Background: an optimization exercise with open tools, aiming at small area and a short achievable clock period. Do not read the settings as production practice. Not every run is shown, and edits may drop behaviour that the tests do not exercise. Function was not checked in any run shown here: the RTL went through the layout flow alone. No activity file was given, so power comes from the tool's default toggle rates.

### flow/design.v
module DSP48A1_simplified (P, A, B, D, C, clk, rst_n);
  parameter OPERATION = "ADD";
  input [17:0] A, B, D;
  input [47:0] C;
  input clk, rst_n;
  output reg [47:0] P;
  reg [18:0] S;
  always @(posedge clk) S <= D + B;
  reg [9:0] BN, B1, B2;   
  reg [17:0] A_r;
  wire [21:0] sx = {2'b00, S, 1'b0};
  wire [2:0] bw0 = sx[2:0];
  wire [2:0] bw1 = sx[4:2];
  wire [2:0] bw2 = sx[6:4];
  wire [2:0] bw3 = sx[8:6];
  wire [2:0] bw4 = sx[10:8];
  wire [2:0] bw5 = sx[12:10];
  wire [2:0] bw6 = sx[14:12];
  wire [2:0] bw7 = sx[16:14];
  wire [2:0] bw8 = sx[18:16];
  wire [2:0] bw9 = sx[20:18];
  always @(posedge clk) begin
    A_r <= A;
    BN[0] <= rst_n & bw0[2] & ~(bw0[1] & bw0[0]);
    BN[1] <= rst_n & bw1[2] & ~(bw1[1] & bw1[0]);
    BN[2] <= rst_n & bw2[2] & ~(bw2[1] & bw2[0]);
    BN[3] <= rst_n & bw3[2] & ~(bw3[1] & bw3[0]);
    BN[4] <= rst_n & bw4[2] & ~(bw4[1] & bw4[0]);
    BN[5] <= rst_n & bw5[2] & ~(bw5[1] & bw5[0]);
    BN[6] <= rst_n & bw6[2] & ~(bw6[1] & bw6[0]);
    BN[7] <= rst_n & bw7[2] & ~(bw7[1] & bw7[0]);
    BN[8] <= rst_n & bw8[2] & ~(bw8[1] & bw8[0]);
    BN[9] <= rst_n & bw9[2] & ~(bw9[1] & bw9[0]);
    B1[0] <= rst_n & (bw0[1] ^ bw0[0]);
    B1[1] <= rst_n & (bw1[1] ^ bw1[0]);
    B1[2] <= rst_n & (bw2[1] ^ bw2[0]);
    B1[3] <= rst_n & (bw3[1] ^ bw3[0]);
    B1[4] <= rst_n & (bw4[1] ^ bw4[0]);
    B1[5] <= rst_n & (bw5[1] ^ bw5[0]);
    B1[6] <= rst_n & (bw6[1] ^ bw6[0]);
    B1[7] <= rst_n & (bw7[1] ^ bw7[0]);
    B1[8] <= rst_n & (bw8[1] ^ bw8[0]);
    B1[9] <= rst_n & (bw9[1] ^ bw9[0]);
    B2[0] <= rst_n & ((bw0[2] & ~bw0[1] & ~bw0[0]) | (~bw0[2] & bw0[1] & bw0[0]));
    B2[1] <= rst_n & ((bw1[2] & ~bw1[1] & ~bw1[0]) | (~bw1[2] & bw1[1] & bw1[0]));
    B2[2] <= rst_n & ((bw2[2] & ~bw2[1] & ~bw2[0]) | (~bw2[2] & bw2[1] & bw2[0]));
    B2[3] <= rst_n & ((bw3[2] & ~bw3[1] & ~bw3[0]) | (~bw3[2] & bw3[1] & bw3[0]));
    B2[4] <= rst_n & ((bw4[2] & ~bw4[1] & ~bw4[0]) | (~bw4[2] & bw4[1] & bw4[0]));
    B2[5] <= rst_n & ((bw5[2] & ~bw5[1] & ~bw5[0]) | (~bw5[2] & bw5[1] & bw5[0]));
    B2[6] <= rst_n & ((bw6[2] & ~bw6[1] & ~bw6[0]) | (~bw6[2] & bw6[1] & bw6[0]));
    B2[7] <= rst_n & ((bw7[2] & ~bw7[1] & ~bw7[0]) | (~bw7[2] & bw7[1] & bw7[0]));
    B2[8] <= rst_n & ((bw8[2] & ~bw8[1] & ~bw8[0]) | (~bw8[2] & bw8[1] & bw8[0]));
    B2[9] <= rst_n & ((bw9[2] & ~bw9[1] & ~bw9[0]) | (~bw9[2] & bw9[1] & bw9[0]));
  end
  wire [19:0] ax = {1'b0, A_r, 1'b0};   
  wire pp_0_0 = ((B1[0] & ax[1]) | (B2[0] & ax[0])) ^ BN[0];
  wire pp_0_1 = ((B1[0] & ax[2]) | (B2[0] & ax[1])) ^ BN[0];
  wire pp_0_2 = ((B1[0] & ax[3]) | (B2[0] & ax[2])) ^ BN[0];
  wire pp_0_3 = ((B1[0] & ax[4]) | (B2[0] & ax[3])) ^ BN[0];
  wire pp_0_4 = ((B1[0] & ax[5]) | (B2[0] & ax[4])) ^ BN[0];
  wire pp_0_5 = ((B1[0] & ax[6]) | (B2[0] & ax[5])) ^ BN[0];
  wire pp_0_6 = ((B1[0] & ax[7]) | (B2[0] & ax[6])) ^ BN[0];
  wire pp_0_7 = ((B1[0] & ax[8]) | (B2[0] & ax[7])) ^ BN[0];
  wire pp_0_8 = ((B1[0] & ax[9]) | (B2[0] & ax[8])) ^ BN[0];
  wire pp_0_9 = ((B1[0] & ax[10]) | (B2[0] & ax[9])) ^ BN[0];
  wire pp_0_10 = ((B1[0] & ax[11]) | (B2[0] & ax[10])) ^ BN[0];
  wire pp_0_11 = ((B1[0] & ax[12]) | (B2[0] & ax[11])) ^ BN[0];
  wire pp_0_12 = ((B1[0] & ax[13]) | (B2[0] & ax[12])) ^ BN[0];
  wire pp_0_13 = ((B1[0] & ax[14]) | (B2[0] & ax[13])) ^ BN[0];
  wire pp_0_14 = ((B1[0] & ax[15]) | (B2[0] & ax[14])) ^ BN[0];
  wire pp_0_15 = ((B1[0] & ax[16]) | (B2[0] & ax[15])) ^ BN[0];
  wire pp_0_16 = ((B1[0] & ax[17]) | (B2[0] & ax[16])) ^ BN[0];
  wire pp_0_17 = ((B1[0] & ax[18]) | (B2[0] & ax[17])) ^ BN[0];
  wire pp_0_18 = ((B1[0] & ax[19]) | (B2[0] & ax[18])) ^ BN[0];
  wire pp_1_0 = ((B1[1] & ax[1]) | (B2[1] & ax[0])) ^ BN[1];
  wire pp_1_1 = ((B1[1] & ax[2]) | (B2[1] & ax[1])) ^ BN[1];
  wire pp_1_2 = ((B1[1] & ax[3]) | (B2[1] & ax[2])) ^ BN[1];
  wire pp_1_3 = ((B1[1] & ax[4]) | (B2[1] & ax[3])) ^ BN[1];
  wire pp_1_4 = ((B1[1] & ax[5]) | (B2[1] & ax[4])) ^ BN[1];
  wire pp_1_5 = ((B1[1] & ax[6]) | (B2[1] & ax[5])) ^ BN[1];
  wire pp_1_6 = ((B1[1] & ax[7]) | (B2[1] & ax[6])) ^ BN[1];
  wire pp_1_7 = ((B1[1] & ax[8]) | (B2[1] & ax[7])) ^ BN[1];
  wire pp_1_8 = ((B1[1] & ax[9]) | (B2[1] & ax[8])) ^ BN[1];
  wire pp_1_9 = ((B1[1] & ax[10]) | (B2[1] & ax[9])) ^ BN[1];
  wire pp_1_10 = ((B1[1] & ax[11]) | (B2[1] & ax[10])) ^ BN[1];
  wire pp_1_11 = ((B1[1] & ax[12]) | (B2[1] & ax[11])) ^ BN[1];
  wire pp_1_12 = ((B1[1] & ax[13]) | (B2[1] & ax[12])) ^ BN[1];
  wire pp_1_13 = ((B1[1] & ax[14]) | (B2[1] & ax[13])) ^ BN[1];
  wire pp_1_14 = ((B1[1] & ax[15]) | (B2[1] & ax[14])) ^ BN[1];
  wire pp_1_15 = ((B1[1] & ax[16]) | (B2[1] & ax[15])) ^ BN[1];
  wire pp_1_16 = ((B1[1] & ax[17]) | (B2[1] & ax[16])) ^ BN[1];
  wire pp_1_17 = ((B1[1] & ax[18]) | (B2[1] & ax[17])) ^ BN[1];
  wire pp_1_18 = ((B1[1] & ax[19]) | (B2[1] & ax[18])) ^ BN[1];
  wire pp_2_0 = ((B1[2] & ax[1]) | (B2[2] & ax[0])) ^ BN[2];
  wire pp_2_1 = ((B1[2] & ax[2]) | (B2[2] & ax[1])) ^ BN[2];
  wire pp_2_2 = ((B1[2] & ax[3]) | (B2[2] & ax[2])) ^ BN[2];
  wire pp_2_3 = ((B1[2] & ax[4]) | (B2[2] & ax[3])) ^ BN[2];
  wire pp_2_4 = ((B1[2] & ax[5]) | (B2[2] & ax[4])) ^ BN[2];
  wire pp_2_5 = ((B1[2] & ax[6]) | (B2[2] & ax[5])) ^ BN[2];
  wire pp_2_6 = ((B1[2] & ax[7]) | (B2[2] & ax[6])) ^ BN[2];
  wire pp_2_7 = ((B1[2] & ax[8]) | (B2[2] & ax[7])) ^ BN[2];
  wire pp_2_8 = ((B1[2] & ax[9]) | (B2[2] & ax[8])) ^ BN[2];
  wire pp_2_9 = ((B1[2] & ax[10]) | (B2[2] & ax[9])) ^ BN[2];
  wire pp_2_10 = ((B1[2] & ax[11]) | (B2[2] & ax[10])) ^ BN[2];
  wire pp_2_11 = ((B1[2] & ax[12]) | (B2[2] & ax[11])) ^ BN[2];
  wire pp_2_12 = ((B1[2] & ax[13]) | (B2[2] & ax[12])) ^ BN[2];
  wire pp_2_13 = ((B1[2] & ax[14]) | (B2[2] & ax[13])) ^ BN[2];
  wire pp_2_14 = ((B1[2] & ax[15]) | (B2[2] & ax[14])) ^ BN[2];
  wire pp_2_15 = ((B1[2] & ax[16]) | (B2[2] & ax[15])) ^ BN[2];
  wire pp_2_16 = ((B1[2] & ax[17]) | (B2[2] & ax[16])) ^ BN[2];
  wire pp_2_17 = ((B1[2] & ax[18]) | (B2[2] & ax[17])) ^ BN[2];
  wire pp_2_18 = ((B1[2] & ax[19]) | (B2[2] & ax[18])) ^ BN[2];
  wire pp_3_0 = ((B1[3] & ax[1]) | (B2[3] & ax[0])) ^ BN[3];
  wire pp_3_1 = ((B1[3] & ax[2]) | (B2[3] & ax[1])) ^ BN[3];
  wire pp_3_2 = ((B1[3] & ax[3]) | (B2[3] & ax[2])) ^ BN[3];
  wire pp_3_3 = ((B1[3] & ax[4]) | (B2[3] & ax[3])) ^ BN[3];
  wire pp_3_4 = ((B1[3] & ax[5]) | (B2[3] & ax[4])) ^ BN[3];
  wire pp_3_5 = ((B1[3] & ax[6]) | (B2[3] & ax[5])) ^ BN[3];
  wire pp_3_6 = ((B1[3] & ax[7]) | (B2[3] & ax[6])) ^ BN[3];
  wire pp_3_7 = ((B1[3] & ax[8]) | (B2[3] & ax[7])) ^ BN[3];
  wire pp_3_8 = ((B1[3] & ax[9]) | (B2[3] & ax[8])) ^ BN[3];
  wire pp_3_9 = ((B1[3] & ax[10]) | (B2[3] & ax[9])) ^ BN[3];
  wire pp_3_10 = ((B1[3] & ax[11]) | (B2[3] & ax[10])) ^ BN[3];
  wire pp_3_11 = ((B1[3] & ax[12]) | (B2[3] & ax[11])) ^ BN[3];
  wire pp_3_12 = ((B1[3] & ax[13]) | (B2[3] & ax[12])) ^ BN[3];
  wire pp_3_13 = ((B1[3] & ax[14]) | (B2[3] & ax[13])) ^ BN[3];
  wire pp_3_14 = ((B1[3] & ax[15]) | (B2[3] & ax[14])) ^ BN[3];
  wire pp_3_15 = ((B1[3] & ax[16]) | (B2[3] & ax[15])) ^ BN[3];
  wire pp_3_16 = ((B1[3] & ax[17]) | (B2[3] & ax[16])) ^ BN[3];
  wire pp_3_17 = ((B1[3] & ax[18]) | (B2[3] & ax[17])) ^ BN[3];
  wire pp_3_18 = ((B1[3] & ax[19]) | (B2[3] & ax[18])) ^ BN[3];
  wire pp_4_0 = ((B1[4] & ax[1]) | (B2[4] & ax[0])) ^ BN[4];
  wire pp_4_1 = ((B1[4] & ax[2]) | (B2[4] & ax[1])) ^ BN[4];
  wire pp_4_2 = ((B1[4] & ax[3]) | (B2[4] & ax[2])) ^ BN[4];
  wire pp_4_3 = ((B1[4] & ax[4]) | (B2[4] & ax[3])) ^ BN[4];
  wire pp_4_4 = ((B1[4] & ax[5]) | (B2[4] & ax[4])) ^ BN[4];
  wire pp_4_5 = ((B1[4] & ax[6]) | (B2[4] & ax[5])) ^ BN[4];
  wire pp_4_6 = ((B1[4] & ax[7]) | (B2[4] & ax[6])) ^ BN[4];
  wire pp_4_7 = ((B1[4] & ax[8]) | (B2[4] & ax[7])) ^ BN[4];
  wire pp_4_8 = ((B1[4] & ax[9]) | (B2[4] & ax[8])) ^ BN[4];
  wire pp_4_9 = ((B1[4] & ax[10]) | (B2[4] & ax[9])) ^ BN[4];
  wire pp_4_10 = ((B1[4] & ax[11]) | (B2[4] & ax[10])) ^ BN[4];
  wire pp_4_11 = ((B1[4] & ax[12]) | (B2[4] & ax[11])) ^ BN[4];
  wire pp_4_12 = ((B1[4] & ax[13]) | (B2[4] & ax[12])) ^ BN[4];
  wire pp_4_13 = ((B1[4] & ax[14]) | (B2[4] & ax[13])) ^ BN[4];
  wire pp_4_14 = ((B1[4] & ax[15]) | (B2[4] & ax[14])) ^ BN[4];
  wire pp_4_15 = ((B1[4] & ax[16]) | (B2[4] & ax[15])) ^ BN[4];
  wire pp_4_16 = ((B1[4] & ax[17]) | (B2[4] & ax[16])) ^ BN[4];
  wire pp_4_17 = ((B1[4] & ax[18]) | (B2[4] & ax[17])) ^ BN[4];
  wire pp_4_18 = ((B1[4] & ax[19]) | (B2[4] & ax[18])) ^ BN[4];
  wire pp_5_0 = ((B1[5] & ax[1]) | (B2[5] & ax[0])) ^ BN[5];
  wire pp_5_1 = ((B1[5] & ax[2]) | (B2[5] & ax[1])) ^ BN[5];
  wire pp_5_2 = ((B1[5] & ax[3]) | (B2[5] & ax[2])) ^ BN[5];
  wire pp_5_3 = ((B1[5] & ax[4]) | (B2[5] & ax[3])) ^ BN[5];
  wire pp_5_4 = ((B1[5] & ax[5]) | (B2[5] & ax[4])) ^ BN[5];
  wire pp_5_5 = ((B1[5] & ax[6]) | (B2[5] & ax[5])) ^ BN[5];
  wire pp_5_6 = ((B1[5] & ax[7]) | (B2[5] & ax[6])) ^ BN[5];
  wire pp_5_7 = ((B1[5] & ax[8]) | (B2[5] & ax[7])) ^ BN[5];
  wire pp_5_8 = ((B1[5] & ax[9]) | (B2[5] & ax[8])) ^ BN[5];
  wire pp_5_9 = ((B1[5] & ax[10]) | (B2[5] & ax[9])) ^ BN[5];
  wire pp_5_10 = ((B1[5] & ax[11]) | (B2[5] & ax[10])) ^ BN[5];
  wire pp_5_11 = ((B1[5] & ax[12]) | (B2[5] & ax[11])) ^ BN[5];
  wire pp_5_12 = ((B1[5] & ax[13]) | (B2[5] & ax[12])) ^ BN[5];
  wire pp_5_13 = ((B1[5] & ax[14]) | (B2[5] & ax[13])) ^ BN[5];
  wire pp_5_14 = ((B1[5] & ax[15]) | (B2[5] & ax[14])) ^ BN[5];
  wire pp_5_15 = ((B1[5] & ax[16]) | (B2[5] & ax[15])) ^ BN[5];
  wire pp_5_16 = ((B1[5] & ax[17]) | (B2[5] & ax[16])) ^ BN[5];
  wire pp_5_17 = ((B1[5] & ax[18]) | (B2[5] & ax[17])) ^ BN[5];
  wire pp_5_18 = ((B1[5] & ax[19]) | (B2[5] & ax[18])) ^ BN[5];
  wire pp_6_0 = ((B1[6] & ax[1]) | (B2[6] & ax[0])) ^ BN[6];
  wire pp_6_1 = ((B1[6] & ax[2]) | (B2[6] & ax[1])) ^ BN[6];
  wire pp_6_2 = ((B1[6] & ax[3]) | (B2[6] & ax[2])) ^ BN[6];
  wire pp_6_3 = ((B1[6] & ax[4]) | (B2[6] & ax[3])) ^ BN[6];
  wire pp_6_4 = ((B1[6] & ax[5]) | (B2[6] & ax[4])) ^ BN[6];
  wire pp_6_5 = ((B1[6] & ax[6]) | (B2[6] & ax[5])) ^ BN[6];
  wire pp_6_6 = ((B1[6] & ax[7]) | (B2[6] & ax[6])) ^ BN[6];
  wire pp_6_7 = ((B1[6] & ax[8]) | (B2[6] & ax[7])) ^ BN[6];
  wire pp_6_8 = ((B1[6] & ax[9]) | (B2[6] & ax[8])) ^ BN[6];
  wire pp_6_9 = ((B1[6] & ax[10]) | (B2[6] & ax[9])) ^ BN[6];
  wire pp_6_10 = ((B1[6] & ax[11]) | (B2[6] & ax[10])) ^ BN[6];
  wire pp_6_11 = ((B1[6] & ax[12]) | (B2[6] & ax[11])) ^ BN[6];
  wire pp_6_12 = ((B1[6] & ax[13]) | (B2[6] & ax[12])) ^ BN[6];
  wire pp_6_13 = ((B1[6] & ax[14]) | (B2[6] & ax[13])) ^ BN[6];
  wire pp_6_14 = ((B1[6] & ax[15]) | (B2[6] & ax[14])) ^ BN[6];
  wire pp_6_15 = ((B1[6] & ax[16]) | (B2[6] & ax[15])) ^ BN[6];
  wire pp_6_16 = ((B1[6] & ax[17]) | (B2[6] & ax[16])) ^ BN[6];
  wire pp_6_17 = ((B1[6] & ax[18]) | (B2[6] & ax[17])) ^ BN[6];
  wire pp_6_18 = ((B1[6] & ax[19]) | (B2[6] & ax[18])) ^ BN[6];
  wire pp_7_0 = ((B1[7] & ax[1]) | (B2[7] & ax[0])) ^ BN[7];
  wire pp_7_1 = ((B1[7] & ax[2]) | (B2[7] & ax[1])) ^ BN[7];
  wire pp_7_2 = ((B1[7] & ax[3]) | (B2[7] & ax[2])) ^ BN[7];
  wire pp_7_3 = ((B1[7] & ax[4]) | (B2[7] & ax[3])) ^ BN[7];
  wire pp_7_4 = ((B1[7] & ax[5]) | (B2[7] & ax[4])) ^ BN[7];
  wire pp_7_5 = ((B1[7] & ax[6]) | (B2[7] & ax[5])) ^ BN[7];
  wire pp_7_6 = ((B1[7] & ax[7]) | (B2[7] & ax[6])) ^ BN[7];
  wire pp_7_7 = ((B1[7] & ax[8]) | (B2[7] & ax[7])) ^ BN[7];
  wire pp_7_8 = ((B1[7] & ax[9]) | (B2[7] & ax[8])) ^ BN[7];
  wire pp_7_9 = ((B1[7] & ax[10]) | (B2[7] & ax[9])) ^ BN[7];
  wire pp_7_10 = ((B1[7] & ax[11]) | (B2[7] & ax[10])) ^ BN[7];
  wire pp_7_11 = ((B1[7] & ax[12]) | (B2[7] & ax[11])) ^ BN[7];
  wire pp_7_12 = ((B1[7] & ax[13]) | (B2[7] & ax[12])) ^ BN[7];
  wire pp_7_13 = ((B1[7] & ax[14]) | (B2[7] & ax[13])) ^ BN[7];
  wire pp_7_14 = ((B1[7] & ax[15]) | (B2[7] & ax[14])) ^ BN[7];
  wire pp_7_15 = ((B1[7] & ax[16]) | (B2[7] & ax[15])) ^ BN[7];
  wire pp_7_16 = ((B1[7] & ax[17]) | (B2[7] & ax[16])) ^ BN[7];
  wire pp_7_17 = ((B1[7] & ax[18]) | (B2[7] & ax[17])) ^ BN[7];
  wire pp_7_18 = ((B1[7] & ax[19]) | (B2[7] & ax[18])) ^ BN[7];
  wire pp_8_0 = ((B1[8] & ax[1]) | (B2[8] & ax[0])) ^ BN[8];
  wire pp_8_1 = ((B1[8] & ax[2]) | (B2[8] & ax[1])) ^ BN[8];
  wire pp_8_2 = ((B1[8] & ax[3]) | (B2[8] & ax[2])) ^ BN[8];
  wire pp_8_3 = ((B1[8] & ax[4]) | (B2[8] & ax[3])) ^ BN[8];
  wire pp_8_4 = ((B1[8] & ax[5]) | (B2[8] & ax[4])) ^ BN[8];
  wire pp_8_5 = ((B1[8] & ax[6]) | (B2[8] & ax[5])) ^ BN[8];
  wire pp_8_6 = ((B1[8] & ax[7]) | (B2[8] & ax[6])) ^ BN[8];
  wire pp_8_7 = ((B1[8] & ax[8]) | (B2[8] & ax[7])) ^ BN[8];
  wire pp_8_8 = ((B1[8] & ax[9]) | (B2[8] & ax[8])) ^ BN[8];
  wire pp_8_9 = ((B1[8] & ax[10]) | (B2[8] & ax[9])) ^ BN[8];
  wire pp_8_10 = ((B1[8] & ax[11]) | (B2[8] & ax[10])) ^ BN[8];
  wire pp_8_11 = ((B1[8] & ax[12]) | (B2[8] & ax[11])) ^ BN[8];
  wire pp_8_12 = ((B1[8] & ax[13]) | (B2[8] & ax[12])) ^ BN[8];
  wire pp_8_13 = ((B1[8] & ax[14]) | (B2[8] & ax[13])) ^ BN[8];
  wire pp_8_14 = ((B1[8] & ax[15]) | (B2[8] & ax[14])) ^ BN[8];
  wire pp_8_15 = ((B1[8] & ax[16]) | (B2[8] & ax[15])) ^ BN[8];
  wire pp_8_16 = ((B1[8] & ax[17]) | (B2[8] & ax[16])) ^ BN[8];
  wire pp_8_17 = ((B1[8] & ax[18]) | (B2[8] & ax[17])) ^ BN[8];
  wire pp_8_18 = ((B1[8] & ax[19]) | (B2[8] & ax[18])) ^ BN[8];
  wire pp_9_0 = ((B1[9] & ax[1]) | (B2[9] & ax[0])) ^ BN[9];
  wire pp_9_1 = ((B1[9] & ax[2]) | (B2[9] & ax[1])) ^ BN[9];
  wire pp_9_2 = ((B1[9] & ax[3]) | (B2[9] & ax[2])) ^ BN[9];
  wire pp_9_3 = ((B1[9] & ax[4]) | (B2[9] & ax[3])) ^ BN[9];
  wire pp_9_4 = ((B1[9] & ax[5]) | (B2[9] & ax[4])) ^ BN[9];
  wire pp_9_5 = ((B1[9] & ax[6]) | (B2[9] & ax[5])) ^ BN[9];
  wire pp_9_6 = ((B1[9] & ax[7]) | (B2[9] & ax[6])) ^ BN[9];
  wire pp_9_7 = ((B1[9] & ax[8]) | (B2[9] & ax[7])) ^ BN[9];
  wire pp_9_8 = ((B1[9] & ax[9]) | (B2[9] & ax[8])) ^ BN[9];
  wire pp_9_9 = ((B1[9] & ax[10]) | (B2[9] & ax[9])) ^ BN[9];
  wire pp_9_10 = ((B1[9] & ax[11]) | (B2[9] & ax[10])) ^ BN[9];
  wire pp_9_11 = ((B1[9] & ax[12]) | (B2[9] & ax[11])) ^ BN[9];
  wire pp_9_12 = ((B1[9] & ax[13]) | (B2[9] & ax[12])) ^ BN[9];
  wire pp_9_13 = ((B1[9] & ax[14]) | (B2[9] & ax[13])) ^ BN[9];
  wire pp_9_14 = ((B1[9] & ax[15]) | (B2[9] & ax[14])) ^ BN[9];
  wire pp_9_15 = ((B1[9] & ax[16]) | (B2[9] & ax[15])) ^ BN[9];
  wire pp_9_16 = ((B1[9] & ax[17]) | (B2[9] & ax[16])) ^ BN[9];
  wire pp_9_17 = ((B1[9] & ax[18]) | (B2[9] & ax[17])) ^ BN[9];
  wire pp_9_18 = ((B1[9] & ax[19]) | (B2[9] & ax[18])) ^ BN[9];
  wire ms1;
  wire mc2;
  wire ms3;
  wire mc4;
  wire ms5;
  wire mc6;
  wire ms7;
  wire mc8;
  wire ms9;
  wire mc10;
  wire ms11;
  wire mc12;
  wire ms13;
  wire mc14;
  wire ms15;
  wire mc16;
  wire ms17;
  wire mc18;
  wire ms19;
  wire mc20;
  wire ms21;
  wire mc22;
  wire ms23;
  wire mc24;
  wire ms25;
  wire mc26;
  wire ms27;
  wire mc28;
  wire ms29;
  wire mc30;
  wire ms31;
  wire mc32;
  wire ms33;
  wire mc34;
  wire ms35;
  wire mc36;
  wire ms37;
  wire mc38;
  wire ms39;
  wire mc40;
  wire ms41;
  wire mc42;
  wire ms43;
  wire mc44;
  wire ms45;
  wire mc46;
  wire ms47;
  wire mc48;
  wire ms49;
  wire mc50;
  wire ms51;
  wire mc52;
  wire ms53;
  wire mc54;
  wire ms55;
  wire mc56;
  wire ms57;
  wire mc58;
  wire ms59;
  wire mc60;
  wire ms61;
  wire mc62;
  wire ms63;
  wire mc64;
  wire ms65;
  wire mc66;
  wire ms67;
  wire mc68;
  wire ms69;
  wire mc70;
  wire ms71;
  wire mc72;
  wire ms73;
  wire mc74;
  wire ms75;
  wire mc76;
  wire ms77;
  wire mc78;
  wire ms79;
  wire mc80;
  wire ms81;
  wire mc82;
  wire ms83;
  wire mc84;
  wire ms85;
  wire mc86;
  wire ms87;
  wire mc88;
  wire ms89;
  wire mc90;
  wire ms91;
  wire mc92;
  wire ms93;
  wire mc94;
  wire ms95;
  wire mc96;
  wire ms97;
  wire mc98;
  wire ms99;
  wire mc100;
  wire ms101;
  wire mc102;
  wire ms103;
  wire mc104;
  wire ms105;
  wire mc106;
  wire ms107;
  wire mc108;
  wire ms109;
  wire mc110;
  wire ms111;
  wire mc112;
  wire ms113;
  wire mc114;
  wire ms115;
  wire mc116;
  wire ms117;
  wire mc118;
  wire ms119;
  wire mc120;
  wire ms121;
  wire mc122;
  wire ms123;
  wire mc124;
  wire ms125;
  wire mc126;
  wire ms127;
  wire mc128;
  wire ms129;
  wire mc130;
  wire ms131;
  wire mc132;
  wire ms133;
  wire mc134;
  wire ms135;
  wire mc136;
  wire ms137;
  wire mc138;
  wire ms139;
  wire mc140;
  wire ms141;
  wire mc142;
  wire ms143;
  wire mc144;
  wire ms145;
  wire mc146;
  wire ms147;
  wire mc148;
  wire ms149;
  wire mc150;
  wire ms151;
  wire mc152;
  wire ms153;
  wire mc154;
  wire ms155;
  wire mc156;
  wire ms157;
  wire mc158;
  wire ms159;
  wire mc160;
  wire ms161;
  wire mc162;
  wire ms163;
  wire mc164;
  wire ms165;
  wire mc166;
  wire ms167;
  wire mc168;
  wire ms169;
  wire mc170;
  wire ms171;
  wire mc172;
  wire ms173;
  wire mc174;
  wire ms175;
  wire mc176;
  wire ms177;
  wire mc178;
  wire ms179;
  wire mc180;
  wire ms181;
  wire mc182;
  wire ms183;
  wire mc184;
  wire ms185;
  wire mc186;
  wire ms187;
  wire mc188;
  wire ms189;
  wire mc190;
  wire ms191;
  wire mc192;
  wire ms193;
  wire mc194;
  wire ms195;
  wire mc196;
  wire ms197;
  wire mc198;
  wire ms199;
  wire mc200;
  wire ms201;
  wire mc202;
  wire ms203;
  wire mc204;
  wire ms205;
  wire mc206;
  wire ms207;
  wire mc208;
  wire ms209;
  wire mc210;
  wire ms211;
  wire mc212;
  wire ms213;
  wire mc214;
  wire ms215;
  wire mc216;
  wire ms217;
  wire mc218;
  wire ms219;
  wire mc220;
  wire ms221;
  wire mc222;
  wire ms223;
  wire mc224;
  wire ms225;
  wire mc226;
  wire ms227;
  wire mc228;
  wire ms229;
  wire mc230;
  wire ms231;
  wire mc232;
  wire ms233;
  wire mc234;
  wire ms235;
  wire mc236;
  wire ms237;
  wire mc238;
  wire ms239;
  wire mc240;
  wire ms241;
  wire mc242;
  wire ms243;
  wire mc244;
  wire ms245;
  wire mc246;
  wire ms247;
  wire mc248;
  wire ms249;
  wire mc250;
  wire ms251;
  wire mc252;
  wire ms253;
  wire mc254;
  wire ms255;
  wire mc256;
  wire ms257;
  wire mc258;
  wire ms259;
  wire mc260;
  wire ms261;
  wire mc262;
  wire ms263;
  wire mc264;
  wire ms265;
  wire mc266;
  wire ms267;
  wire mc268;
  wire ms269;
  wire mc270;
  wire ms271;
  wire mc272;
  wire ms273;
  wire mc274;
  wire ms275;
  wire mc276;
  wire ms277;
  wire mc278;
  wire ms279;
  wire mc280;
  wire ms281;
  wire mc282;
  wire ms283;
  wire mc284;
  wire ms285;
  wire mc286;
  wire ms287;
  wire mc288;
  wire ms289;
  wire mc290;
  wire ms291;
  wire mc292;
  wire ms293;
  wire mc294;
  wire ms295;
  wire mc296;
  wire ms297;
  wire mc298;
  wire ms299;
  wire mc300;
  wire ms301;
  wire mc302;
  wire ms303;
  wire mc304;
  wire ms305;
  wire mc306;
  wire ms307;
  wire mc308;
  wire ms309;
  wire mc310;
  wire ms311;
  wire mc312;
  wire ms313;
  wire mc314;
  wire ms315;
  wire mc316;
  wire ms317;
  wire mc318;
  wire ms319;
  wire mc320;
  wire ms321;
  wire mc322;
  wire ms323;
  wire mc324;
  wire ms325;
  wire mc326;
  wire ms327;
  wire mc328;
  wire ms329;
  wire mc330;
  wire ms331;
  wire mc332;
  wire ms333;
  wire mc334;
  wire ms335;
  wire mc336;
  wire ms337;
  wire mc338;
  wire ms339;
  wire mc340;
  wire ms341;
  wire mc342;
  wire ms343;
  wire mc344;
  wire ms345;
  wire mc346;
  wire ms347;
  wire mc348;
  wire ms349;
  wire mc350;
  wire ms351;
  wire mc352;
  wire ms353;
  wire mc354;
  wire ms355;
  wire mc356;
  wire ms357;
  wire mc358;
  wire ms359;
  wire mc360;
  wire ms361;
  wire mc362;
  wire ms363;
  wire mc364;
  wire ms365;
  wire mc366;
  wire ms367;
  wire mc368;
  wire ms369;
  wire mc370;
  wire ms371;
  wire mc372;
  wire ms373;
  wire mc374;
  wire ms375;
  wire mc376;
  wire ms377;
  wire mc378;
  wire ms379;
  wire mc380;
  wire ms381;
  wire mc382;
  wire ms383;
  wire mc384;
  wire ms385;
  wire mc386;
  wire ms387;
  wire mc388;
  dsp_ha u_ms1 (.a(BN[0]), .b(pp_0_0), .s(ms1), .co(mc2));
  dsp_ha u_ms3 (.a(pp_0_1), .b(mc2), .s(ms3), .co(mc4));
  dsp_fa u_ms5 (.a(BN[1]), .b(pp_0_2), .c(pp_1_0), .s(ms5), .co(mc6));
  dsp_ha u_ms7 (.a(Cx[2]), .b(mc4), .s(ms7), .co(mc8));
  dsp_fa u_ms9 (.a(pp_0_3), .b(pp_1_1), .c(Cx[3]), .s(ms9), .co(mc10));
  dsp_ha u_ms11 (.a(mc6), .b(mc8), .s(ms11), .co(mc12));
  dsp_fa u_ms13 (.a(BN[2]), .b(pp_0_4), .c(pp_1_2), .s(ms13), .co(mc14));
  dsp_fa u_ms15 (.a(pp_2_0), .b(Cx[4]), .c(ms13), .s(ms15), .co(mc16));
  dsp_ha u_ms17 (.a(mc10), .b(mc12), .s(ms17), .co(mc18));
  dsp_fa u_ms19 (.a(pp_0_5), .b(pp_1_3), .c(pp_2_1), .s(ms19), .co(mc20));
  dsp_fa u_ms21 (.a(Cx[5]), .b(mc14), .c(ms19), .s(ms21), .co(mc22));
  dsp_ha u_ms23 (.a(mc16), .b(ms21), .s(ms23), .co(mc24));
  dsp_fa u_ms25 (.a(BN[3]), .b(pp_0_6), .c(pp_1_4), .s(ms25), .co(mc26));
  dsp_fa u_ms27 (.a(pp_2_2), .b(pp_3_0), .c(Cx[6]), .s(ms27), .co(mc28));
  dsp_fa u_ms29 (.a(mc20), .b(ms25), .c(ms27), .s(ms29), .co(mc30));
  dsp_ha u_ms31 (.a(mc22), .b(mc24), .s(ms31), .co(mc32));
  dsp_fa u_ms33 (.a(pp_0_7), .b(pp_1_5), .c(pp_2_3), .s(ms33), .co(mc34));
  dsp_fa u_ms35 (.a(pp_3_1), .b(Cx[7]), .c(mc26), .s(ms35), .co(mc36));
  dsp_fa u_ms37 (.a(ms33), .b(mc28), .c(ms35), .s(ms37), .co(mc38));
  dsp_ha u_ms39 (.a(mc30), .b(ms37), .s(ms39), .co(mc40));
  dsp_fa u_ms41 (.a(BN[4]), .b(pp_0_8), .c(pp_1_6), .s(ms41), .co(mc42));
  dsp_fa u_ms43 (.a(pp_2_4), .b(pp_3_2), .c(pp_4_0), .s(ms43), .co(mc44));
  dsp_fa u_ms45 (.a(Cx[8]), .b(mc34), .c(ms41), .s(ms45), .co(mc46));
  dsp_fa u_ms47 (.a(ms43), .b(mc36), .c(ms45), .s(ms47), .co(mc48));
  dsp_ha u_ms49 (.a(mc38), .b(ms47), .s(ms49), .co(mc50));
  dsp_fa u_ms51 (.a(pp_0_9), .b(pp_1_7), .c(pp_2_5), .s(ms51), .co(mc52));
  dsp_fa u_ms53 (.a(pp_3_3), .b(pp_4_1), .c(Cx[9]), .s(ms53), .co(mc54));
  dsp_fa u_ms55 (.a(mc42), .b(mc44), .c(ms51), .s(ms55), .co(mc56));
  dsp_fa u_ms57 (.a(ms53), .b(mc46), .c(ms55), .s(ms57), .co(mc58));
  dsp_ha u_ms59 (.a(mc48), .b(ms57), .s(ms59), .co(mc60));
  dsp_fa u_ms61 (.a(BN[5]), .b(pp_0_10), .c(pp_1_8), .s(ms61), .co(mc62));
  dsp_fa u_ms63 (.a(pp_2_6), .b(pp_3_4), .c(pp_4_2), .s(ms63), .co(mc64));
  dsp_fa u_ms65 (.a(pp_5_0), .b(Cx[10]), .c(mc52), .s(ms65), .co(mc66));
  dsp_fa u_ms67 (.a(ms61), .b(ms63), .c(mc54), .s(ms67), .co(mc68));
  dsp_fa u_ms69 (.a(mc56), .b(ms65), .c(ms67), .s(ms69), .co(mc70));
  dsp_fa u_ms71 (.a(pp_0_11), .b(pp_1_9), .c(pp_2_7), .s(ms71), .co(mc72));
  dsp_fa u_ms73 (.a(pp_3_5), .b(pp_4_3), .c(pp_5_1), .s(ms73), .co(mc74));
  dsp_fa u_ms75 (.a(Cx[11]), .b(mc62), .c(mc64), .s(ms75), .co(mc76));
  dsp_fa u_ms77 (.a(ms71), .b(ms73), .c(mc66), .s(ms77), .co(mc78));
  dsp_ha u_ms79 (.a(ms75), .b(mc68), .s(ms79), .co(mc80));
  dsp_ha u_ms81 (.a(ms77), .b(ms79), .s(ms81), .co(mc82));
  dsp_fa u_ms83 (.a(BN[6]), .b(pp_0_12), .c(pp_1_10), .s(ms83), .co(mc84));
  dsp_fa u_ms85 (.a(pp_2_8), .b(pp_3_6), .c(pp_4_4), .s(ms85), .co(mc86));
  dsp_fa u_ms87 (.a(pp_5_2), .b(pp_6_0), .c(Cx[12]), .s(ms87), .co(mc88));
  dsp_fa u_ms89 (.a(mc72), .b(mc74), .c(ms83), .s(ms89), .co(mc90));
  dsp_fa u_ms91 (.a(ms85), .b(mc76), .c(ms87), .s(ms91), .co(mc92));
  dsp_fa u_ms93 (.a(ms89), .b(mc78), .c(ms91), .s(ms93), .co(mc94));
  dsp_fa u_ms95 (.a(pp_0_13), .b(pp_1_11), .c(pp_2_9), .s(ms95), .co(mc96));
  dsp_fa u_ms97 (.a(pp_3_7), .b(pp_4_5), .c(pp_5_3), .s(ms97), .co(mc98));
  dsp_fa u_ms99 (.a(pp_6_1), .b(Cx[13]), .c(mc84), .s(ms99), .co(mc100));
  dsp_fa u_ms101 (.a(mc86), .b(ms95), .c(ms97), .s(ms101), .co(mc102));
  dsp_fa u_ms103 (.a(mc88), .b(mc90), .c(ms99), .s(ms103), .co(mc104));
  dsp_ha u_ms105 (.a(ms101), .b(mc92), .s(ms105), .co(mc106));
  dsp_ha u_ms107 (.a(ms103), .b(ms105), .s(ms107), .co(mc108));
  dsp_fa u_ms109 (.a(BN[7]), .b(pp_0_14), .c(pp_1_12), .s(ms109), .co(mc110));
  dsp_fa u_ms111 (.a(pp_2_10), .b(pp_3_8), .c(pp_4_6), .s(ms111), .co(mc112));
  dsp_fa u_ms113 (.a(pp_5_4), .b(pp_6_2), .c(pp_7_0), .s(ms113), .co(mc114));
  dsp_fa u_ms115 (.a(Cx[14]), .b(mc96), .c(mc98), .s(ms115), .co(mc116));
  dsp_fa u_ms117 (.a(ms109), .b(ms111), .c(ms113), .s(ms117), .co(mc118));
  dsp_fa u_ms119 (.a(mc100), .b(mc102), .c(ms115), .s(ms119), .co(mc120));
  dsp_fa u_ms121 (.a(ms117), .b(mc104), .c(ms119), .s(ms121), .co(mc122));
  dsp_fa u_ms123 (.a(pp_0_15), .b(pp_1_13), .c(pp_2_11), .s(ms123), .co(mc124));
  dsp_fa u_ms125 (.a(pp_3_9), .b(pp_4_7), .c(pp_5_5), .s(ms125), .co(mc126));
  dsp_fa u_ms127 (.a(pp_6_3), .b(pp_7_1), .c(Cx[15]), .s(ms127), .co(mc128));
  dsp_fa u_ms129 (.a(mc110), .b(mc112), .c(mc114), .s(ms129), .co(mc130));
  dsp_fa u_ms131 (.a(ms123), .b(ms125), .c(mc116), .s(ms131), .co(mc132));
  dsp_fa u_ms133 (.a(ms127), .b(mc118), .c(ms129), .s(ms133), .co(mc134));
  dsp_ha u_ms135 (.a(mc120), .b(ms131), .s(ms135), .co(mc136));
  dsp_fa u_ms137 (.a(BN[8]), .b(pp_0_16), .c(pp_1_14), .s(ms137), .co(mc138));
  dsp_fa u_ms139 (.a(pp_2_12), .b(pp_3_10), .c(pp_4_8), .s(ms139), .co(mc140));
  dsp_fa u_ms141 (.a(pp_5_6), .b(pp_6_4), .c(pp_7_2), .s(ms141), .co(mc142));
  dsp_fa u_ms143 (.a(pp_8_0), .b(Cx[16]), .c(mc124), .s(ms143), .co(mc144));
  dsp_fa u_ms145 (.a(mc126), .b(ms137), .c(ms139), .s(ms145), .co(mc146));
  dsp_fa u_ms147 (.a(ms141), .b(mc128), .c(mc130), .s(ms147), .co(mc148));
  dsp_fa u_ms149 (.a(ms143), .b(ms145), .c(mc132), .s(ms149), .co(mc150));
  dsp_ha u_ms151 (.a(mc134), .b(ms147), .s(ms151), .co(mc152));
  dsp_fa u_ms153 (.a(pp_0_17), .b(pp_1_15), .c(pp_2_13), .s(ms153), .co(mc154));
  dsp_fa u_ms155 (.a(pp_3_11), .b(pp_4_9), .c(pp_5_7), .s(ms155), .co(mc156));
  dsp_fa u_ms157 (.a(pp_6_5), .b(pp_7_3), .c(pp_8_1), .s(ms157), .co(mc158));
  dsp_fa u_ms159 (.a(Cx[17]), .b(mc138), .c(mc140), .s(ms159), .co(mc160));
  dsp_fa u_ms161 (.a(mc142), .b(ms153), .c(ms155), .s(ms161), .co(mc162));
  dsp_fa u_ms163 (.a(ms157), .b(mc144), .c(mc146), .s(ms163), .co(mc164));
  dsp_fa u_ms165 (.a(ms159), .b(ms161), .c(mc148), .s(ms165), .co(mc166));
  dsp_ha u_ms167 (.a(ms163), .b(mc152), .s(ms167), .co(mc168));
  dsp_fa u_ms169 (.a(pp_0_18), .b(pp_1_16), .c(pp_2_14), .s(ms169), .co(mc170));
  dsp_fa u_ms171 (.a(pp_3_12), .b(pp_4_10), .c(pp_5_8), .s(ms171), .co(mc172));
  dsp_fa u_ms173 (.a(pp_6_6), .b(pp_7_4), .c(pp_8_2), .s(ms173), .co(mc174));
  dsp_fa u_ms175 (.a(pp_9_0), .b(Cx[18]), .c(mc154), .s(ms175), .co(mc176));
  dsp_fa u_ms177 (.a(mc156), .b(mc158), .c(ms169), .s(ms177), .co(mc178));
  dsp_fa u_ms179 (.a(ms171), .b(ms173), .c(mc160), .s(ms179), .co(mc180));
  dsp_fa u_ms181 (.a(mc162), .b(ms175), .c(ms177), .s(ms181), .co(mc182));
  dsp_fa u_ms183 (.a(mc164), .b(ms179), .c(ms181), .s(ms183), .co(mc184));
  assign ms185 = ~(~BN[0] ^ pp_1_17);
  assign mc186 = ~BN[0] | pp_1_17;
  dsp_fa u_ms187 (.a(pp_2_15), .b(pp_3_13), .c(pp_4_11), .s(ms187), .co(mc188));
  dsp_fa u_ms189 (.a(pp_5_9), .b(pp_6_7), .c(pp_7_5), .s(ms189), .co(mc190));
  dsp_fa u_ms191 (.a(pp_8_3), .b(pp_9_1), .c(Cx[19]), .s(ms191), .co(mc192));
  dsp_fa u_ms193 (.a(mc170), .b(mc172), .c(mc174), .s(ms193), .co(mc194));
  dsp_fa u_ms195 (.a(ms185), .b(ms187), .c(ms189), .s(ms195), .co(mc196));
  dsp_fa u_ms197 (.a(mc176), .b(ms191), .c(mc178), .s(ms197), .co(mc198));
  dsp_fa u_ms199 (.a(ms193), .b(ms195), .c(mc180), .s(ms199), .co(mc200));
  dsp_ha u_ms201 (.a(mc182), .b(ms197), .s(ms201), .co(mc202));
  assign ms203 = ~(pp_1_18 ^ pp_2_16);
  assign mc204 = pp_1_18 | pp_2_16;
  dsp_fa u_ms205 (.a(pp_3_14), .b(pp_4_12), .c(pp_5_10), .s(ms205), .co(mc206));
  dsp_fa u_ms207 (.a(pp_6_8), .b(pp_7_6), .c(pp_8_4), .s(ms207), .co(mc208));
  dsp_fa u_ms209 (.a(pp_9_2), .b(Cx[20]), .c(mc186), .s(ms209), .co(mc210));
  dsp_fa u_ms211 (.a(mc188), .b(mc190), .c(ms203), .s(ms211), .co(mc212));
  dsp_fa u_ms213 (.a(ms205), .b(ms207), .c(mc192), .s(ms213), .co(mc214));
  dsp_fa u_ms215 (.a(mc194), .b(mc196), .c(ms209), .s(ms215), .co(mc216));
  dsp_fa u_ms217 (.a(ms211), .b(ms213), .c(mc198), .s(ms217), .co(mc218));
  dsp_ha u_ms219 (.a(ms215), .b(mc202), .s(ms219), .co(mc220));
  dsp_fa u_ms221 (.a(~BN[1]), .b(pp_2_17), .c(pp_3_15), .s(ms221), .co(mc222));
  dsp_fa u_ms223 (.a(pp_4_13), .b(pp_5_11), .c(pp_6_9), .s(ms223), .co(mc224));
  dsp_fa u_ms225 (.a(pp_7_7), .b(pp_8_5), .c(pp_9_3), .s(ms225), .co(mc226));
  dsp_fa u_ms227 (.a(Cx[21]), .b(mc204), .c(mc206), .s(ms227), .co(mc228));
  dsp_fa u_ms229 (.a(mc208), .b(ms221), .c(ms223), .s(ms229), .co(mc230));
  dsp_fa u_ms231 (.a(ms225), .b(mc210), .c(mc212), .s(ms231), .co(mc232));
  dsp_fa u_ms233 (.a(ms227), .b(ms229), .c(mc214), .s(ms233), .co(mc234));
  dsp_fa u_ms235 (.a(mc216), .b(ms231), .c(ms233), .s(ms235), .co(mc236));
  assign ms237 = ~(pp_2_18 ^ pp_3_16);
  assign mc238 = pp_2_18 | pp_3_16;
  dsp_fa u_ms239 (.a(pp_4_14), .b(pp_5_12), .c(pp_6_10), .s(ms239), .co(mc240));
  dsp_fa u_ms241 (.a(pp_7_8), .b(pp_8_6), .c(pp_9_4), .s(ms241), .co(mc242));
  dsp_fa u_ms243 (.a(Cx[22]), .b(mc222), .c(mc224), .s(ms243), .co(mc244));
  dsp_fa u_ms245 (.a(mc226), .b(ms237), .c(ms239), .s(ms245), .co(mc246));
  dsp_fa u_ms247 (.a(ms241), .b(mc228), .c(mc230), .s(ms247), .co(mc248));
  dsp_fa u_ms249 (.a(ms243), .b(ms245), .c(mc232), .s(ms249), .co(mc250));
  dsp_ha u_ms251 (.a(ms247), .b(mc234), .s(ms251), .co(mc252));
  dsp_fa u_ms253 (.a(~BN[2]), .b(pp_3_17), .c(pp_4_15), .s(ms253), .co(mc254));
  dsp_fa u_ms255 (.a(pp_5_13), .b(pp_6_11), .c(pp_7_9), .s(ms255), .co(mc256));
  dsp_fa u_ms257 (.a(pp_8_7), .b(pp_9_5), .c(Cx[23]), .s(ms257), .co(mc258));
  dsp_fa u_ms259 (.a(mc238), .b(mc240), .c(mc242), .s(ms259), .co(mc260));
  dsp_fa u_ms261 (.a(ms253), .b(ms255), .c(mc244), .s(ms261), .co(mc262));
  dsp_fa u_ms263 (.a(ms257), .b(mc246), .c(ms259), .s(ms263), .co(mc264));
  dsp_fa u_ms265 (.a(mc248), .b(ms261), .c(ms263), .s(ms265), .co(mc266));
  assign ms267 = ~(pp_3_18 ^ pp_4_16);
  assign mc268 = pp_3_18 | pp_4_16;
  dsp_fa u_ms269 (.a(pp_5_14), .b(pp_6_12), .c(pp_7_10), .s(ms269), .co(mc270));
  dsp_fa u_ms271 (.a(pp_8_8), .b(pp_9_6), .c(Cx[24]), .s(ms271), .co(mc272));
  dsp_fa u_ms273 (.a(mc254), .b(mc256), .c(ms267), .s(ms273), .co(mc274));
  dsp_fa u_ms275 (.a(ms269), .b(mc258), .c(mc260), .s(ms275), .co(mc276));
  dsp_fa u_ms277 (.a(ms271), .b(ms273), .c(mc262), .s(ms277), .co(mc278));
  dsp_ha u_ms279 (.a(mc264), .b(ms275), .s(ms279), .co(mc280));
  dsp_fa u_ms281 (.a(~BN[3]), .b(pp_4_17), .c(pp_5_15), .s(ms281), .co(mc282));
  dsp_fa u_ms283 (.a(pp_6_13), .b(pp_7_11), .c(pp_8_9), .s(ms283), .co(mc284));
  dsp_fa u_ms285 (.a(pp_9_7), .b(Cx[25]), .c(mc268), .s(ms285), .co(mc286));
  dsp_fa u_ms287 (.a(mc270), .b(ms281), .c(ms283), .s(ms287), .co(mc288));
  dsp_fa u_ms289 (.a(mc272), .b(mc274), .c(ms285), .s(ms289), .co(mc290));
  dsp_fa u_ms291 (.a(ms287), .b(mc276), .c(ms289), .s(ms291), .co(mc292));
  assign ms293 = ~(pp_4_18 ^ pp_5_16);
  assign mc294 = pp_4_18 | pp_5_16;
  dsp_fa u_ms295 (.a(pp_6_14), .b(pp_7_12), .c(pp_8_10), .s(ms295), .co(mc296));
  dsp_fa u_ms297 (.a(pp_9_8), .b(Cx[26]), .c(mc282), .s(ms297), .co(mc298));
  dsp_fa u_ms299 (.a(mc284), .b(ms293), .c(ms295), .s(ms299), .co(mc300));
  dsp_fa u_ms301 (.a(mc286), .b(mc288), .c(ms297), .s(ms301), .co(mc302));
  dsp_ha u_ms303 (.a(ms299), .b(mc290), .s(ms303), .co(mc304));
  dsp_fa u_ms305 (.a(~BN[4]), .b(pp_5_17), .c(pp_6_15), .s(ms305), .co(mc306));
  dsp_fa u_ms307 (.a(pp_7_13), .b(pp_8_11), .c(pp_9_9), .s(ms307), .co(mc308));
  dsp_fa u_ms309 (.a(Cx[27]), .b(mc294), .c(mc296), .s(ms309), .co(mc310));
  dsp_fa u_ms311 (.a(ms305), .b(ms307), .c(mc298), .s(ms311), .co(mc312));
  dsp_fa u_ms313 (.a(mc300), .b(ms309), .c(mc302), .s(ms313), .co(mc314));
  dsp_ha u_ms315 (.a(ms311), .b(mc304), .s(ms315), .co(mc316));
  assign ms317 = ~(pp_5_18 ^ pp_6_16);
  assign mc318 = pp_5_18 | pp_6_16;
  dsp_fa u_ms319 (.a(pp_7_14), .b(pp_8_12), .c(pp_9_10), .s(ms319), .co(mc320));
  dsp_fa u_ms321 (.a(Cx[28]), .b(mc306), .c(mc308), .s(ms321), .co(mc322));
  dsp_fa u_ms323 (.a(ms317), .b(ms319), .c(mc310), .s(ms323), .co(mc324));
  dsp_fa u_ms325 (.a(ms321), .b(mc312), .c(ms323), .s(ms325), .co(mc326));
  dsp_fa u_ms327 (.a(~BN[5]), .b(pp_6_17), .c(pp_7_15), .s(ms327), .co(mc328));
  dsp_fa u_ms329 (.a(pp_8_13), .b(pp_9_11), .c(Cx[29]), .s(ms329), .co(mc330));
  dsp_fa u_ms331 (.a(mc318), .b(mc320), .c(ms327), .s(ms331), .co(mc332));
  dsp_fa u_ms333 (.a(mc322), .b(ms329), .c(ms331), .s(ms333), .co(mc334));
  dsp_ha u_ms335 (.a(mc324), .b(ms333), .s(ms335), .co(mc336));
  assign ms337 = ~(pp_6_18 ^ pp_7_16);
  assign mc338 = pp_6_18 | pp_7_16;
  dsp_fa u_ms339 (.a(pp_8_14), .b(pp_9_12), .c(Cx[30]), .s(ms339), .co(mc340));
  dsp_fa u_ms341 (.a(mc328), .b(ms337), .c(mc330), .s(ms341), .co(mc342));
  dsp_fa u_ms343 (.a(ms339), .b(mc332), .c(ms341), .s(ms343), .co(mc344));
  dsp_fa u_ms345 (.a(~BN[6]), .b(pp_7_17), .c(pp_8_15), .s(ms345), .co(mc346));
  dsp_fa u_ms347 (.a(pp_9_13), .b(Cx[31]), .c(mc338), .s(ms347), .co(mc348));
  dsp_fa u_ms349 (.a(ms345), .b(mc340), .c(ms347), .s(ms349), .co(mc350));
  dsp_ha u_ms351 (.a(mc342), .b(ms349), .s(ms351), .co(mc352));
  assign ms353 = ~(pp_7_18 ^ pp_8_16);
  assign mc354 = pp_7_18 | pp_8_16;
  dsp_fa u_ms355 (.a(pp_9_14), .b(Cx[32]), .c(mc346), .s(ms355), .co(mc356));
  dsp_fa u_ms357 (.a(ms353), .b(mc348), .c(ms355), .s(ms357), .co(mc358));
  dsp_ha u_ms359 (.a(mc350), .b(ms357), .s(ms359), .co(mc360));
  dsp_fa u_ms361 (.a(~BN[7]), .b(pp_8_17), .c(pp_9_15), .s(ms361), .co(mc362));
  dsp_fa u_ms363 (.a(Cx[33]), .b(mc354), .c(ms361), .s(ms363), .co(mc364));
  dsp_ha u_ms365 (.a(mc356), .b(ms363), .s(ms365), .co(mc366));
  dsp_ha u_ms367 (.a(ms365), .b(mc358), .s(ms367), .co(mc368));
  assign ms369 = ~(pp_8_18 ^ pp_9_16);
  assign mc370 = pp_8_18 | pp_9_16;
  dsp_fa u_ms371 (.a(Cx[34]), .b(mc362), .c(ms369), .s(ms371), .co(mc372));
  dsp_ha u_ms373 (.a(mc364), .b(ms371), .s(ms373), .co(mc374));
  dsp_ha u_ms375 (.a(mc366), .b(ms373), .s(ms375), .co(mc376));
  dsp_fa u_ms377 (.a(~BN[8]), .b(pp_9_17), .c(Cx[35]), .s(ms377), .co(mc378));
  dsp_fa u_ms379 (.a(mc370), .b(ms377), .c(mc372), .s(ms379), .co(mc380));
  dsp_ha u_ms381 (.a(mc374), .b(ms379), .s(ms381), .co(mc382));
  dsp_fa u_ms383 (.a(pp_9_18), .b(Cx[36]), .c(mc378), .s(ms383), .co(mc384));
  dsp_ha u_ms385 (.a(ms383), .b(mc380), .s(ms385), .co(mc386));
  dsp_ha u_ms387 (.a(Cx[37]), .b(mc384), .s(ms387), .co(mc388));
  wire [47:0] Cx = C - (48'd1 << 36);
  reg R0_0;
  reg R1_0;
  reg R0_1;
  reg R1_1;
  reg R0_2;
  reg R1_2;
  reg R0_3;
  reg R1_3;
  reg R0_4;
  reg R1_4;
  reg R0_5;
  reg R1_5;
  reg R0_6;
  reg R1_6;
  reg R0_7;
  reg R1_7;
  reg R0_8;
  reg R1_8;
  reg R0_9;
  reg R1_9;
  reg R0_10;
  reg R1_10;
  reg R2_10;
  reg R0_11;
  reg R1_11;
  reg R0_12;
  reg R1_12;
  reg R2_12;
  reg R0_13;
  reg R1_13;
  reg R0_14;
  reg R1_14;
  reg R2_14;
  reg R0_15;
  reg R1_15;
  reg R2_15;
  reg R0_16;
  reg R1_16;
  reg R2_16;
  reg R0_17;
  reg R1_17;
  reg R2_17;
  reg R0_18;
  reg R1_18;
  reg R2_18;
  reg R0_19;
  reg R1_19;
  reg R2_19;
  reg R0_20;
  reg R1_20;
  reg R2_20;
  reg R0_21;
  reg R1_21;
  reg R2_21;
  reg R0_22;
  reg R1_22;
  reg R2_22;
  reg R0_23;
  reg R1_23;
  reg R2_23;
  reg R0_24;
  reg R1_24;
  reg R2_24;
  reg R0_25;
  reg R1_25;
  reg R2_25;
  reg R0_26;
  reg R1_26;
  reg R2_26;
  reg R0_27;
  reg R1_27;
  reg R0_28;
  reg R1_28;
  reg R2_28;
  reg R0_29;
  reg R1_29;
  reg R0_30;
  reg R1_30;
  reg R2_30;
  reg R0_31;
  reg R1_31;
  reg R0_32;
  reg R1_32;
  reg R0_33;
  reg R1_33;
  reg R0_34;
  reg R1_34;
  reg R0_35;
  reg R1_35;
  reg R0_36;
  reg R1_36;
  reg R0_37;
  reg R1_37;
  reg R0_38;
  reg R1_38;
  reg R0_39;
  reg R0_40;
  reg R0_41;
  reg R0_42;
  reg R0_43;
  reg R0_44;
  reg R0_45;
  reg R0_46;
  reg R0_47;
  always @(posedge clk) begin
    R0_0 <= rst_n ? ms1 : C[0];
    R1_0 <= rst_n & Cx[0];
    R0_1 <= rst_n ? Cx[1] : C[1];
    R1_1 <= rst_n & ms3;
    R0_2 <= rst_n ? ms5 : C[2];
    R1_2 <= rst_n & ms7;
    R0_3 <= rst_n ? ms9 : C[3];
    R1_3 <= rst_n & ms11;
    R0_4 <= rst_n ? ms15 : C[4];
    R1_4 <= rst_n & ms17;
    R0_5 <= rst_n ? mc18 : C[5];
    R1_5 <= rst_n & ms23;
    R0_6 <= rst_n ? ms29 : C[6];
    R1_6 <= rst_n & ms31;
    R0_7 <= rst_n ? mc32 : C[7];
    R1_7 <= rst_n & ms39;
    R0_8 <= rst_n ? mc40 : C[8];
    R1_8 <= rst_n & ms49;
    R0_9 <= rst_n ? mc50 : C[9];
    R1_9 <= rst_n & ms59;
    R0_10 <= rst_n ? mc58 : C[10];
    R1_10 <= rst_n & mc60;
    R2_10 <= rst_n & ms69;
    R0_11 <= rst_n ? mc70 : C[11];
    R1_11 <= rst_n & ms81;
    R0_12 <= rst_n ? mc80 : C[12];
    R1_12 <= rst_n & mc82;
    R2_12 <= rst_n & ms93;
    R0_13 <= rst_n ? mc94 : C[13];
    R1_13 <= rst_n & ms107;
    R0_14 <= rst_n ? mc106 : C[14];
    R1_14 <= rst_n & mc108;
    R2_14 <= rst_n & ms121;
    R0_15 <= rst_n ? ms133 : C[15];
    R1_15 <= rst_n & ms135;
    R2_15 <= rst_n & mc122;
    R0_16 <= rst_n ? mc136 : C[16];
    R1_16 <= rst_n & ms151;
    R2_16 <= rst_n & ms149;
    R0_17 <= rst_n ? mc150 : C[17];
    R1_17 <= rst_n & ms165;
    R2_17 <= rst_n & ms167;
    R0_18 <= rst_n ? mc166 : C[18];
    R1_18 <= rst_n & mc168;
    R2_18 <= rst_n & ms183;
    R0_19 <= rst_n ? ms201 : C[19];
    R1_19 <= rst_n & ms199;
    R2_19 <= rst_n & mc184;
    R0_20 <= rst_n ? mc200 : C[20];
    R1_20 <= rst_n & ms217;
    R2_20 <= rst_n & ms219;
    R0_21 <= rst_n ? mc218 : C[21];
    R1_21 <= rst_n & mc220;
    R2_21 <= rst_n & ms235;
    R0_22 <= rst_n ? ms249 : C[22];
    R1_22 <= rst_n & ms251;
    R2_22 <= rst_n & mc236;
    R0_23 <= rst_n ? mc250 : C[23];
    R1_23 <= rst_n & mc252;
    R2_23 <= rst_n & ms265;
    R0_24 <= rst_n ? ms279 : C[24];
    R1_24 <= rst_n & ms277;
    R2_24 <= rst_n & mc266;
    R0_25 <= rst_n ? mc280 : C[25];
    R1_25 <= rst_n & mc278;
    R2_25 <= rst_n & ms291;
    R0_26 <= rst_n ? ms301 : C[26];
    R1_26 <= rst_n & ms303;
    R2_26 <= rst_n & mc292;
    R0_27 <= rst_n ? ms313 : C[27];
    R1_27 <= rst_n & ms315;
    R0_28 <= rst_n ? mc314 : C[28];
    R1_28 <= rst_n & mc316;
    R2_28 <= rst_n & ms325;
    R0_29 <= rst_n ? mc326 : C[29];
    R1_29 <= rst_n & ms335;
    R0_30 <= rst_n ? mc334 : C[30];
    R1_30 <= rst_n & mc336;
    R2_30 <= rst_n & ms343;
    R0_31 <= rst_n ? mc344 : C[31];
    R1_31 <= rst_n & ms351;
    R0_32 <= rst_n ? mc352 : C[32];
    R1_32 <= rst_n & ms359;
    R0_33 <= rst_n ? ms367 : C[33];
    R1_33 <= rst_n & mc360;
    R0_34 <= rst_n ? mc368 : C[34];
    R1_34 <= rst_n & ms375;
    R0_35 <= rst_n ? mc376 : C[35];
    R1_35 <= rst_n & ms381;
    R0_36 <= rst_n ? ms385 : C[36];
    R1_36 <= rst_n & mc382;
    R0_37 <= rst_n ? ms387 : C[37];
    R1_37 <= rst_n & mc386;
    R0_38 <= rst_n ? Cx[38] : C[38];
    R1_38 <= rst_n & mc388;
    R0_39 <= rst_n ? Cx[39] : C[39];
    R0_40 <= rst_n ? Cx[40] : C[40];
    R0_41 <= rst_n ? Cx[41] : C[41];
    R0_42 <= rst_n ? Cx[42] : C[42];
    R0_43 <= rst_n ? Cx[43] : C[43];
    R0_44 <= rst_n ? Cx[44] : C[44];
    R0_45 <= rst_n ? Cx[45] : C[45];
    R0_46 <= rst_n ? Cx[46] : C[46];
    R0_47 <= rst_n ? Cx[47] : C[47];
  end
  wire fs389;
  wire fc390;
  wire fs391;
  wire fc392;
  wire fs393;
  wire fc394;
  wire fs395;
  wire fc396;
  wire fs397;
  wire fc398;
  wire fs399;
  wire fc400;
  wire fs401;
  wire fc402;
  wire fs403;
  wire fc404;
  wire fs405;
  wire fc406;
  wire fs407;
  wire fc408;
  wire fs409;
  wire fc410;
  wire fs411;
  wire fc412;
  wire fs413;
  wire fc414;
  wire fs415;
  wire fc416;
  wire fs417;
  wire fc418;
  wire fs419;
  wire fc420;
  wire fs421;
  wire fc422;
  wire fs423;
  wire fc424;
  wire fs425;
  wire fc426;
  wire fs427;
  wire fc428;
  wire fs429;
  wire fc430;
  wire fs431;
  wire fc432;
  wire fs433;
  wire fc434;
  wire fs435;
  wire fc436;
  wire fs437;
  wire fc438;
  wire fs439;
  wire fc440;
  wire fs441;
  wire fc442;
  wire fs443;
  wire fc444;
  wire fs445;
  wire fc446;
  dsp_ha u_fs389 (.a(R0_10), .b(R1_10), .s(fs389), .co(fc390));
  dsp_ha u_fs391 (.a(R0_11), .b(R1_11), .s(fs391), .co(fc392));
  dsp_fa u_fs393 (.a(R0_12), .b(R1_12), .c(R2_12), .s(fs393), .co(fc394));
  dsp_ha u_fs395 (.a(R0_13), .b(R1_13), .s(fs395), .co(fc396));
  dsp_fa u_fs397 (.a(R0_14), .b(R1_14), .c(R2_14), .s(fs397), .co(fc398));
  dsp_fa u_fs399 (.a(R0_15), .b(R1_15), .c(R2_15), .s(fs399), .co(fc400));
  dsp_fa u_fs401 (.a(R0_16), .b(R1_16), .c(R2_16), .s(fs401), .co(fc402));
  dsp_fa u_fs403 (.a(R0_17), .b(R1_17), .c(R2_17), .s(fs403), .co(fc404));
  dsp_fa u_fs405 (.a(R0_18), .b(R1_18), .c(R2_18), .s(fs405), .co(fc406));
  dsp_fa u_fs407 (.a(R0_19), .b(R1_19), .c(R2_19), .s(fs407), .co(fc408));
  dsp_fa u_fs409 (.a(R0_20), .b(R1_20), .c(R2_20), .s(fs409), .co(fc410));
  dsp_fa u_fs411 (.a(R0_21), .b(R1_21), .c(R2_21), .s(fs411), .co(fc412));
  dsp_fa u_fs413 (.a(R0_22), .b(R1_22), .c(R2_22), .s(fs413), .co(fc414));
  dsp_fa u_fs415 (.a(R0_23), .b(R1_23), .c(R2_23), .s(fs415), .co(fc416));
  dsp_fa u_fs417 (.a(R0_24), .b(R1_24), .c(R2_24), .s(fs417), .co(fc418));
  dsp_fa u_fs419 (.a(R0_25), .b(R1_25), .c(R2_25), .s(fs419), .co(fc420));
  dsp_fa u_fs421 (.a(R0_26), .b(R1_26), .c(R2_26), .s(fs421), .co(fc422));
  dsp_ha u_fs423 (.a(R0_27), .b(R1_27), .s(fs423), .co(fc424));
  dsp_fa u_fs425 (.a(R0_28), .b(R1_28), .c(R2_28), .s(fs425), .co(fc426));
  dsp_ha u_fs427 (.a(R0_29), .b(R1_29), .s(fs427), .co(fc428));
  dsp_fa u_fs429 (.a(R0_30), .b(R1_30), .c(R2_30), .s(fs429), .co(fc430));
  dsp_ha u_fs431 (.a(R0_31), .b(R1_31), .s(fs431), .co(fc432));
  dsp_ha u_fs433 (.a(R0_32), .b(R1_32), .s(fs433), .co(fc434));
  dsp_ha u_fs435 (.a(R0_33), .b(R1_33), .s(fs435), .co(fc436));
  dsp_ha u_fs437 (.a(R0_34), .b(R1_34), .s(fs437), .co(fc438));
  dsp_ha u_fs439 (.a(R0_35), .b(R1_35), .s(fs439), .co(fc440));
  dsp_ha u_fs441 (.a(R0_36), .b(R1_36), .s(fs441), .co(fc442));
  dsp_ha u_fs443 (.a(R0_37), .b(R1_37), .s(fs443), .co(fc444));
  dsp_ha u_fs445 (.a(R0_38), .b(R1_38), .s(fs445), .co(fc446));
  wire [47:0] xa = {R0_47, R0_46, R0_45, R0_44, R0_43, R0_42, R0_41, R0_40, R0_39, fc444, fc442, fc440, fc438, fc436, fc434, fc432, fs431, fc428, fs427, fc424, fs423, fc420, fc418, fc416, fc414, fc412, fc410, fc408, fc406, fc404, fc402, fc400, fc398, fc396, fs395, fc392, fc390, R2_10, R0_9, R0_8, R0_7, R0_6, R0_5, R0_4, R0_3, R0_2, R0_1, R0_0};
  wire [47:0] xb = {1'b0, 1'b0, 1'b0, 1'b0, 1'b0, 1'b0, 1'b0, 1'b0, fc446, fs445, fs443, fs441, fs439, fs437, fs435, fs433, fc430, fs429, fc426, fs425, fc422, fs421, fs419, fs417, fs415, fs413, fs411, fs409, fs407, fs405, fs403, fs401, fs399, fs397, fc394, fs393, fs391, fs389, R1_9, R1_8, R1_7, R1_6, R1_5, R1_4, R1_3, R1_2, R1_1, R1_0};
  wire kg0_0 = xa[0] & xb[0];
  wire kp0_0 = xa[0] ^ xb[0];
  wire kg0_1 = xa[1] & xb[1];
  wire kp0_1 = xa[1] ^ xb[1];
  wire kg0_2 = xa[2] & xb[2];
  wire kp0_2 = xa[2] ^ xb[2];
  wire kg0_3 = xa[3] & xb[3];
  wire kp0_3 = xa[3] ^ xb[3];
  wire kg0_4 = xa[4] & xb[4];
  wire kp0_4 = xa[4] ^ xb[4];
  wire kg0_5 = xa[5] & xb[5];
  wire kp0_5 = xa[5] ^ xb[5];
  wire kg0_6 = xa[6] & xb[6];
  wire kp0_6 = xa[6] ^ xb[6];
  wire kg0_7 = xa[7] & xb[7];
  wire kp0_7 = xa[7] ^ xb[7];
  wire kg0_8 = xa[8] & xb[8];
  wire kp0_8 = xa[8] ^ xb[8];
  wire kg0_9 = xa[9] & xb[9];
  wire kp0_9 = xa[9] ^ xb[9];
  wire kg0_10 = xa[10] & xb[10];
  wire kp0_10 = xa[10] ^ xb[10];
  wire kg0_11 = xa[11] & xb[11];
  wire kp0_11 = xa[11] ^ xb[11];
  wire kg0_12 = xa[12] & xb[12];
  wire kp0_12 = xa[12] ^ xb[12];
  wire kg0_13 = xa[13] & xb[13];
  wire kp0_13 = xa[13] ^ xb[13];
  wire kg0_14 = xa[14] & xb[14];
  wire kp0_14 = xa[14] ^ xb[14];
  wire kg0_15 = xa[15] & xb[15];
  wire kp0_15 = xa[15] ^ xb[15];
  wire kg0_16 = xa[16] & xb[16];
  wire kp0_16 = xa[16] ^ xb[16];
  wire kg0_17 = xa[17] & xb[17];
  wire kp0_17 = xa[17] ^ xb[17];
  wire kg0_18 = xa[18] & xb[18];
  wire kp0_18 = xa[18] ^ xb[18];
  wire kg0_19 = xa[19] & xb[19];
  wire kp0_19 = xa[19] ^ xb[19];
  wire kg0_20 = xa[20] & xb[20];
  wire kp0_20 = xa[20] ^ xb[20];
  wire kg0_21 = xa[21] & xb[21];
  wire kp0_21 = xa[21] ^ xb[21];
  wire kg0_22 = xa[22] & xb[22];
  wire kp0_22 = xa[22] ^ xb[22];
  wire kg0_23 = xa[23] & xb[23];
  wire kp0_23 = xa[23] ^ xb[23];
  wire kg0_24 = xa[24] & xb[24];
  wire kp0_24 = xa[24] ^ xb[24];
  wire kg0_25 = xa[25] & xb[25];
  wire kp0_25 = xa[25] ^ xb[25];
  wire kg0_26 = xa[26] & xb[26];
  wire kp0_26 = xa[26] ^ xb[26];
  wire kg0_27 = xa[27] & xb[27];
  wire kp0_27 = xa[27] ^ xb[27];
  wire kg0_28 = xa[28] & xb[28];
  wire kp0_28 = xa[28] ^ xb[28];
  wire kg0_29 = xa[29] & xb[29];
  wire kp0_29 = xa[29] ^ xb[29];
  wire kg0_30 = xa[30] & xb[30];
  wire kp0_30 = xa[30] ^ xb[30];
  wire kg0_31 = xa[31] & xb[31];
  wire kp0_31 = xa[31] ^ xb[31];
  wire kg0_32 = xa[32] & xb[32];
  wire kp0_32 = xa[32] ^ xb[32];
  wire kg0_33 = xa[33] & xb[33];
  wire kp0_33 = xa[33] ^ xb[33];
  wire kg0_34 = xa[34] & xb[34];
  wire kp0_34 = xa[34] ^ xb[34];
  wire kg0_35 = xa[35] & xb[35];
  wire kp0_35 = xa[35] ^ xb[35];
  wire kg0_36 = xa[36] & xb[36];
  wire kp0_36 = xa[36] ^ xb[36];
  wire kg0_37 = xa[37] & xb[37];
  wire kp0_37 = xa[37] ^ xb[37];
  wire kg0_38 = xa[38] & xb[38];
  wire kp0_38 = xa[38] ^ xb[38];
  wire kg0_39 = xa[39] & xb[39];
  wire kp0_39 = xa[39] ^ xb[39];
  wire kg0_40 = xa[40] & xb[40];
  wire kp0_40 = xa[40] ^ xb[40];
  wire kg1_0 = kg0_0;
  wire kp1_0 = kp0_0;
  wire kg1_1 = kg0_1 | (kp0_1 & kg0_0);
  wire kp1_1 = kp0_1 & kp0_0;
  wire kg1_2 = kg0_2;
  wire kp1_2 = kp0_2;
  wire kg1_3 = kg0_3 | (kp0_3 & kg0_2);
  wire kp1_3 = kp0_3 & kp0_2;
  wire kg1_4 = kg0_4;
  wire kp1_4 = kp0_4;
  wire kg1_5 = kg0_5 | (kp0_5 & kg0_4);
  wire kp1_5 = kp0_5 & kp0_4;
  wire kg1_6 = kg0_6;
  wire kp1_6 = kp0_6;
  wire kg1_7 = kg0_7 | (kp0_7 & kg0_6);
  wire kp1_7 = kp0_7 & kp0_6;
  wire kg1_8 = kg0_8;
  wire kp1_8 = kp0_8;
  wire kg1_9 = kg0_9 | (kp0_9 & kg0_8);
  wire kp1_9 = kp0_9 & kp0_8;
  wire kg1_10 = kg0_10;
  wire kp1_10 = kp0_10;
  wire kg1_11 = kg0_11 | (kp0_11 & kg0_10);
  wire kp1_11 = kp0_11 & kp0_10;
  wire kg1_12 = kg0_12;
  wire kp1_12 = kp0_12;
  wire kg1_13 = kg0_13 | (kp0_13 & kg0_12);
  wire kp1_13 = kp0_13 & kp0_12;
  wire kg1_14 = kg0_14;
  wire kp1_14 = kp0_14;
  wire kg1_15 = kg0_15 | (kp0_15 & kg0_14);
  wire kp1_15 = kp0_15 & kp0_14;
  wire kg1_16 = kg0_16;
  wire kp1_16 = kp0_16;
  wire kg1_17 = kg0_17 | (kp0_17 & kg0_16);
  wire kp1_17 = kp0_17 & kp0_16;
  wire kg1_18 = kg0_18;
  wire kp1_18 = kp0_18;
  wire kg1_19 = kg0_19 | (kp0_19 & kg0_18);
  wire kp1_19 = kp0_19 & kp0_18;
  wire kg1_20 = kg0_20;
  wire kp1_20 = kp0_20;
  wire kg1_21 = kg0_21 | (kp0_21 & kg0_20);
  wire kp1_21 = kp0_21 & kp0_20;
  wire kg1_22 = kg0_22;
  wire kp1_22 = kp0_22;
  wire kg1_23 = kg0_23 | (kp0_23 & kg0_22);
  wire kp1_23 = kp0_23 & kp0_22;
  wire kg1_24 = kg0_24;
  wire kp1_24 = kp0_24;
  wire kg1_25 = kg0_25 | (kp0_25 & kg0_24);
  wire kp1_25 = kp0_25 & kp0_24;
  wire kg1_26 = kg0_26;
  wire kp1_26 = kp0_26;
  wire kg1_27 = kg0_27 | (kp0_27 & kg0_26);
  wire kp1_27 = kp0_27 & kp0_26;
  wire kg1_28 = kg0_28;
  wire kp1_28 = kp0_28;
  wire kg1_29 = kg0_29 | (kp0_29 & kg0_28);
  wire kp1_29 = kp0_29 & kp0_28;
  wire kg1_30 = kg0_30;
  wire kp1_30 = kp0_30;
  wire kg1_31 = kg0_31 | (kp0_31 & kg0_30);
  wire kp1_31 = kp0_31 & kp0_30;
  wire kg1_32 = kg0_32;
  wire kp1_32 = kp0_32;
  wire kg1_33 = kg0_33 | (kp0_33 & kg0_32);
  wire kp1_33 = kp0_33 & kp0_32;
  wire kg1_34 = kg0_34;
  wire kp1_34 = kp0_34;
  wire kg1_35 = kg0_35 | (kp0_35 & kg0_34);
  wire kp1_35 = kp0_35 & kp0_34;
  wire kg1_36 = kg0_36;
  wire kp1_36 = kp0_36;
  wire kg1_37 = kg0_37 | (kp0_37 & kg0_36);
  wire kp1_37 = kp0_37 & kp0_36;
  wire kg1_38 = kg0_38;
  wire kp1_38 = kp0_38;
  wire kg1_39 = kg0_39 | (kp0_39 & kg0_38);
  wire kp1_39 = kp0_39 & kp0_38;
  wire kg1_40 = kg0_40;
  wire kp1_40 = kp0_40;
  wire kg2_0 = kg1_0;
  wire kp2_0 = kp1_0;
  wire kg2_1 = kg1_1;
  wire kp2_1 = kp1_1;
  wire kg2_2 = kg1_2 | (kp1_2 & kg1_1);
  wire kp2_2 = kp1_2 & kp1_1;
  wire kg2_3 = kg1_3 | (kp1_3 & kg1_1);
  wire kp2_3 = kp1_3 & kp1_1;
  wire kg2_4 = kg1_4;
  wire kp2_4 = kp1_4;
  wire kg2_5 = kg1_5;
  wire kp2_5 = kp1_5;
  wire kg2_6 = kg1_6 | (kp1_6 & kg1_5);
  wire kp2_6 = kp1_6 & kp1_5;
  wire kg2_7 = kg1_7 | (kp1_7 & kg1_5);
  wire kp2_7 = kp1_7 & kp1_5;
  wire kg2_8 = kg1_8;
  wire kp2_8 = kp1_8;
  wire kg2_9 = kg1_9;
  wire kp2_9 = kp1_9;
  wire kg2_10 = kg1_10 | (kp1_10 & kg1_9);
  wire kp2_10 = kp1_10 & kp1_9;
  wire kg2_11 = kg1_11 | (kp1_11 & kg1_9);
  wire kp2_11 = kp1_11 & kp1_9;
  wire kg2_12 = kg1_12;
  wire kp2_12 = kp1_12;
  wire kg2_13 = kg1_13;
  wire kp2_13 = kp1_13;
  wire kg2_14 = kg1_14 | (kp1_14 & kg1_13);
  wire kp2_14 = kp1_14 & kp1_13;
  wire kg2_15 = kg1_15 | (kp1_15 & kg1_13);
  wire kp2_15 = kp1_15 & kp1_13;
  wire kg2_16 = kg1_16;
  wire kp2_16 = kp1_16;
  wire kg2_17 = kg1_17;
  wire kp2_17 = kp1_17;
  wire kg2_18 = kg1_18 | (kp1_18 & kg1_17);
  wire kp2_18 = kp1_18 & kp1_17;
  wire kg2_19 = kg1_19 | (kp1_19 & kg1_17);
  wire kp2_19 = kp1_19 & kp1_17;
  wire kg2_20 = kg1_20;
  wire kp2_20 = kp1_20;
  wire kg2_21 = kg1_21;
  wire kp2_21 = kp1_21;
  wire kg2_22 = kg1_22 | (kp1_22 & kg1_21);
  wire kp2_22 = kp1_22 & kp1_21;
  wire kg2_23 = kg1_23 | (kp1_23 & kg1_21);
  wire kp2_23 = kp1_23 & kp1_21;
  wire kg2_24 = kg1_24;
  wire kp2_24 = kp1_24;
  wire kg2_25 = kg1_25;
  wire kp2_25 = kp1_25;
  wire kg2_26 = kg1_26 | (kp1_26 & kg1_25);
  wire kp2_26 = kp1_26 & kp1_25;
  wire kg2_27 = kg1_27 | (kp1_27 & kg1_25);
  wire kp2_27 = kp1_27 & kp1_25;
  wire kg2_28 = kg1_28;
  wire kp2_28 = kp1_28;
  wire kg2_29 = kg1_29;
  wire kp2_29 = kp1_29;
  wire kg2_30 = kg1_30 | (kp1_30 & kg1_29);
  wire kp2_30 = kp1_30 & kp1_29;
  wire kg2_31 = kg1_31 | (kp1_31 & kg1_29);
  wire kp2_31 = kp1_31 & kp1_29;
  wire kg2_32 = kg1_32;
  wire kp2_32 = kp1_32;
  wire kg2_33 = kg1_33;
  wire kp2_33 = kp1_33;
  wire kg2_34 = kg1_34 | (kp1_34 & kg1_33);
  wire kp2_34 = kp1_34 & kp1_33;
  wire kg2_35 = kg1_35 | (kp1_35 & kg1_33);
  wire kp2_35 = kp1_35 & kp1_33;
  wire kg2_36 = kg1_36;
  wire kp2_36 = kp1_36;
  wire kg2_37 = kg1_37;
  wire kp2_37 = kp1_37;
  wire kg2_38 = kg1_38 | (kp1_38 & kg1_37);
  wire kp2_38 = kp1_38 & kp1_37;
  wire kg2_39 = kg1_39 | (kp1_39 & kg1_37);
  wire kp2_39 = kp1_39 & kp1_37;
  wire kg2_40 = kg1_40;
  wire kp2_40 = kp1_40;
  wire kg3_0 = kg2_0;
  wire kp3_0 = kp2_0;
  wire kg3_1 = kg2_1;
  wire kp3_1 = kp2_1;
  wire kg3_2 = kg2_2;
  wire kp3_2 = kp2_2;
  wire kg3_3 = kg2_3;
  wire kp3_3 = kp2_3;
  wire kg3_4 = kg2_4 | (kp2_4 & kg2_3);
  wire kp3_4 = kp2_4 & kp2_3;
  wire kg3_5 = kg2_5 | (kp2_5 & kg2_3);
  wire kp3_5 = kp2_5 & kp2_3;
  wire kg3_6 = kg2_6 | (kp2_6 & kg2_3);
  wire kp3_6 = kp2_6 & kp2_3;
  wire kg3_7 = kg2_7 | (kp2_7 & kg2_3);
  wire kp3_7 = kp2_7 & kp2_3;
  wire kg3_8 = kg2_8;
  wire kp3_8 = kp2_8;
  wire kg3_9 = kg2_9;
  wire kp3_9 = kp2_9;
  wire kg3_10 = kg2_10;
  wire kp3_10 = kp2_10;
  wire kg3_11 = kg2_11;
  wire kp3_11 = kp2_11;
  wire kg3_12 = kg2_12 | (kp2_12 & kg2_11);
  wire kp3_12 = kp2_12 & kp2_11;
  wire kg3_13 = kg2_13 | (kp2_13 & kg2_11);
  wire kp3_13 = kp2_13 & kp2_11;
  wire kg3_14 = kg2_14 | (kp2_14 & kg2_11);
  wire kp3_14 = kp2_14 & kp2_11;
  wire kg3_15 = kg2_15 | (kp2_15 & kg2_11);
  wire kp3_15 = kp2_15 & kp2_11;
  wire kg3_16 = kg2_16;
  wire kp3_16 = kp2_16;
  wire kg3_17 = kg2_17;
  wire kp3_17 = kp2_17;
  wire kg3_18 = kg2_18;
  wire kp3_18 = kp2_18;
  wire kg3_19 = kg2_19;
  wire kp3_19 = kp2_19;
  wire kg3_20 = kg2_20 | (kp2_20 & kg2_19);
  wire kp3_20 = kp2_20 & kp2_19;
  wire kg3_21 = kg2_21 | (kp2_21 & kg2_19);
  wire kp3_21 = kp2_21 & kp2_19;
  wire kg3_22 = kg2_22 | (kp2_22 & kg2_19);
  wire kp3_22 = kp2_22 & kp2_19;
  wire kg3_23 = kg2_23 | (kp2_23 & kg2_19);
  wire kp3_23 = kp2_23 & kp2_19;
  wire kg3_24 = kg2_24;
  wire kp3_24 = kp2_24;
  wire kg3_25 = kg2_25;
  wire kp3_25 = kp2_25;
  wire kg3_26 = kg2_26;
  wire kp3_26 = kp2_26;
  wire kg3_27 = kg2_27;
  wire kp3_27 = kp2_27;
  wire kg3_28 = kg2_28 | (kp2_28 & kg2_27);
  wire kp3_28 = kp2_28 & kp2_27;
  wire kg3_29 = kg2_29 | (kp2_29 & kg2_27);
  wire kp3_29 = kp2_29 & kp2_27;
  wire kg3_30 = kg2_30 | (kp2_30 & kg2_27);
  wire kp3_30 = kp2_30 & kp2_27;
  wire kg3_31 = kg2_31 | (kp2_31 & kg2_27);
  wire kp3_31 = kp2_31 & kp2_27;
  wire kg3_32 = kg2_32;
  wire kp3_32 = kp2_32;
  wire kg3_33 = kg2_33;
  wire kp3_33 = kp2_33;
  wire kg3_34 = kg2_34;
  wire kp3_34 = kp2_34;
  wire kg3_35 = kg2_35;
  wire kp3_35 = kp2_35;
  wire kg3_36 = kg2_36 | (kp2_36 & kg2_35);
  wire kp3_36 = kp2_36 & kp2_35;
  wire kg3_37 = kg2_37 | (kp2_37 & kg2_35);
  wire kp3_37 = kp2_37 & kp2_35;
  wire kg3_38 = kg2_38 | (kp2_38 & kg2_35);
  wire kp3_38 = kp2_38 & kp2_35;
  wire kg3_39 = kg2_39 | (kp2_39 & kg2_35);
  wire kp3_39 = kp2_39 & kp2_35;
  wire kg3_40 = kg2_40;
  wire kp3_40 = kp2_40;
  wire kg4_0 = kg3_0;
  wire kp4_0 = kp3_0;
  wire kg4_1 = kg3_1;
  wire kp4_1 = kp3_1;
  wire kg4_2 = kg3_2;
  wire kp4_2 = kp3_2;
  wire kg4_3 = kg3_3;
  wire kp4_3 = kp3_3;
  wire kg4_4 = kg3_4;
  wire kp4_4 = kp3_4;
  wire kg4_5 = kg3_5;
  wire kp4_5 = kp3_5;
  wire kg4_6 = kg3_6;
  wire kp4_6 = kp3_6;
  wire kg4_7 = kg3_7;
  wire kp4_7 = kp3_7;
  wire kg4_8 = kg3_8 | (kp3_8 & kg3_7);
  wire kp4_8 = kp3_8 & kp3_7;
  wire kg4_9 = kg3_9 | (kp3_9 & kg3_7);
  wire kp4_9 = kp3_9 & kp3_7;
  wire kg4_10 = kg3_10 | (kp3_10 & kg3_7);
  wire kp4_10 = kp3_10 & kp3_7;
  wire kg4_11 = kg3_11 | (kp3_11 & kg3_7);
  wire kp4_11 = kp3_11 & kp3_7;
  wire kg4_12 = kg3_12 | (kp3_12 & kg3_7);
  wire kp4_12 = kp3_12 & kp3_7;
  wire kg4_13 = kg3_13 | (kp3_13 & kg3_7);
  wire kp4_13 = kp3_13 & kp3_7;
  wire kg4_14 = kg3_14 | (kp3_14 & kg3_7);
  wire kp4_14 = kp3_14 & kp3_7;
  wire kg4_15 = kg3_15 | (kp3_15 & kg3_7);
  wire kp4_15 = kp3_15 & kp3_7;
  wire kg4_16 = kg3_16;
  wire kp4_16 = kp3_16;
  wire kg4_17 = kg3_17;
  wire kp4_17 = kp3_17;
  wire kg4_18 = kg3_18;
  wire kp4_18 = kp3_18;
  wire kg4_19 = kg3_19;
  wire kp4_19 = kp3_19;
  wire kg4_20 = kg3_20;
  wire kp4_20 = kp3_20;
  wire kg4_21 = kg3_21;
  wire kp4_21 = kp3_21;
  wire kg4_22 = kg3_22;
  wire kp4_22 = kp3_22;
  wire kg4_23 = kg3_23;
  wire kp4_23 = kp3_23;
  wire kg4_24 = kg3_24 | (kp3_24 & kg3_23);
  wire kp4_24 = kp3_24 & kp3_23;
  wire kg4_25 = kg3_25 | (kp3_25 & kg3_23);
  wire kp4_25 = kp3_25 & kp3_23;
  wire kg4_26 = kg3_26 | (kp3_26 & kg3_23);
  wire kp4_26 = kp3_26 & kp3_23;
  wire kg4_27 = kg3_27 | (kp3_27 & kg3_23);
  wire kp4_27 = kp3_27 & kp3_23;
  wire kg4_28 = kg3_28 | (kp3_28 & kg3_23);
  wire kp4_28 = kp3_28 & kp3_23;
  wire kg4_29 = kg3_29 | (kp3_29 & kg3_23);
  wire kp4_29 = kp3_29 & kp3_23;
  wire kg4_30 = kg3_30 | (kp3_30 & kg3_23);
  wire kp4_30 = kp3_30 & kp3_23;
  wire kg4_31 = kg3_31 | (kp3_31 & kg3_23);
  wire kp4_31 = kp3_31 & kp3_23;
  wire kg4_32 = kg3_32;
  wire kp4_32 = kp3_32;
  wire kg4_33 = kg3_33;
  wire kp4_33 = kp3_33;
  wire kg4_34 = kg3_34;
  wire kp4_34 = kp3_34;
  wire kg4_35 = kg3_35;
  wire kp4_35 = kp3_35;
  wire kg4_36 = kg3_36;
  wire kp4_36 = kp3_36;
  wire kg4_37 = kg3_37;
  wire kp4_37 = kp3_37;
  wire kg4_38 = kg3_38;
  wire kp4_38 = kp3_38;
  wire kg4_39 = kg3_39;
  wire kp4_39 = kp3_39;
  wire kg4_40 = kg3_40 | (kp3_40 & kg3_39);
  wire kp4_40 = kp3_40 & kp3_39;
  wire kg5_0 = kg4_0;
  wire kp5_0 = kp4_0;
  wire kg5_1 = kg4_1;
  wire kp5_1 = kp4_1;
  wire kg5_2 = kg4_2;
  wire kp5_2 = kp4_2;
  wire kg5_3 = kg4_3;
  wire kp5_3 = kp4_3;
  wire kg5_4 = kg4_4;
  wire kp5_4 = kp4_4;
  wire kg5_5 = kg4_5;
  wire kp5_5 = kp4_5;
  wire kg5_6 = kg4_6;
  wire kp5_6 = kp4_6;
  wire kg5_7 = kg4_7;
  wire kp5_7 = kp4_7;
  wire kg5_8 = kg4_8;
  wire kp5_8 = kp4_8;
  wire kg5_9 = kg4_9;
  wire kp5_9 = kp4_9;
  wire kg5_10 = kg4_10;
  wire kp5_10 = kp4_10;
  wire kg5_11 = kg4_11;
  wire kp5_11 = kp4_11;
  wire kg5_12 = kg4_12;
  wire kp5_12 = kp4_12;
  wire kg5_13 = kg4_13;
  wire kp5_13 = kp4_13;
  wire kg5_14 = kg4_14;
  wire kp5_14 = kp4_14;
  wire kg5_15 = kg4_15;
  wire kp5_15 = kp4_15;
  wire kg5_16 = kg4_16 | (kp4_16 & kg4_15);
  wire kp5_16 = kp4_16 & kp4_15;
  wire kg5_17 = kg4_17 | (kp4_17 & kg4_15);
  wire kp5_17 = kp4_17 & kp4_15;
  wire kg5_18 = kg4_18 | (kp4_18 & kg4_15);
  wire kp5_18 = kp4_18 & kp4_15;
  wire kg5_19 = kg4_19 | (kp4_19 & kg4_15);
  wire kp5_19 = kp4_19 & kp4_15;
  wire kg5_20 = kg4_20 | (kp4_20 & kg4_15);
  wire kp5_20 = kp4_20 & kp4_15;
  wire kg5_21 = kg4_21 | (kp4_21 & kg4_15);
  wire kp5_21 = kp4_21 & kp4_15;
  wire kg5_22 = kg4_22 | (kp4_22 & kg4_15);
  wire kp5_22 = kp4_22 & kp4_15;
  wire kg5_23 = kg4_23 | (kp4_23 & kg4_15);
  wire kp5_23 = kp4_23 & kp4_15;
  wire kg5_24 = kg4_24 | (kp4_24 & kg4_15);
  wire kp5_24 = kp4_24 & kp4_15;
  wire kg5_25 = kg4_25 | (kp4_25 & kg4_15);
  wire kp5_25 = kp4_25 & kp4_15;
  wire kg5_26 = kg4_26 | (kp4_26 & kg4_15);
  wire kp5_26 = kp4_26 & kp4_15;
  wire kg5_27 = kg4_27 | (kp4_27 & kg4_15);
  wire kp5_27 = kp4_27 & kp4_15;
  wire kg5_28 = kg4_28 | (kp4_28 & kg4_15);
  wire kp5_28 = kp4_28 & kp4_15;
  wire kg5_29 = kg4_29 | (kp4_29 & kg4_15);
  wire kp5_29 = kp4_29 & kp4_15;
  wire kg5_30 = kg4_30 | (kp4_30 & kg4_15);
  wire kp5_30 = kp4_30 & kp4_15;
  wire kg5_31 = kg4_31 | (kp4_31 & kg4_15);
  wire kp5_31 = kp4_31 & kp4_15;
  wire kg5_32 = kg4_32;
  wire kp5_32 = kp4_32;
  wire kg5_33 = kg4_33;
  wire kp5_33 = kp4_33;
  wire kg5_34 = kg4_34;
  wire kp5_34 = kp4_34;
  wire kg5_35 = kg4_35;
  wire kp5_35 = kp4_35;
  wire kg5_36 = kg4_36;
  wire kp5_36 = kp4_36;
  wire kg5_37 = kg4_37;
  wire kp5_37 = kp4_37;
  wire kg5_38 = kg4_38;
  wire kp5_38 = kp4_38;
  wire kg5_39 = kg4_39;
  wire kp5_39 = kp4_39;
  wire kg5_40 = kg4_40;
  wire kp5_40 = kp4_40;
  wire kg6_0 = kg5_0;
  wire kp6_0 = kp5_0;
  wire kg6_1 = kg5_1;
  wire kp6_1 = kp5_1;
  wire kg6_2 = kg5_2;
  wire kp6_2 = kp5_2;
  wire kg6_3 = kg5_3;
  wire kp6_3 = kp5_3;
  wire kg6_4 = kg5_4;
  wire kp6_4 = kp5_4;
  wire kg6_5 = kg5_5;
  wire kp6_5 = kp5_5;
  wire kg6_6 = kg5_6;
  wire kp6_6 = kp5_6;
  wire kg6_7 = kg5_7;
  wire kp6_7 = kp5_7;
  wire kg6_8 = kg5_8;
  wire kp6_8 = kp5_8;
  wire kg6_9 = kg5_9;
  wire kp6_9 = kp5_9;
  wire kg6_10 = kg5_10;
  wire kp6_10 = kp5_10;
  wire kg6_11 = kg5_11;
  wire kp6_11 = kp5_11;
  wire kg6_12 = kg5_12;
  wire kp6_12 = kp5_12;
  wire kg6_13 = kg5_13;
  wire kp6_13 = kp5_13;
  wire kg6_14 = kg5_14;
  wire kp6_14 = kp5_14;
  wire kg6_15 = kg5_15;
  wire kp6_15 = kp5_15;
  wire kg6_16 = kg5_16;
  wire kp6_16 = kp5_16;
  wire kg6_17 = kg5_17;
  wire kp6_17 = kp5_17;
  wire kg6_18 = kg5_18;
  wire kp6_18 = kp5_18;
  wire kg6_19 = kg5_19;
  wire kp6_19 = kp5_19;
  wire kg6_20 = kg5_20;
  wire kp6_20 = kp5_20;
  wire kg6_21 = kg5_21;
  wire kp6_21 = kp5_21;
  wire kg6_22 = kg5_22;
  wire kp6_22 = kp5_22;
  wire kg6_23 = kg5_23;
  wire kp6_23 = kp5_23;
  wire kg6_24 = kg5_24;
  wire kp6_24 = kp5_24;
  wire kg6_25 = kg5_25;
  wire kp6_25 = kp5_25;
  wire kg6_26 = kg5_26;
  wire kp6_26 = kp5_26;
  wire kg6_27 = kg5_27;
  wire kp6_27 = kp5_27;
  wire kg6_28 = kg5_28;
  wire kp6_28 = kp5_28;
  wire kg6_29 = kg5_29;
  wire kp6_29 = kp5_29;
  wire kg6_30 = kg5_30;
  wire kp6_30 = kp5_30;
  wire kg6_31 = kg5_31;
  wire kp6_31 = kp5_31;
  wire kg6_32 = kg5_32 | (kp5_32 & kg5_31);
  wire kp6_32 = kp5_32 & kp5_31;
  wire kg6_33 = kg5_33 | (kp5_33 & kg5_31);
  wire kp6_33 = kp5_33 & kp5_31;
  wire kg6_34 = kg5_34 | (kp5_34 & kg5_31);
  wire kp6_34 = kp5_34 & kp5_31;
  wire kg6_35 = kg5_35 | (kp5_35 & kg5_31);
  wire kp6_35 = kp5_35 & kp5_31;
  wire kg6_36 = kg5_36 | (kp5_36 & kg5_31);
  wire kp6_36 = kp5_36 & kp5_31;
  wire kg6_37 = kg5_37 | (kp5_37 & kg5_31);
  wire kp6_37 = kp5_37 & kp5_31;
  wire kg6_38 = kg5_38 | (kp5_38 & kg5_31);
  wire kp6_38 = kp5_38 & kp5_31;
  wire kg6_39 = kg5_39 | (kp5_39 & kg5_31);
  wire kp6_39 = kp5_39 & kp5_31;
  wire kg6_40 = kg5_40 | (kp5_40 & kg5_31);
  wire kp6_40 = kp5_40 & kp5_31;
  wire [40:0] sumlo = {kp0_40, kp0_39, kp0_38, kp0_37, kp0_36, kp0_35, kp0_34, kp0_33, kp0_32, kp0_31, kp0_30, kp0_29, kp0_28, kp0_27, kp0_26, kp0_25, kp0_24, kp0_23, kp0_22, kp0_21, kp0_20, kp0_19, kp0_18, kp0_17, kp0_16, kp0_15, kp0_14, kp0_13, kp0_12, kp0_11, kp0_10, kp0_9, kp0_8, kp0_7, kp0_6, kp0_5, kp0_4, kp0_3, kp0_2, kp0_1, kp0_0} ^ {kg6_39, kg6_38, kg6_37, kg6_36, kg6_35, kg6_34, kg6_33, kg6_32, kg6_31, kg6_30, kg6_29, kg6_28, kg6_27, kg6_26, kg6_25, kg6_24, kg6_23, kg6_22, kg6_21, kg6_20, kg6_19, kg6_18, kg6_17, kg6_16, kg6_15, kg6_14, kg6_13, kg6_12, kg6_11, kg6_10, kg6_9, kg6_8, kg6_7, kg6_6, kg6_5, kg6_4, kg6_3, kg6_2, kg6_1, kg6_0, 1'b0};
  wire sumlo_co = kg6_40;   
  wire kco = sumlo_co;
  wire [6:0] xhi = xa[47:41];
  wire [6:0] xhi1 = xhi + 1'b1;
  wire [47:0] sum = {kco ? xhi1 : xhi, sumlo};
  always @(posedge clk) P <= rst_n ? sum : 48'd0;
endmodule
module dsp_fa (input a, input b, input c, output s, output co);
  assign s = a ^ b ^ c;
  assign co = (a & b) | (a & c) | (b & c);
endmodule
module dsp_ha (input a, input b, output s, output co);
  assign s = a ^ b;
  assign co = a & b;
endmodule
### flow/config.mk
export PLATFORM = sky130hd
export DESIGN_NAME = DSP48A1_simplified
export DESIGN_NICKNAME = DSP48A1_simplified
export VERILOG_FILES = /design/flow/design.v
export SDC_FILE = /design/flow/constraint.sdc
export NUM_CORES = 4
export LEC_CHECK = 0
export CAP_MARGIN = 20
export CORE_MARGIN = 2
export CORE_UTILIZATION = 40
export SETUP_SLACK_MARGIN = 3.4
export SLEW_MARGIN = 20
export SYNTH_HIERARCHICAL = 1
export TNS_END_PERCENT = 0
### flow/constraint.sdc
create_clock -name core_clock -period 6.5 [get_ports {clk}]
set_input_delay 1.3000 -clock core_clock [delete_from_list [all_inputs] [get_ports {clk}]]
set_output_delay 1.3000 -clock core_clock [all_outputs]
set_load 0.01 [all_outputs]
### flow/flow/run.sh
#!/bin/bash
# The standard layout (standard.sh: the standard synthesis, then ORFS to the
# routed layout), with two changes made through ORFS's own variables:
#  - the port buffers are plain buf_1 cells instead of the delay-cell buffers
#    that port buffering picks by default (every port still gets its own buffer);
#  - clock tree synthesis uses clkbuf_8 buffers with sink clusters of at most
#    14 flip-flops (80 um across) and no dummy loads, instead of clkbuf_16 leaves.
# All make/tool output goes to standard.log in this folder.
set -uo pipefail
export BUFFER_PORTS_ARGS="-buffer_cell sky130_fd_sc_hd__buf_1"
export CTS_ARGS="-sink_clustering_enable -repair_clock_nets -dont_use_dummy_load -buf_list sky130_fd_sc_hd__clkbuf_8 -sink_clustering_size 14 -sink_clustering_max_diameter 80"
bash standard.sh > standard.log 2>&1
### flow/standard.sh
#!/bin/bash
# synth_recipe.tcl (not shown) runs the flow's synth.tcl, then flattens the netlist and writes it again
# the make line also repeats each setting of config.mk as NAME=value (left out here)
make -C /OpenROAD-flow-scripts/flow DESIGN_CONFIG=/design/flow/config.mk WORK_HOME=/design/flow/orfs CLKGATE_MAP_FILE= SYNTH_SCRIPT=/design/flow/synth_recipe.tcl "${@:-finish}"
Figure 1. Supply voltage drop heat map (run 1).
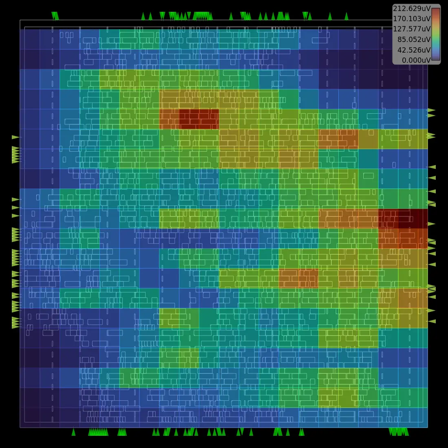
Final Power: 8810 uW
P_int: 5020 uW
sw power: 3790 uW
Power Density: 502 mW/mm^2

Figure 2. Clock wires, drivers and flops (run 1).
(3 px per um)
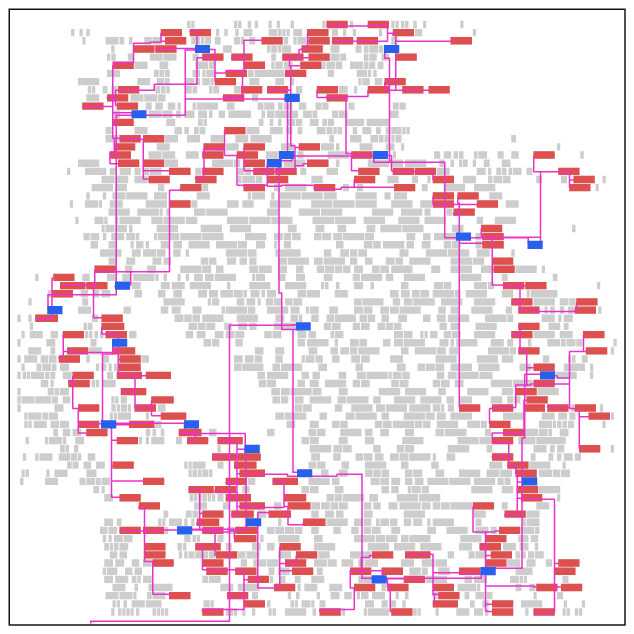
flip-flops: in red, count 218. clock wires: in magenta, length 2980 um. cells driving clock nets: in blue, count 23.
Position of the flops: all over the die.
clock share of power: 8.7%
Clk Latency, worst-skew pair: 560 ps
clk_skew: 55.5 ps
Clk. pwr: 763 uW

Figure 3. Routed metal per tile (run 1).
(2 px per um) 20 x 20 tiles, from white (low) to dark blue (high), scaled to the fullest tile. Values are wire area over tile area, all layers added.
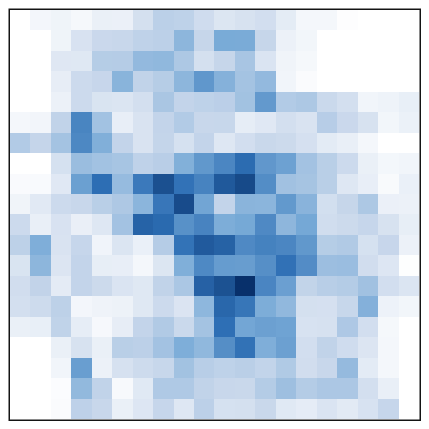
The densest ninth of the die: center. 14% of the tiles are over half the peak. 12% of the tiles are nearly empty. The fullest tile reaches 0.56. The mean over all tiles is 0.15.
Vias: 11313
GRT Total Usage: 18.9%
Post-Route WL: 38600 um

Figure 4. Cell classes on the final placement (run 1).
(2 px per um)
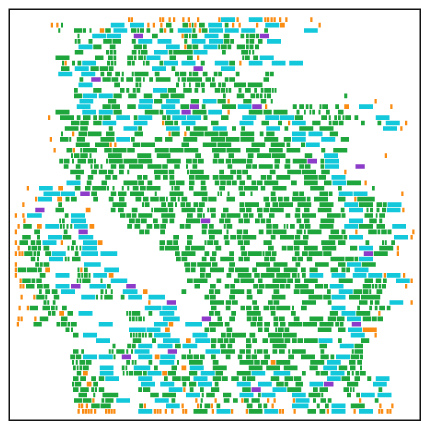
other buffers and delay cells: in orange, cells 173. all other logic: in green, cells 1181. cells driving clock nets: in purple, cells 23. flip-flops: in cyan, cells 218.
sequential share of cell area: 25.3%
post-layout util: 44.2%
final non-filler cell area: 0.0175 mm^2

run 1: kinds of logic after synthesis:
| kind of cell | count (synthesis) | synth area share (%) |
|---|---|---|
| adders and majority gates | 298 | 31.3 |
| AOI/OAI and AO/OA | 299 | 13.8 |
| and+or+nand+nor | 273 | 9.11 |
| buffers and inverters | 164 | 3.90 |
| xor gates and xnor gates | 224 | 12.2 |
| muxes | 39 | 2.69 |
| DFF | 218 | 27.1 |
run 1: modules after synthesis, one instance, submodules excluded:
module	copies in the design	cells inside	cell area, um^2
dsp_ha	46	1	12.5
DSP48A1_simplified	1	1301	12200
dsp_fa	168	1	20.0
run 1: synthesized netlist by cell type, types with 3 or more instances:
master    instances
dfxtp_1         218
xnor2_1         201
fa_1            175
a22oi_1         154
ha_1            123
and2_1          109
clkbuf_1         97
nand2_1          65
inv_1            48
a21oi_1          36
mux2_2           35
nor2_1           32
o21ai_0          25
xor2_1           23
a22o_1           16
buf_1            16
nand3_1          12
a21o_1           11
and3_1            9
nor2b_1           9
nand2b_1          7
nor3_1            7
a31oi_1           5
o21a_1            5
o21bai_1          5
and4_1            4
mux2i_1           4
or3_1             4
nand4_1           3
o211ai_1          3
o41ai_1           3
==> impl_metrics.toml, run 1 <==
[run_status]
status = "complete, no violations"

[floorplanning]
dieWidth_um = 205
coreArea_mm2 = 0.0397
dieHeight_um = 205
initial_utilization_pct = 40.6
rows = 73

[logic_synthesis]
ys.flop_type = "dfxtp_1"
yosysWarnings = 7
async_flop_share_pct = 0
syn-instance-count = 1515
syn_avg_cell_area_um2 = 10.6
syn_area_mm2 = 0.0161
synth_nets = 1917
synth_top_area_share_pct = 27.1

[sta]
setup_viol = 0
drv_slew = 0
relSlewSlack_pct = 46.0
hold_viol_final = 0
fin_crit_sh_pct = 50.3
layout_setup_ws_ps = 3230
setup-tns-final_ps = 0
worst_hold_slack_ps = 444

[placement]
hpwl_um = 28000
routabilityCongestion = 0.834
dp.cells = 2090
placed_area_mm2 = 0.0170
dp_slack_ps = 2660
portBuffers = 151

[global_routing]
use_met3_pct = 2.74
met2_usage_pct = 31.3
grt-ovfl-total = 0
grt_max_degree = 94
grt_pass1_wl_um = 63100
grtUsageMet1_pct = 26.0
antenna_found_initial = 2
grt_pass1_vias = 11736

[cells_and_area]
seqCellArea_mm2 = 0.00444
drive_gt1_share_pct = 8.59
antenna_cells = 0
inv_count = 48
multi_input_area_share_pct = 63.8
multi_input_area_mm2 = 0.0112
n_all_buffers = 173
multi_input_gates = 1133
instances_no_fill = 2120
final_common_cell = "xnor2_1"
final_nets = 1999
final-nonclk-buf-share_pct = 4.26
final_cell_mix = "xnor2_1, dfxtp_1, fa_1"
design.seq.count = 218
clock_area_share_pct = 1.80
largest-register = "P"
area_delta_synth_final_pct = 8.86
top_regs = "P x48, S x19, A_r x18"

[setup_path]
worstPathArrival_ps = 3700
crit_fanout = 2
cp-end-kind = "register"
path_cells = "buf_1, ha_2, fa_2, a21o_1, a21oi_2, o21ai_2, a221o_1, o41a_1, buf_4, a31oi_1, o21ai_0, xor2_1"
worstPathRequired_ps = 6930
rrSetupSlack_ps = 3280
cp.depth = 12
max_stage_delay_ps = 460
cp-endpoint = "S[16]"
r2r-start = "A_r[6]"
crit_buf_inv = 2
crit_slowest_cell = "o41a_1"
critPathKind = "in2reg"

[drt]
routed.top_layer = "met5"
met3_length_um = 2390
route.layer.met1.wl_um = 17400
avgRoutedWirePerCell_um = 18.2
drt_iter0_drc = 721
drt-pass1-iter-count = 5

[worst_hold_path]
min-delay-path-class = "reg2reg"
hold_end = "B2[0]"
whs_path_depth = 1

[cts]
clock-sinks = 218
h-tree-depth = 1
clock_path_buffers = 3
clk_pin_slew_worst_paths_ps = 80
cts_tree = "done"
cts_repair_resize_count = 59
post_cts_buffers = 4

[power]
leakage_uw = 0.00699
pwr-share-seq_pct = 24.3
vdd_drop_max_uv = 228
power_frac_comb_pct = 67.0
switching_share_pct = 43.0
comb_cell_power_uw = 5900
--- run 2: outline of the changes from run 1 ---
flow/design.v: 1726 -> 1831 lines; modules unchanged: 2
  DSP48A1_simplified: edited, 1718 -> 1823 lines
==> run 2 against run 1 <==
  * Wire length increased by 5.8%
  * Critical endpoint is now R0_29
  * First-iteration DRC count increased by 3.7%
  * Fmax decreased by 0.77%
  * Power is 2.3% higher
  * Global-route usage up 0.27 points
  * Critical path type is now reg2reg
  * Still clean
==> impl_metrics.toml, run 2 <==
[sta]
skew_ps = 35.9
relSlewSlack_pct = 42.5
setup-tns-final_ps = 0
fin_crit_sh_pct = 50.7
layout_setup_ws_ps = 3200
worst_hold_slack_ps = 441
setup_viol = 0
hold_viol_final = 0
drv_slew = 0

[drt]
routed.top_layer = "met5"
route.layer.met1.wl_um = 19000
drt-pass1-iter-count = 5
drt_iter0_drc = 748

[logic_synthesis]
synth_compound_area_share_pct = 13.4
async_flop_share_pct = 0
synthAdderAreaFrac_pct = 32.5
synth_nets = 1917
synthXorXnorAreaFrac_pct = 11.8
netlist_top_cells_count = "dfxtp_1, xnor2_1, fa_1"
yosys.cell_count.top_type = "dfxtp_1"
synth_top_family_by_area = "adder cells"
ys.flop_type = "dfxtp_1"
muxShareOfSynthArea_pct = 2.75
synth_top_area_share_pct = 26.9
syn_area_mm2 = 0.0158
syn_avg_cell_area_um2 = 10.5

[setup_path]
path_cells = "a22oi_1, xnor2_1, fa_1, fa_1, fa_1, fa_1, ha_1, mux2_2"
crit_buf_inv = 0
critPathLaunch = "B2[8]"
critPathKind = "reg2reg"
crit_slowest_cell = "dfxtp_2"
worstPathRequired_ps = 6950
cp.depth = 8
max_stage_delay_ps = 630
cp-endpoint = "R0_29"
worstPathArrival_ps = 3750
r2r-start = "B2[8]"
rrSetupSlack_ps = 3200
cp-end-kind = "register"

[cts]
clk_latency_ps = 570
cts_tree = "done"
post_cts_buffers = 8
clock_path_buffers = 3
cts_hold_buf = 0
cts_repair_resize_count = 75
clk_pin_slew_worst_paths_ps = 100
clock-sinks = 212
h-tree-depth = 1

[placement]
placed_area_mm2 = 0.0167
hpwl_um = 28300
dp.cells = 2074
routabilityCongestion = 0.859
dp_slack_ps = 2670
portBuffers = 151

[power]
leakage_uw = 0.00701
vdd_drop_max_uv = 198

[cells_and_area]
final_cell_mix = "xnor2_1, dfxtp_1, fa_1"
drive_gt1_share_pct = 11.1
largest-register = "P"
final_nets = 2033
final_common_cell = "xnor2_1"
top_regs = "P x48, S x19, A_r x18"
area_delta_synth_final_pct = 11.5
instances_no_fill = 2140
antenna_cells = 0

[global_routing]
grt-ovfl-total = 0
antenna_found_initial = 0
grt_max_degree = 77

[worst_hold_path]
whs_path_depth = 1
hold_end = "B2[0]"
min-delay-path-class = "reg2reg"

[floorplanning]
coreArea_mm2 = 0.0388
initial_utilization_pct = 40.6
rows = 72
dieWidth_um = 203
dieHeight_um = 203

[run_status]
status = "complete, no violations"
run 2: changes by cell type after synthesis, sizes merged, moves of 6 or more:
cell,change
nor2b,-7
or3,+8
and3,-6
dfxtp,-6
o21a,+9
nor3,+18
o21ai,-8
xnor2,-7
o31ai,+6
and2,-40
a21oi,+11
nor2,+38
ha,+7
run 2: cell type report:
class / count / area [um^2]
inverter: 44 / 165
sequential: 212 / 4380
tap: 518 / 648
timing repair buffer: 209 / 1090
fill: 3685 / 21200
multi-input combinational: 1138 / 11100
clock buffer: 19 / 262
run 2: Yosys stat by module (local to each module, per instance):
module              cells  flops+latches
dsp_ha                  1              0
dsp_fa                  1              0
DSP48A1_simplified   1286            212
run 2: power breakdown:
group | switching, uW | internal, uW | leakage [uW]
clock network | 438 | 262 | 0.000137
logic | 3150 | 3080 | 0.00508
registers | 333 | 1760 | 0.00179
total | 3920 | 5100 | 0.00701
run 2: per-layer routing:
| layer | vias to the layer above | GRT usage [%] |
|---|---|---|
| met5 | - | 0 |
| met2 | 390 | 30.3 |
| li1 | 5369 | - |
| met3 | 46 | 3.69 |
| met1 | 5383 | 27.3 |
| met4 | 2 | 4.12 |
Figure 5. Routed metal per tile (run 2).
(2 px per um) 20 x 20 tiles, from white (low) to dark blue (high), scaled to the fullest tile. Values are wire area over tile area, all layers added.
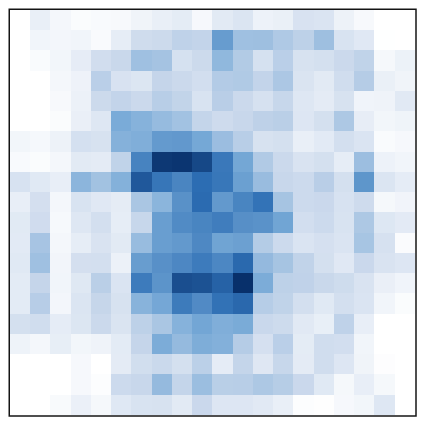
The densest ninth of the die: center. 8.3% of the tiles are nearly empty. The mean over all tiles is 0.16.
Vias: 11190
Post-Route WL: 40800 um
WL/cell: 19.1 um
GRT Total Usage: 19.2%

Figure 6. Cell classes on the final placement (run 2).
(2 px per um)
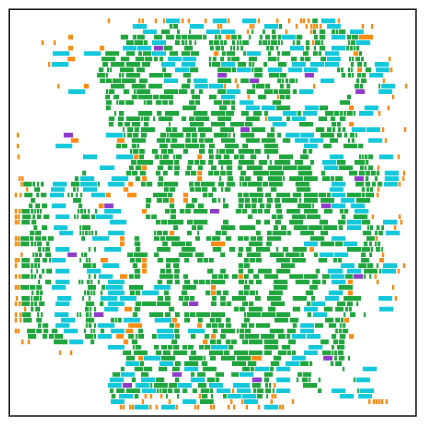
cells driving clock nets: in purple, cells 19. all other logic: in green, cells 1182. flip-flops: in cyan, cells 212. other buffers and delay cells: in orange, cells 209.
post-layout util: 45.3%
sequential share of cell area: 24.9%
final non-filler cell area: 0.0176 mm^2

Figure 7. Supply voltage drop heat map (run 2).
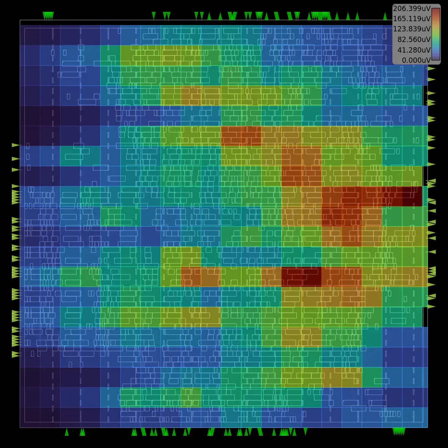
Final Power: 9010 uW
sw power: 3920 uW
Power Density: 512 mW/mm^2

Figure 8. Signal wires on met2 (run 2).
(3 px per um)
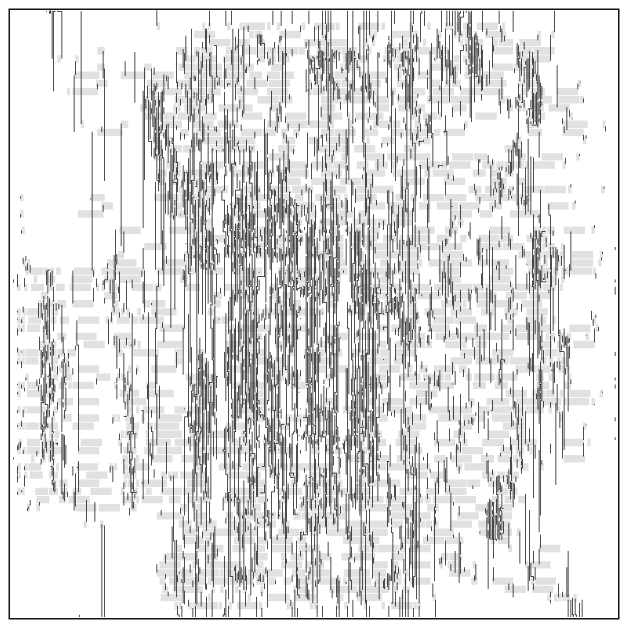
The layer holds 44% of the routed length. The layer carries 18100 um of wire. The wires run mostly vertical. 1579 nets have wire on it.
M2 GR Usage: 30.3%

## what the ideal ports hide
The results above use ideal ports. As a check the final layouts listed here were re-extracted and re-timed, cells and wires unchanged.
Step 1: set_driving_cell puts a clkbuf_16 on clk and a buf_2 on each other input, an assumption about the parent block.
Step 2 adds t to the input delays and takes it off the output delays; t is the mean of the earliest and latest rising clock arrival at the registers after step 1. Input paths then give back, and output paths get back, about the clock's delay inside the block.
Three values: ideal, step 1, step 2; two values: the first two.
| run | t, ns | setup slack, ns | worst setup path after step 2 |
|---|---|---|---|
| run 1 | 0.582 | 3.229 / 3.254 / 2.672 | input to register |
| run 2 | 0.596 | 3.204 / 3.204 / 2.932 | input to register |
After both steps every run listed still meets setup and hold. For run 1, which loses most, drivers alone change the setup slack by +0.025 ns; drivers and shift together by -0.557 ns.
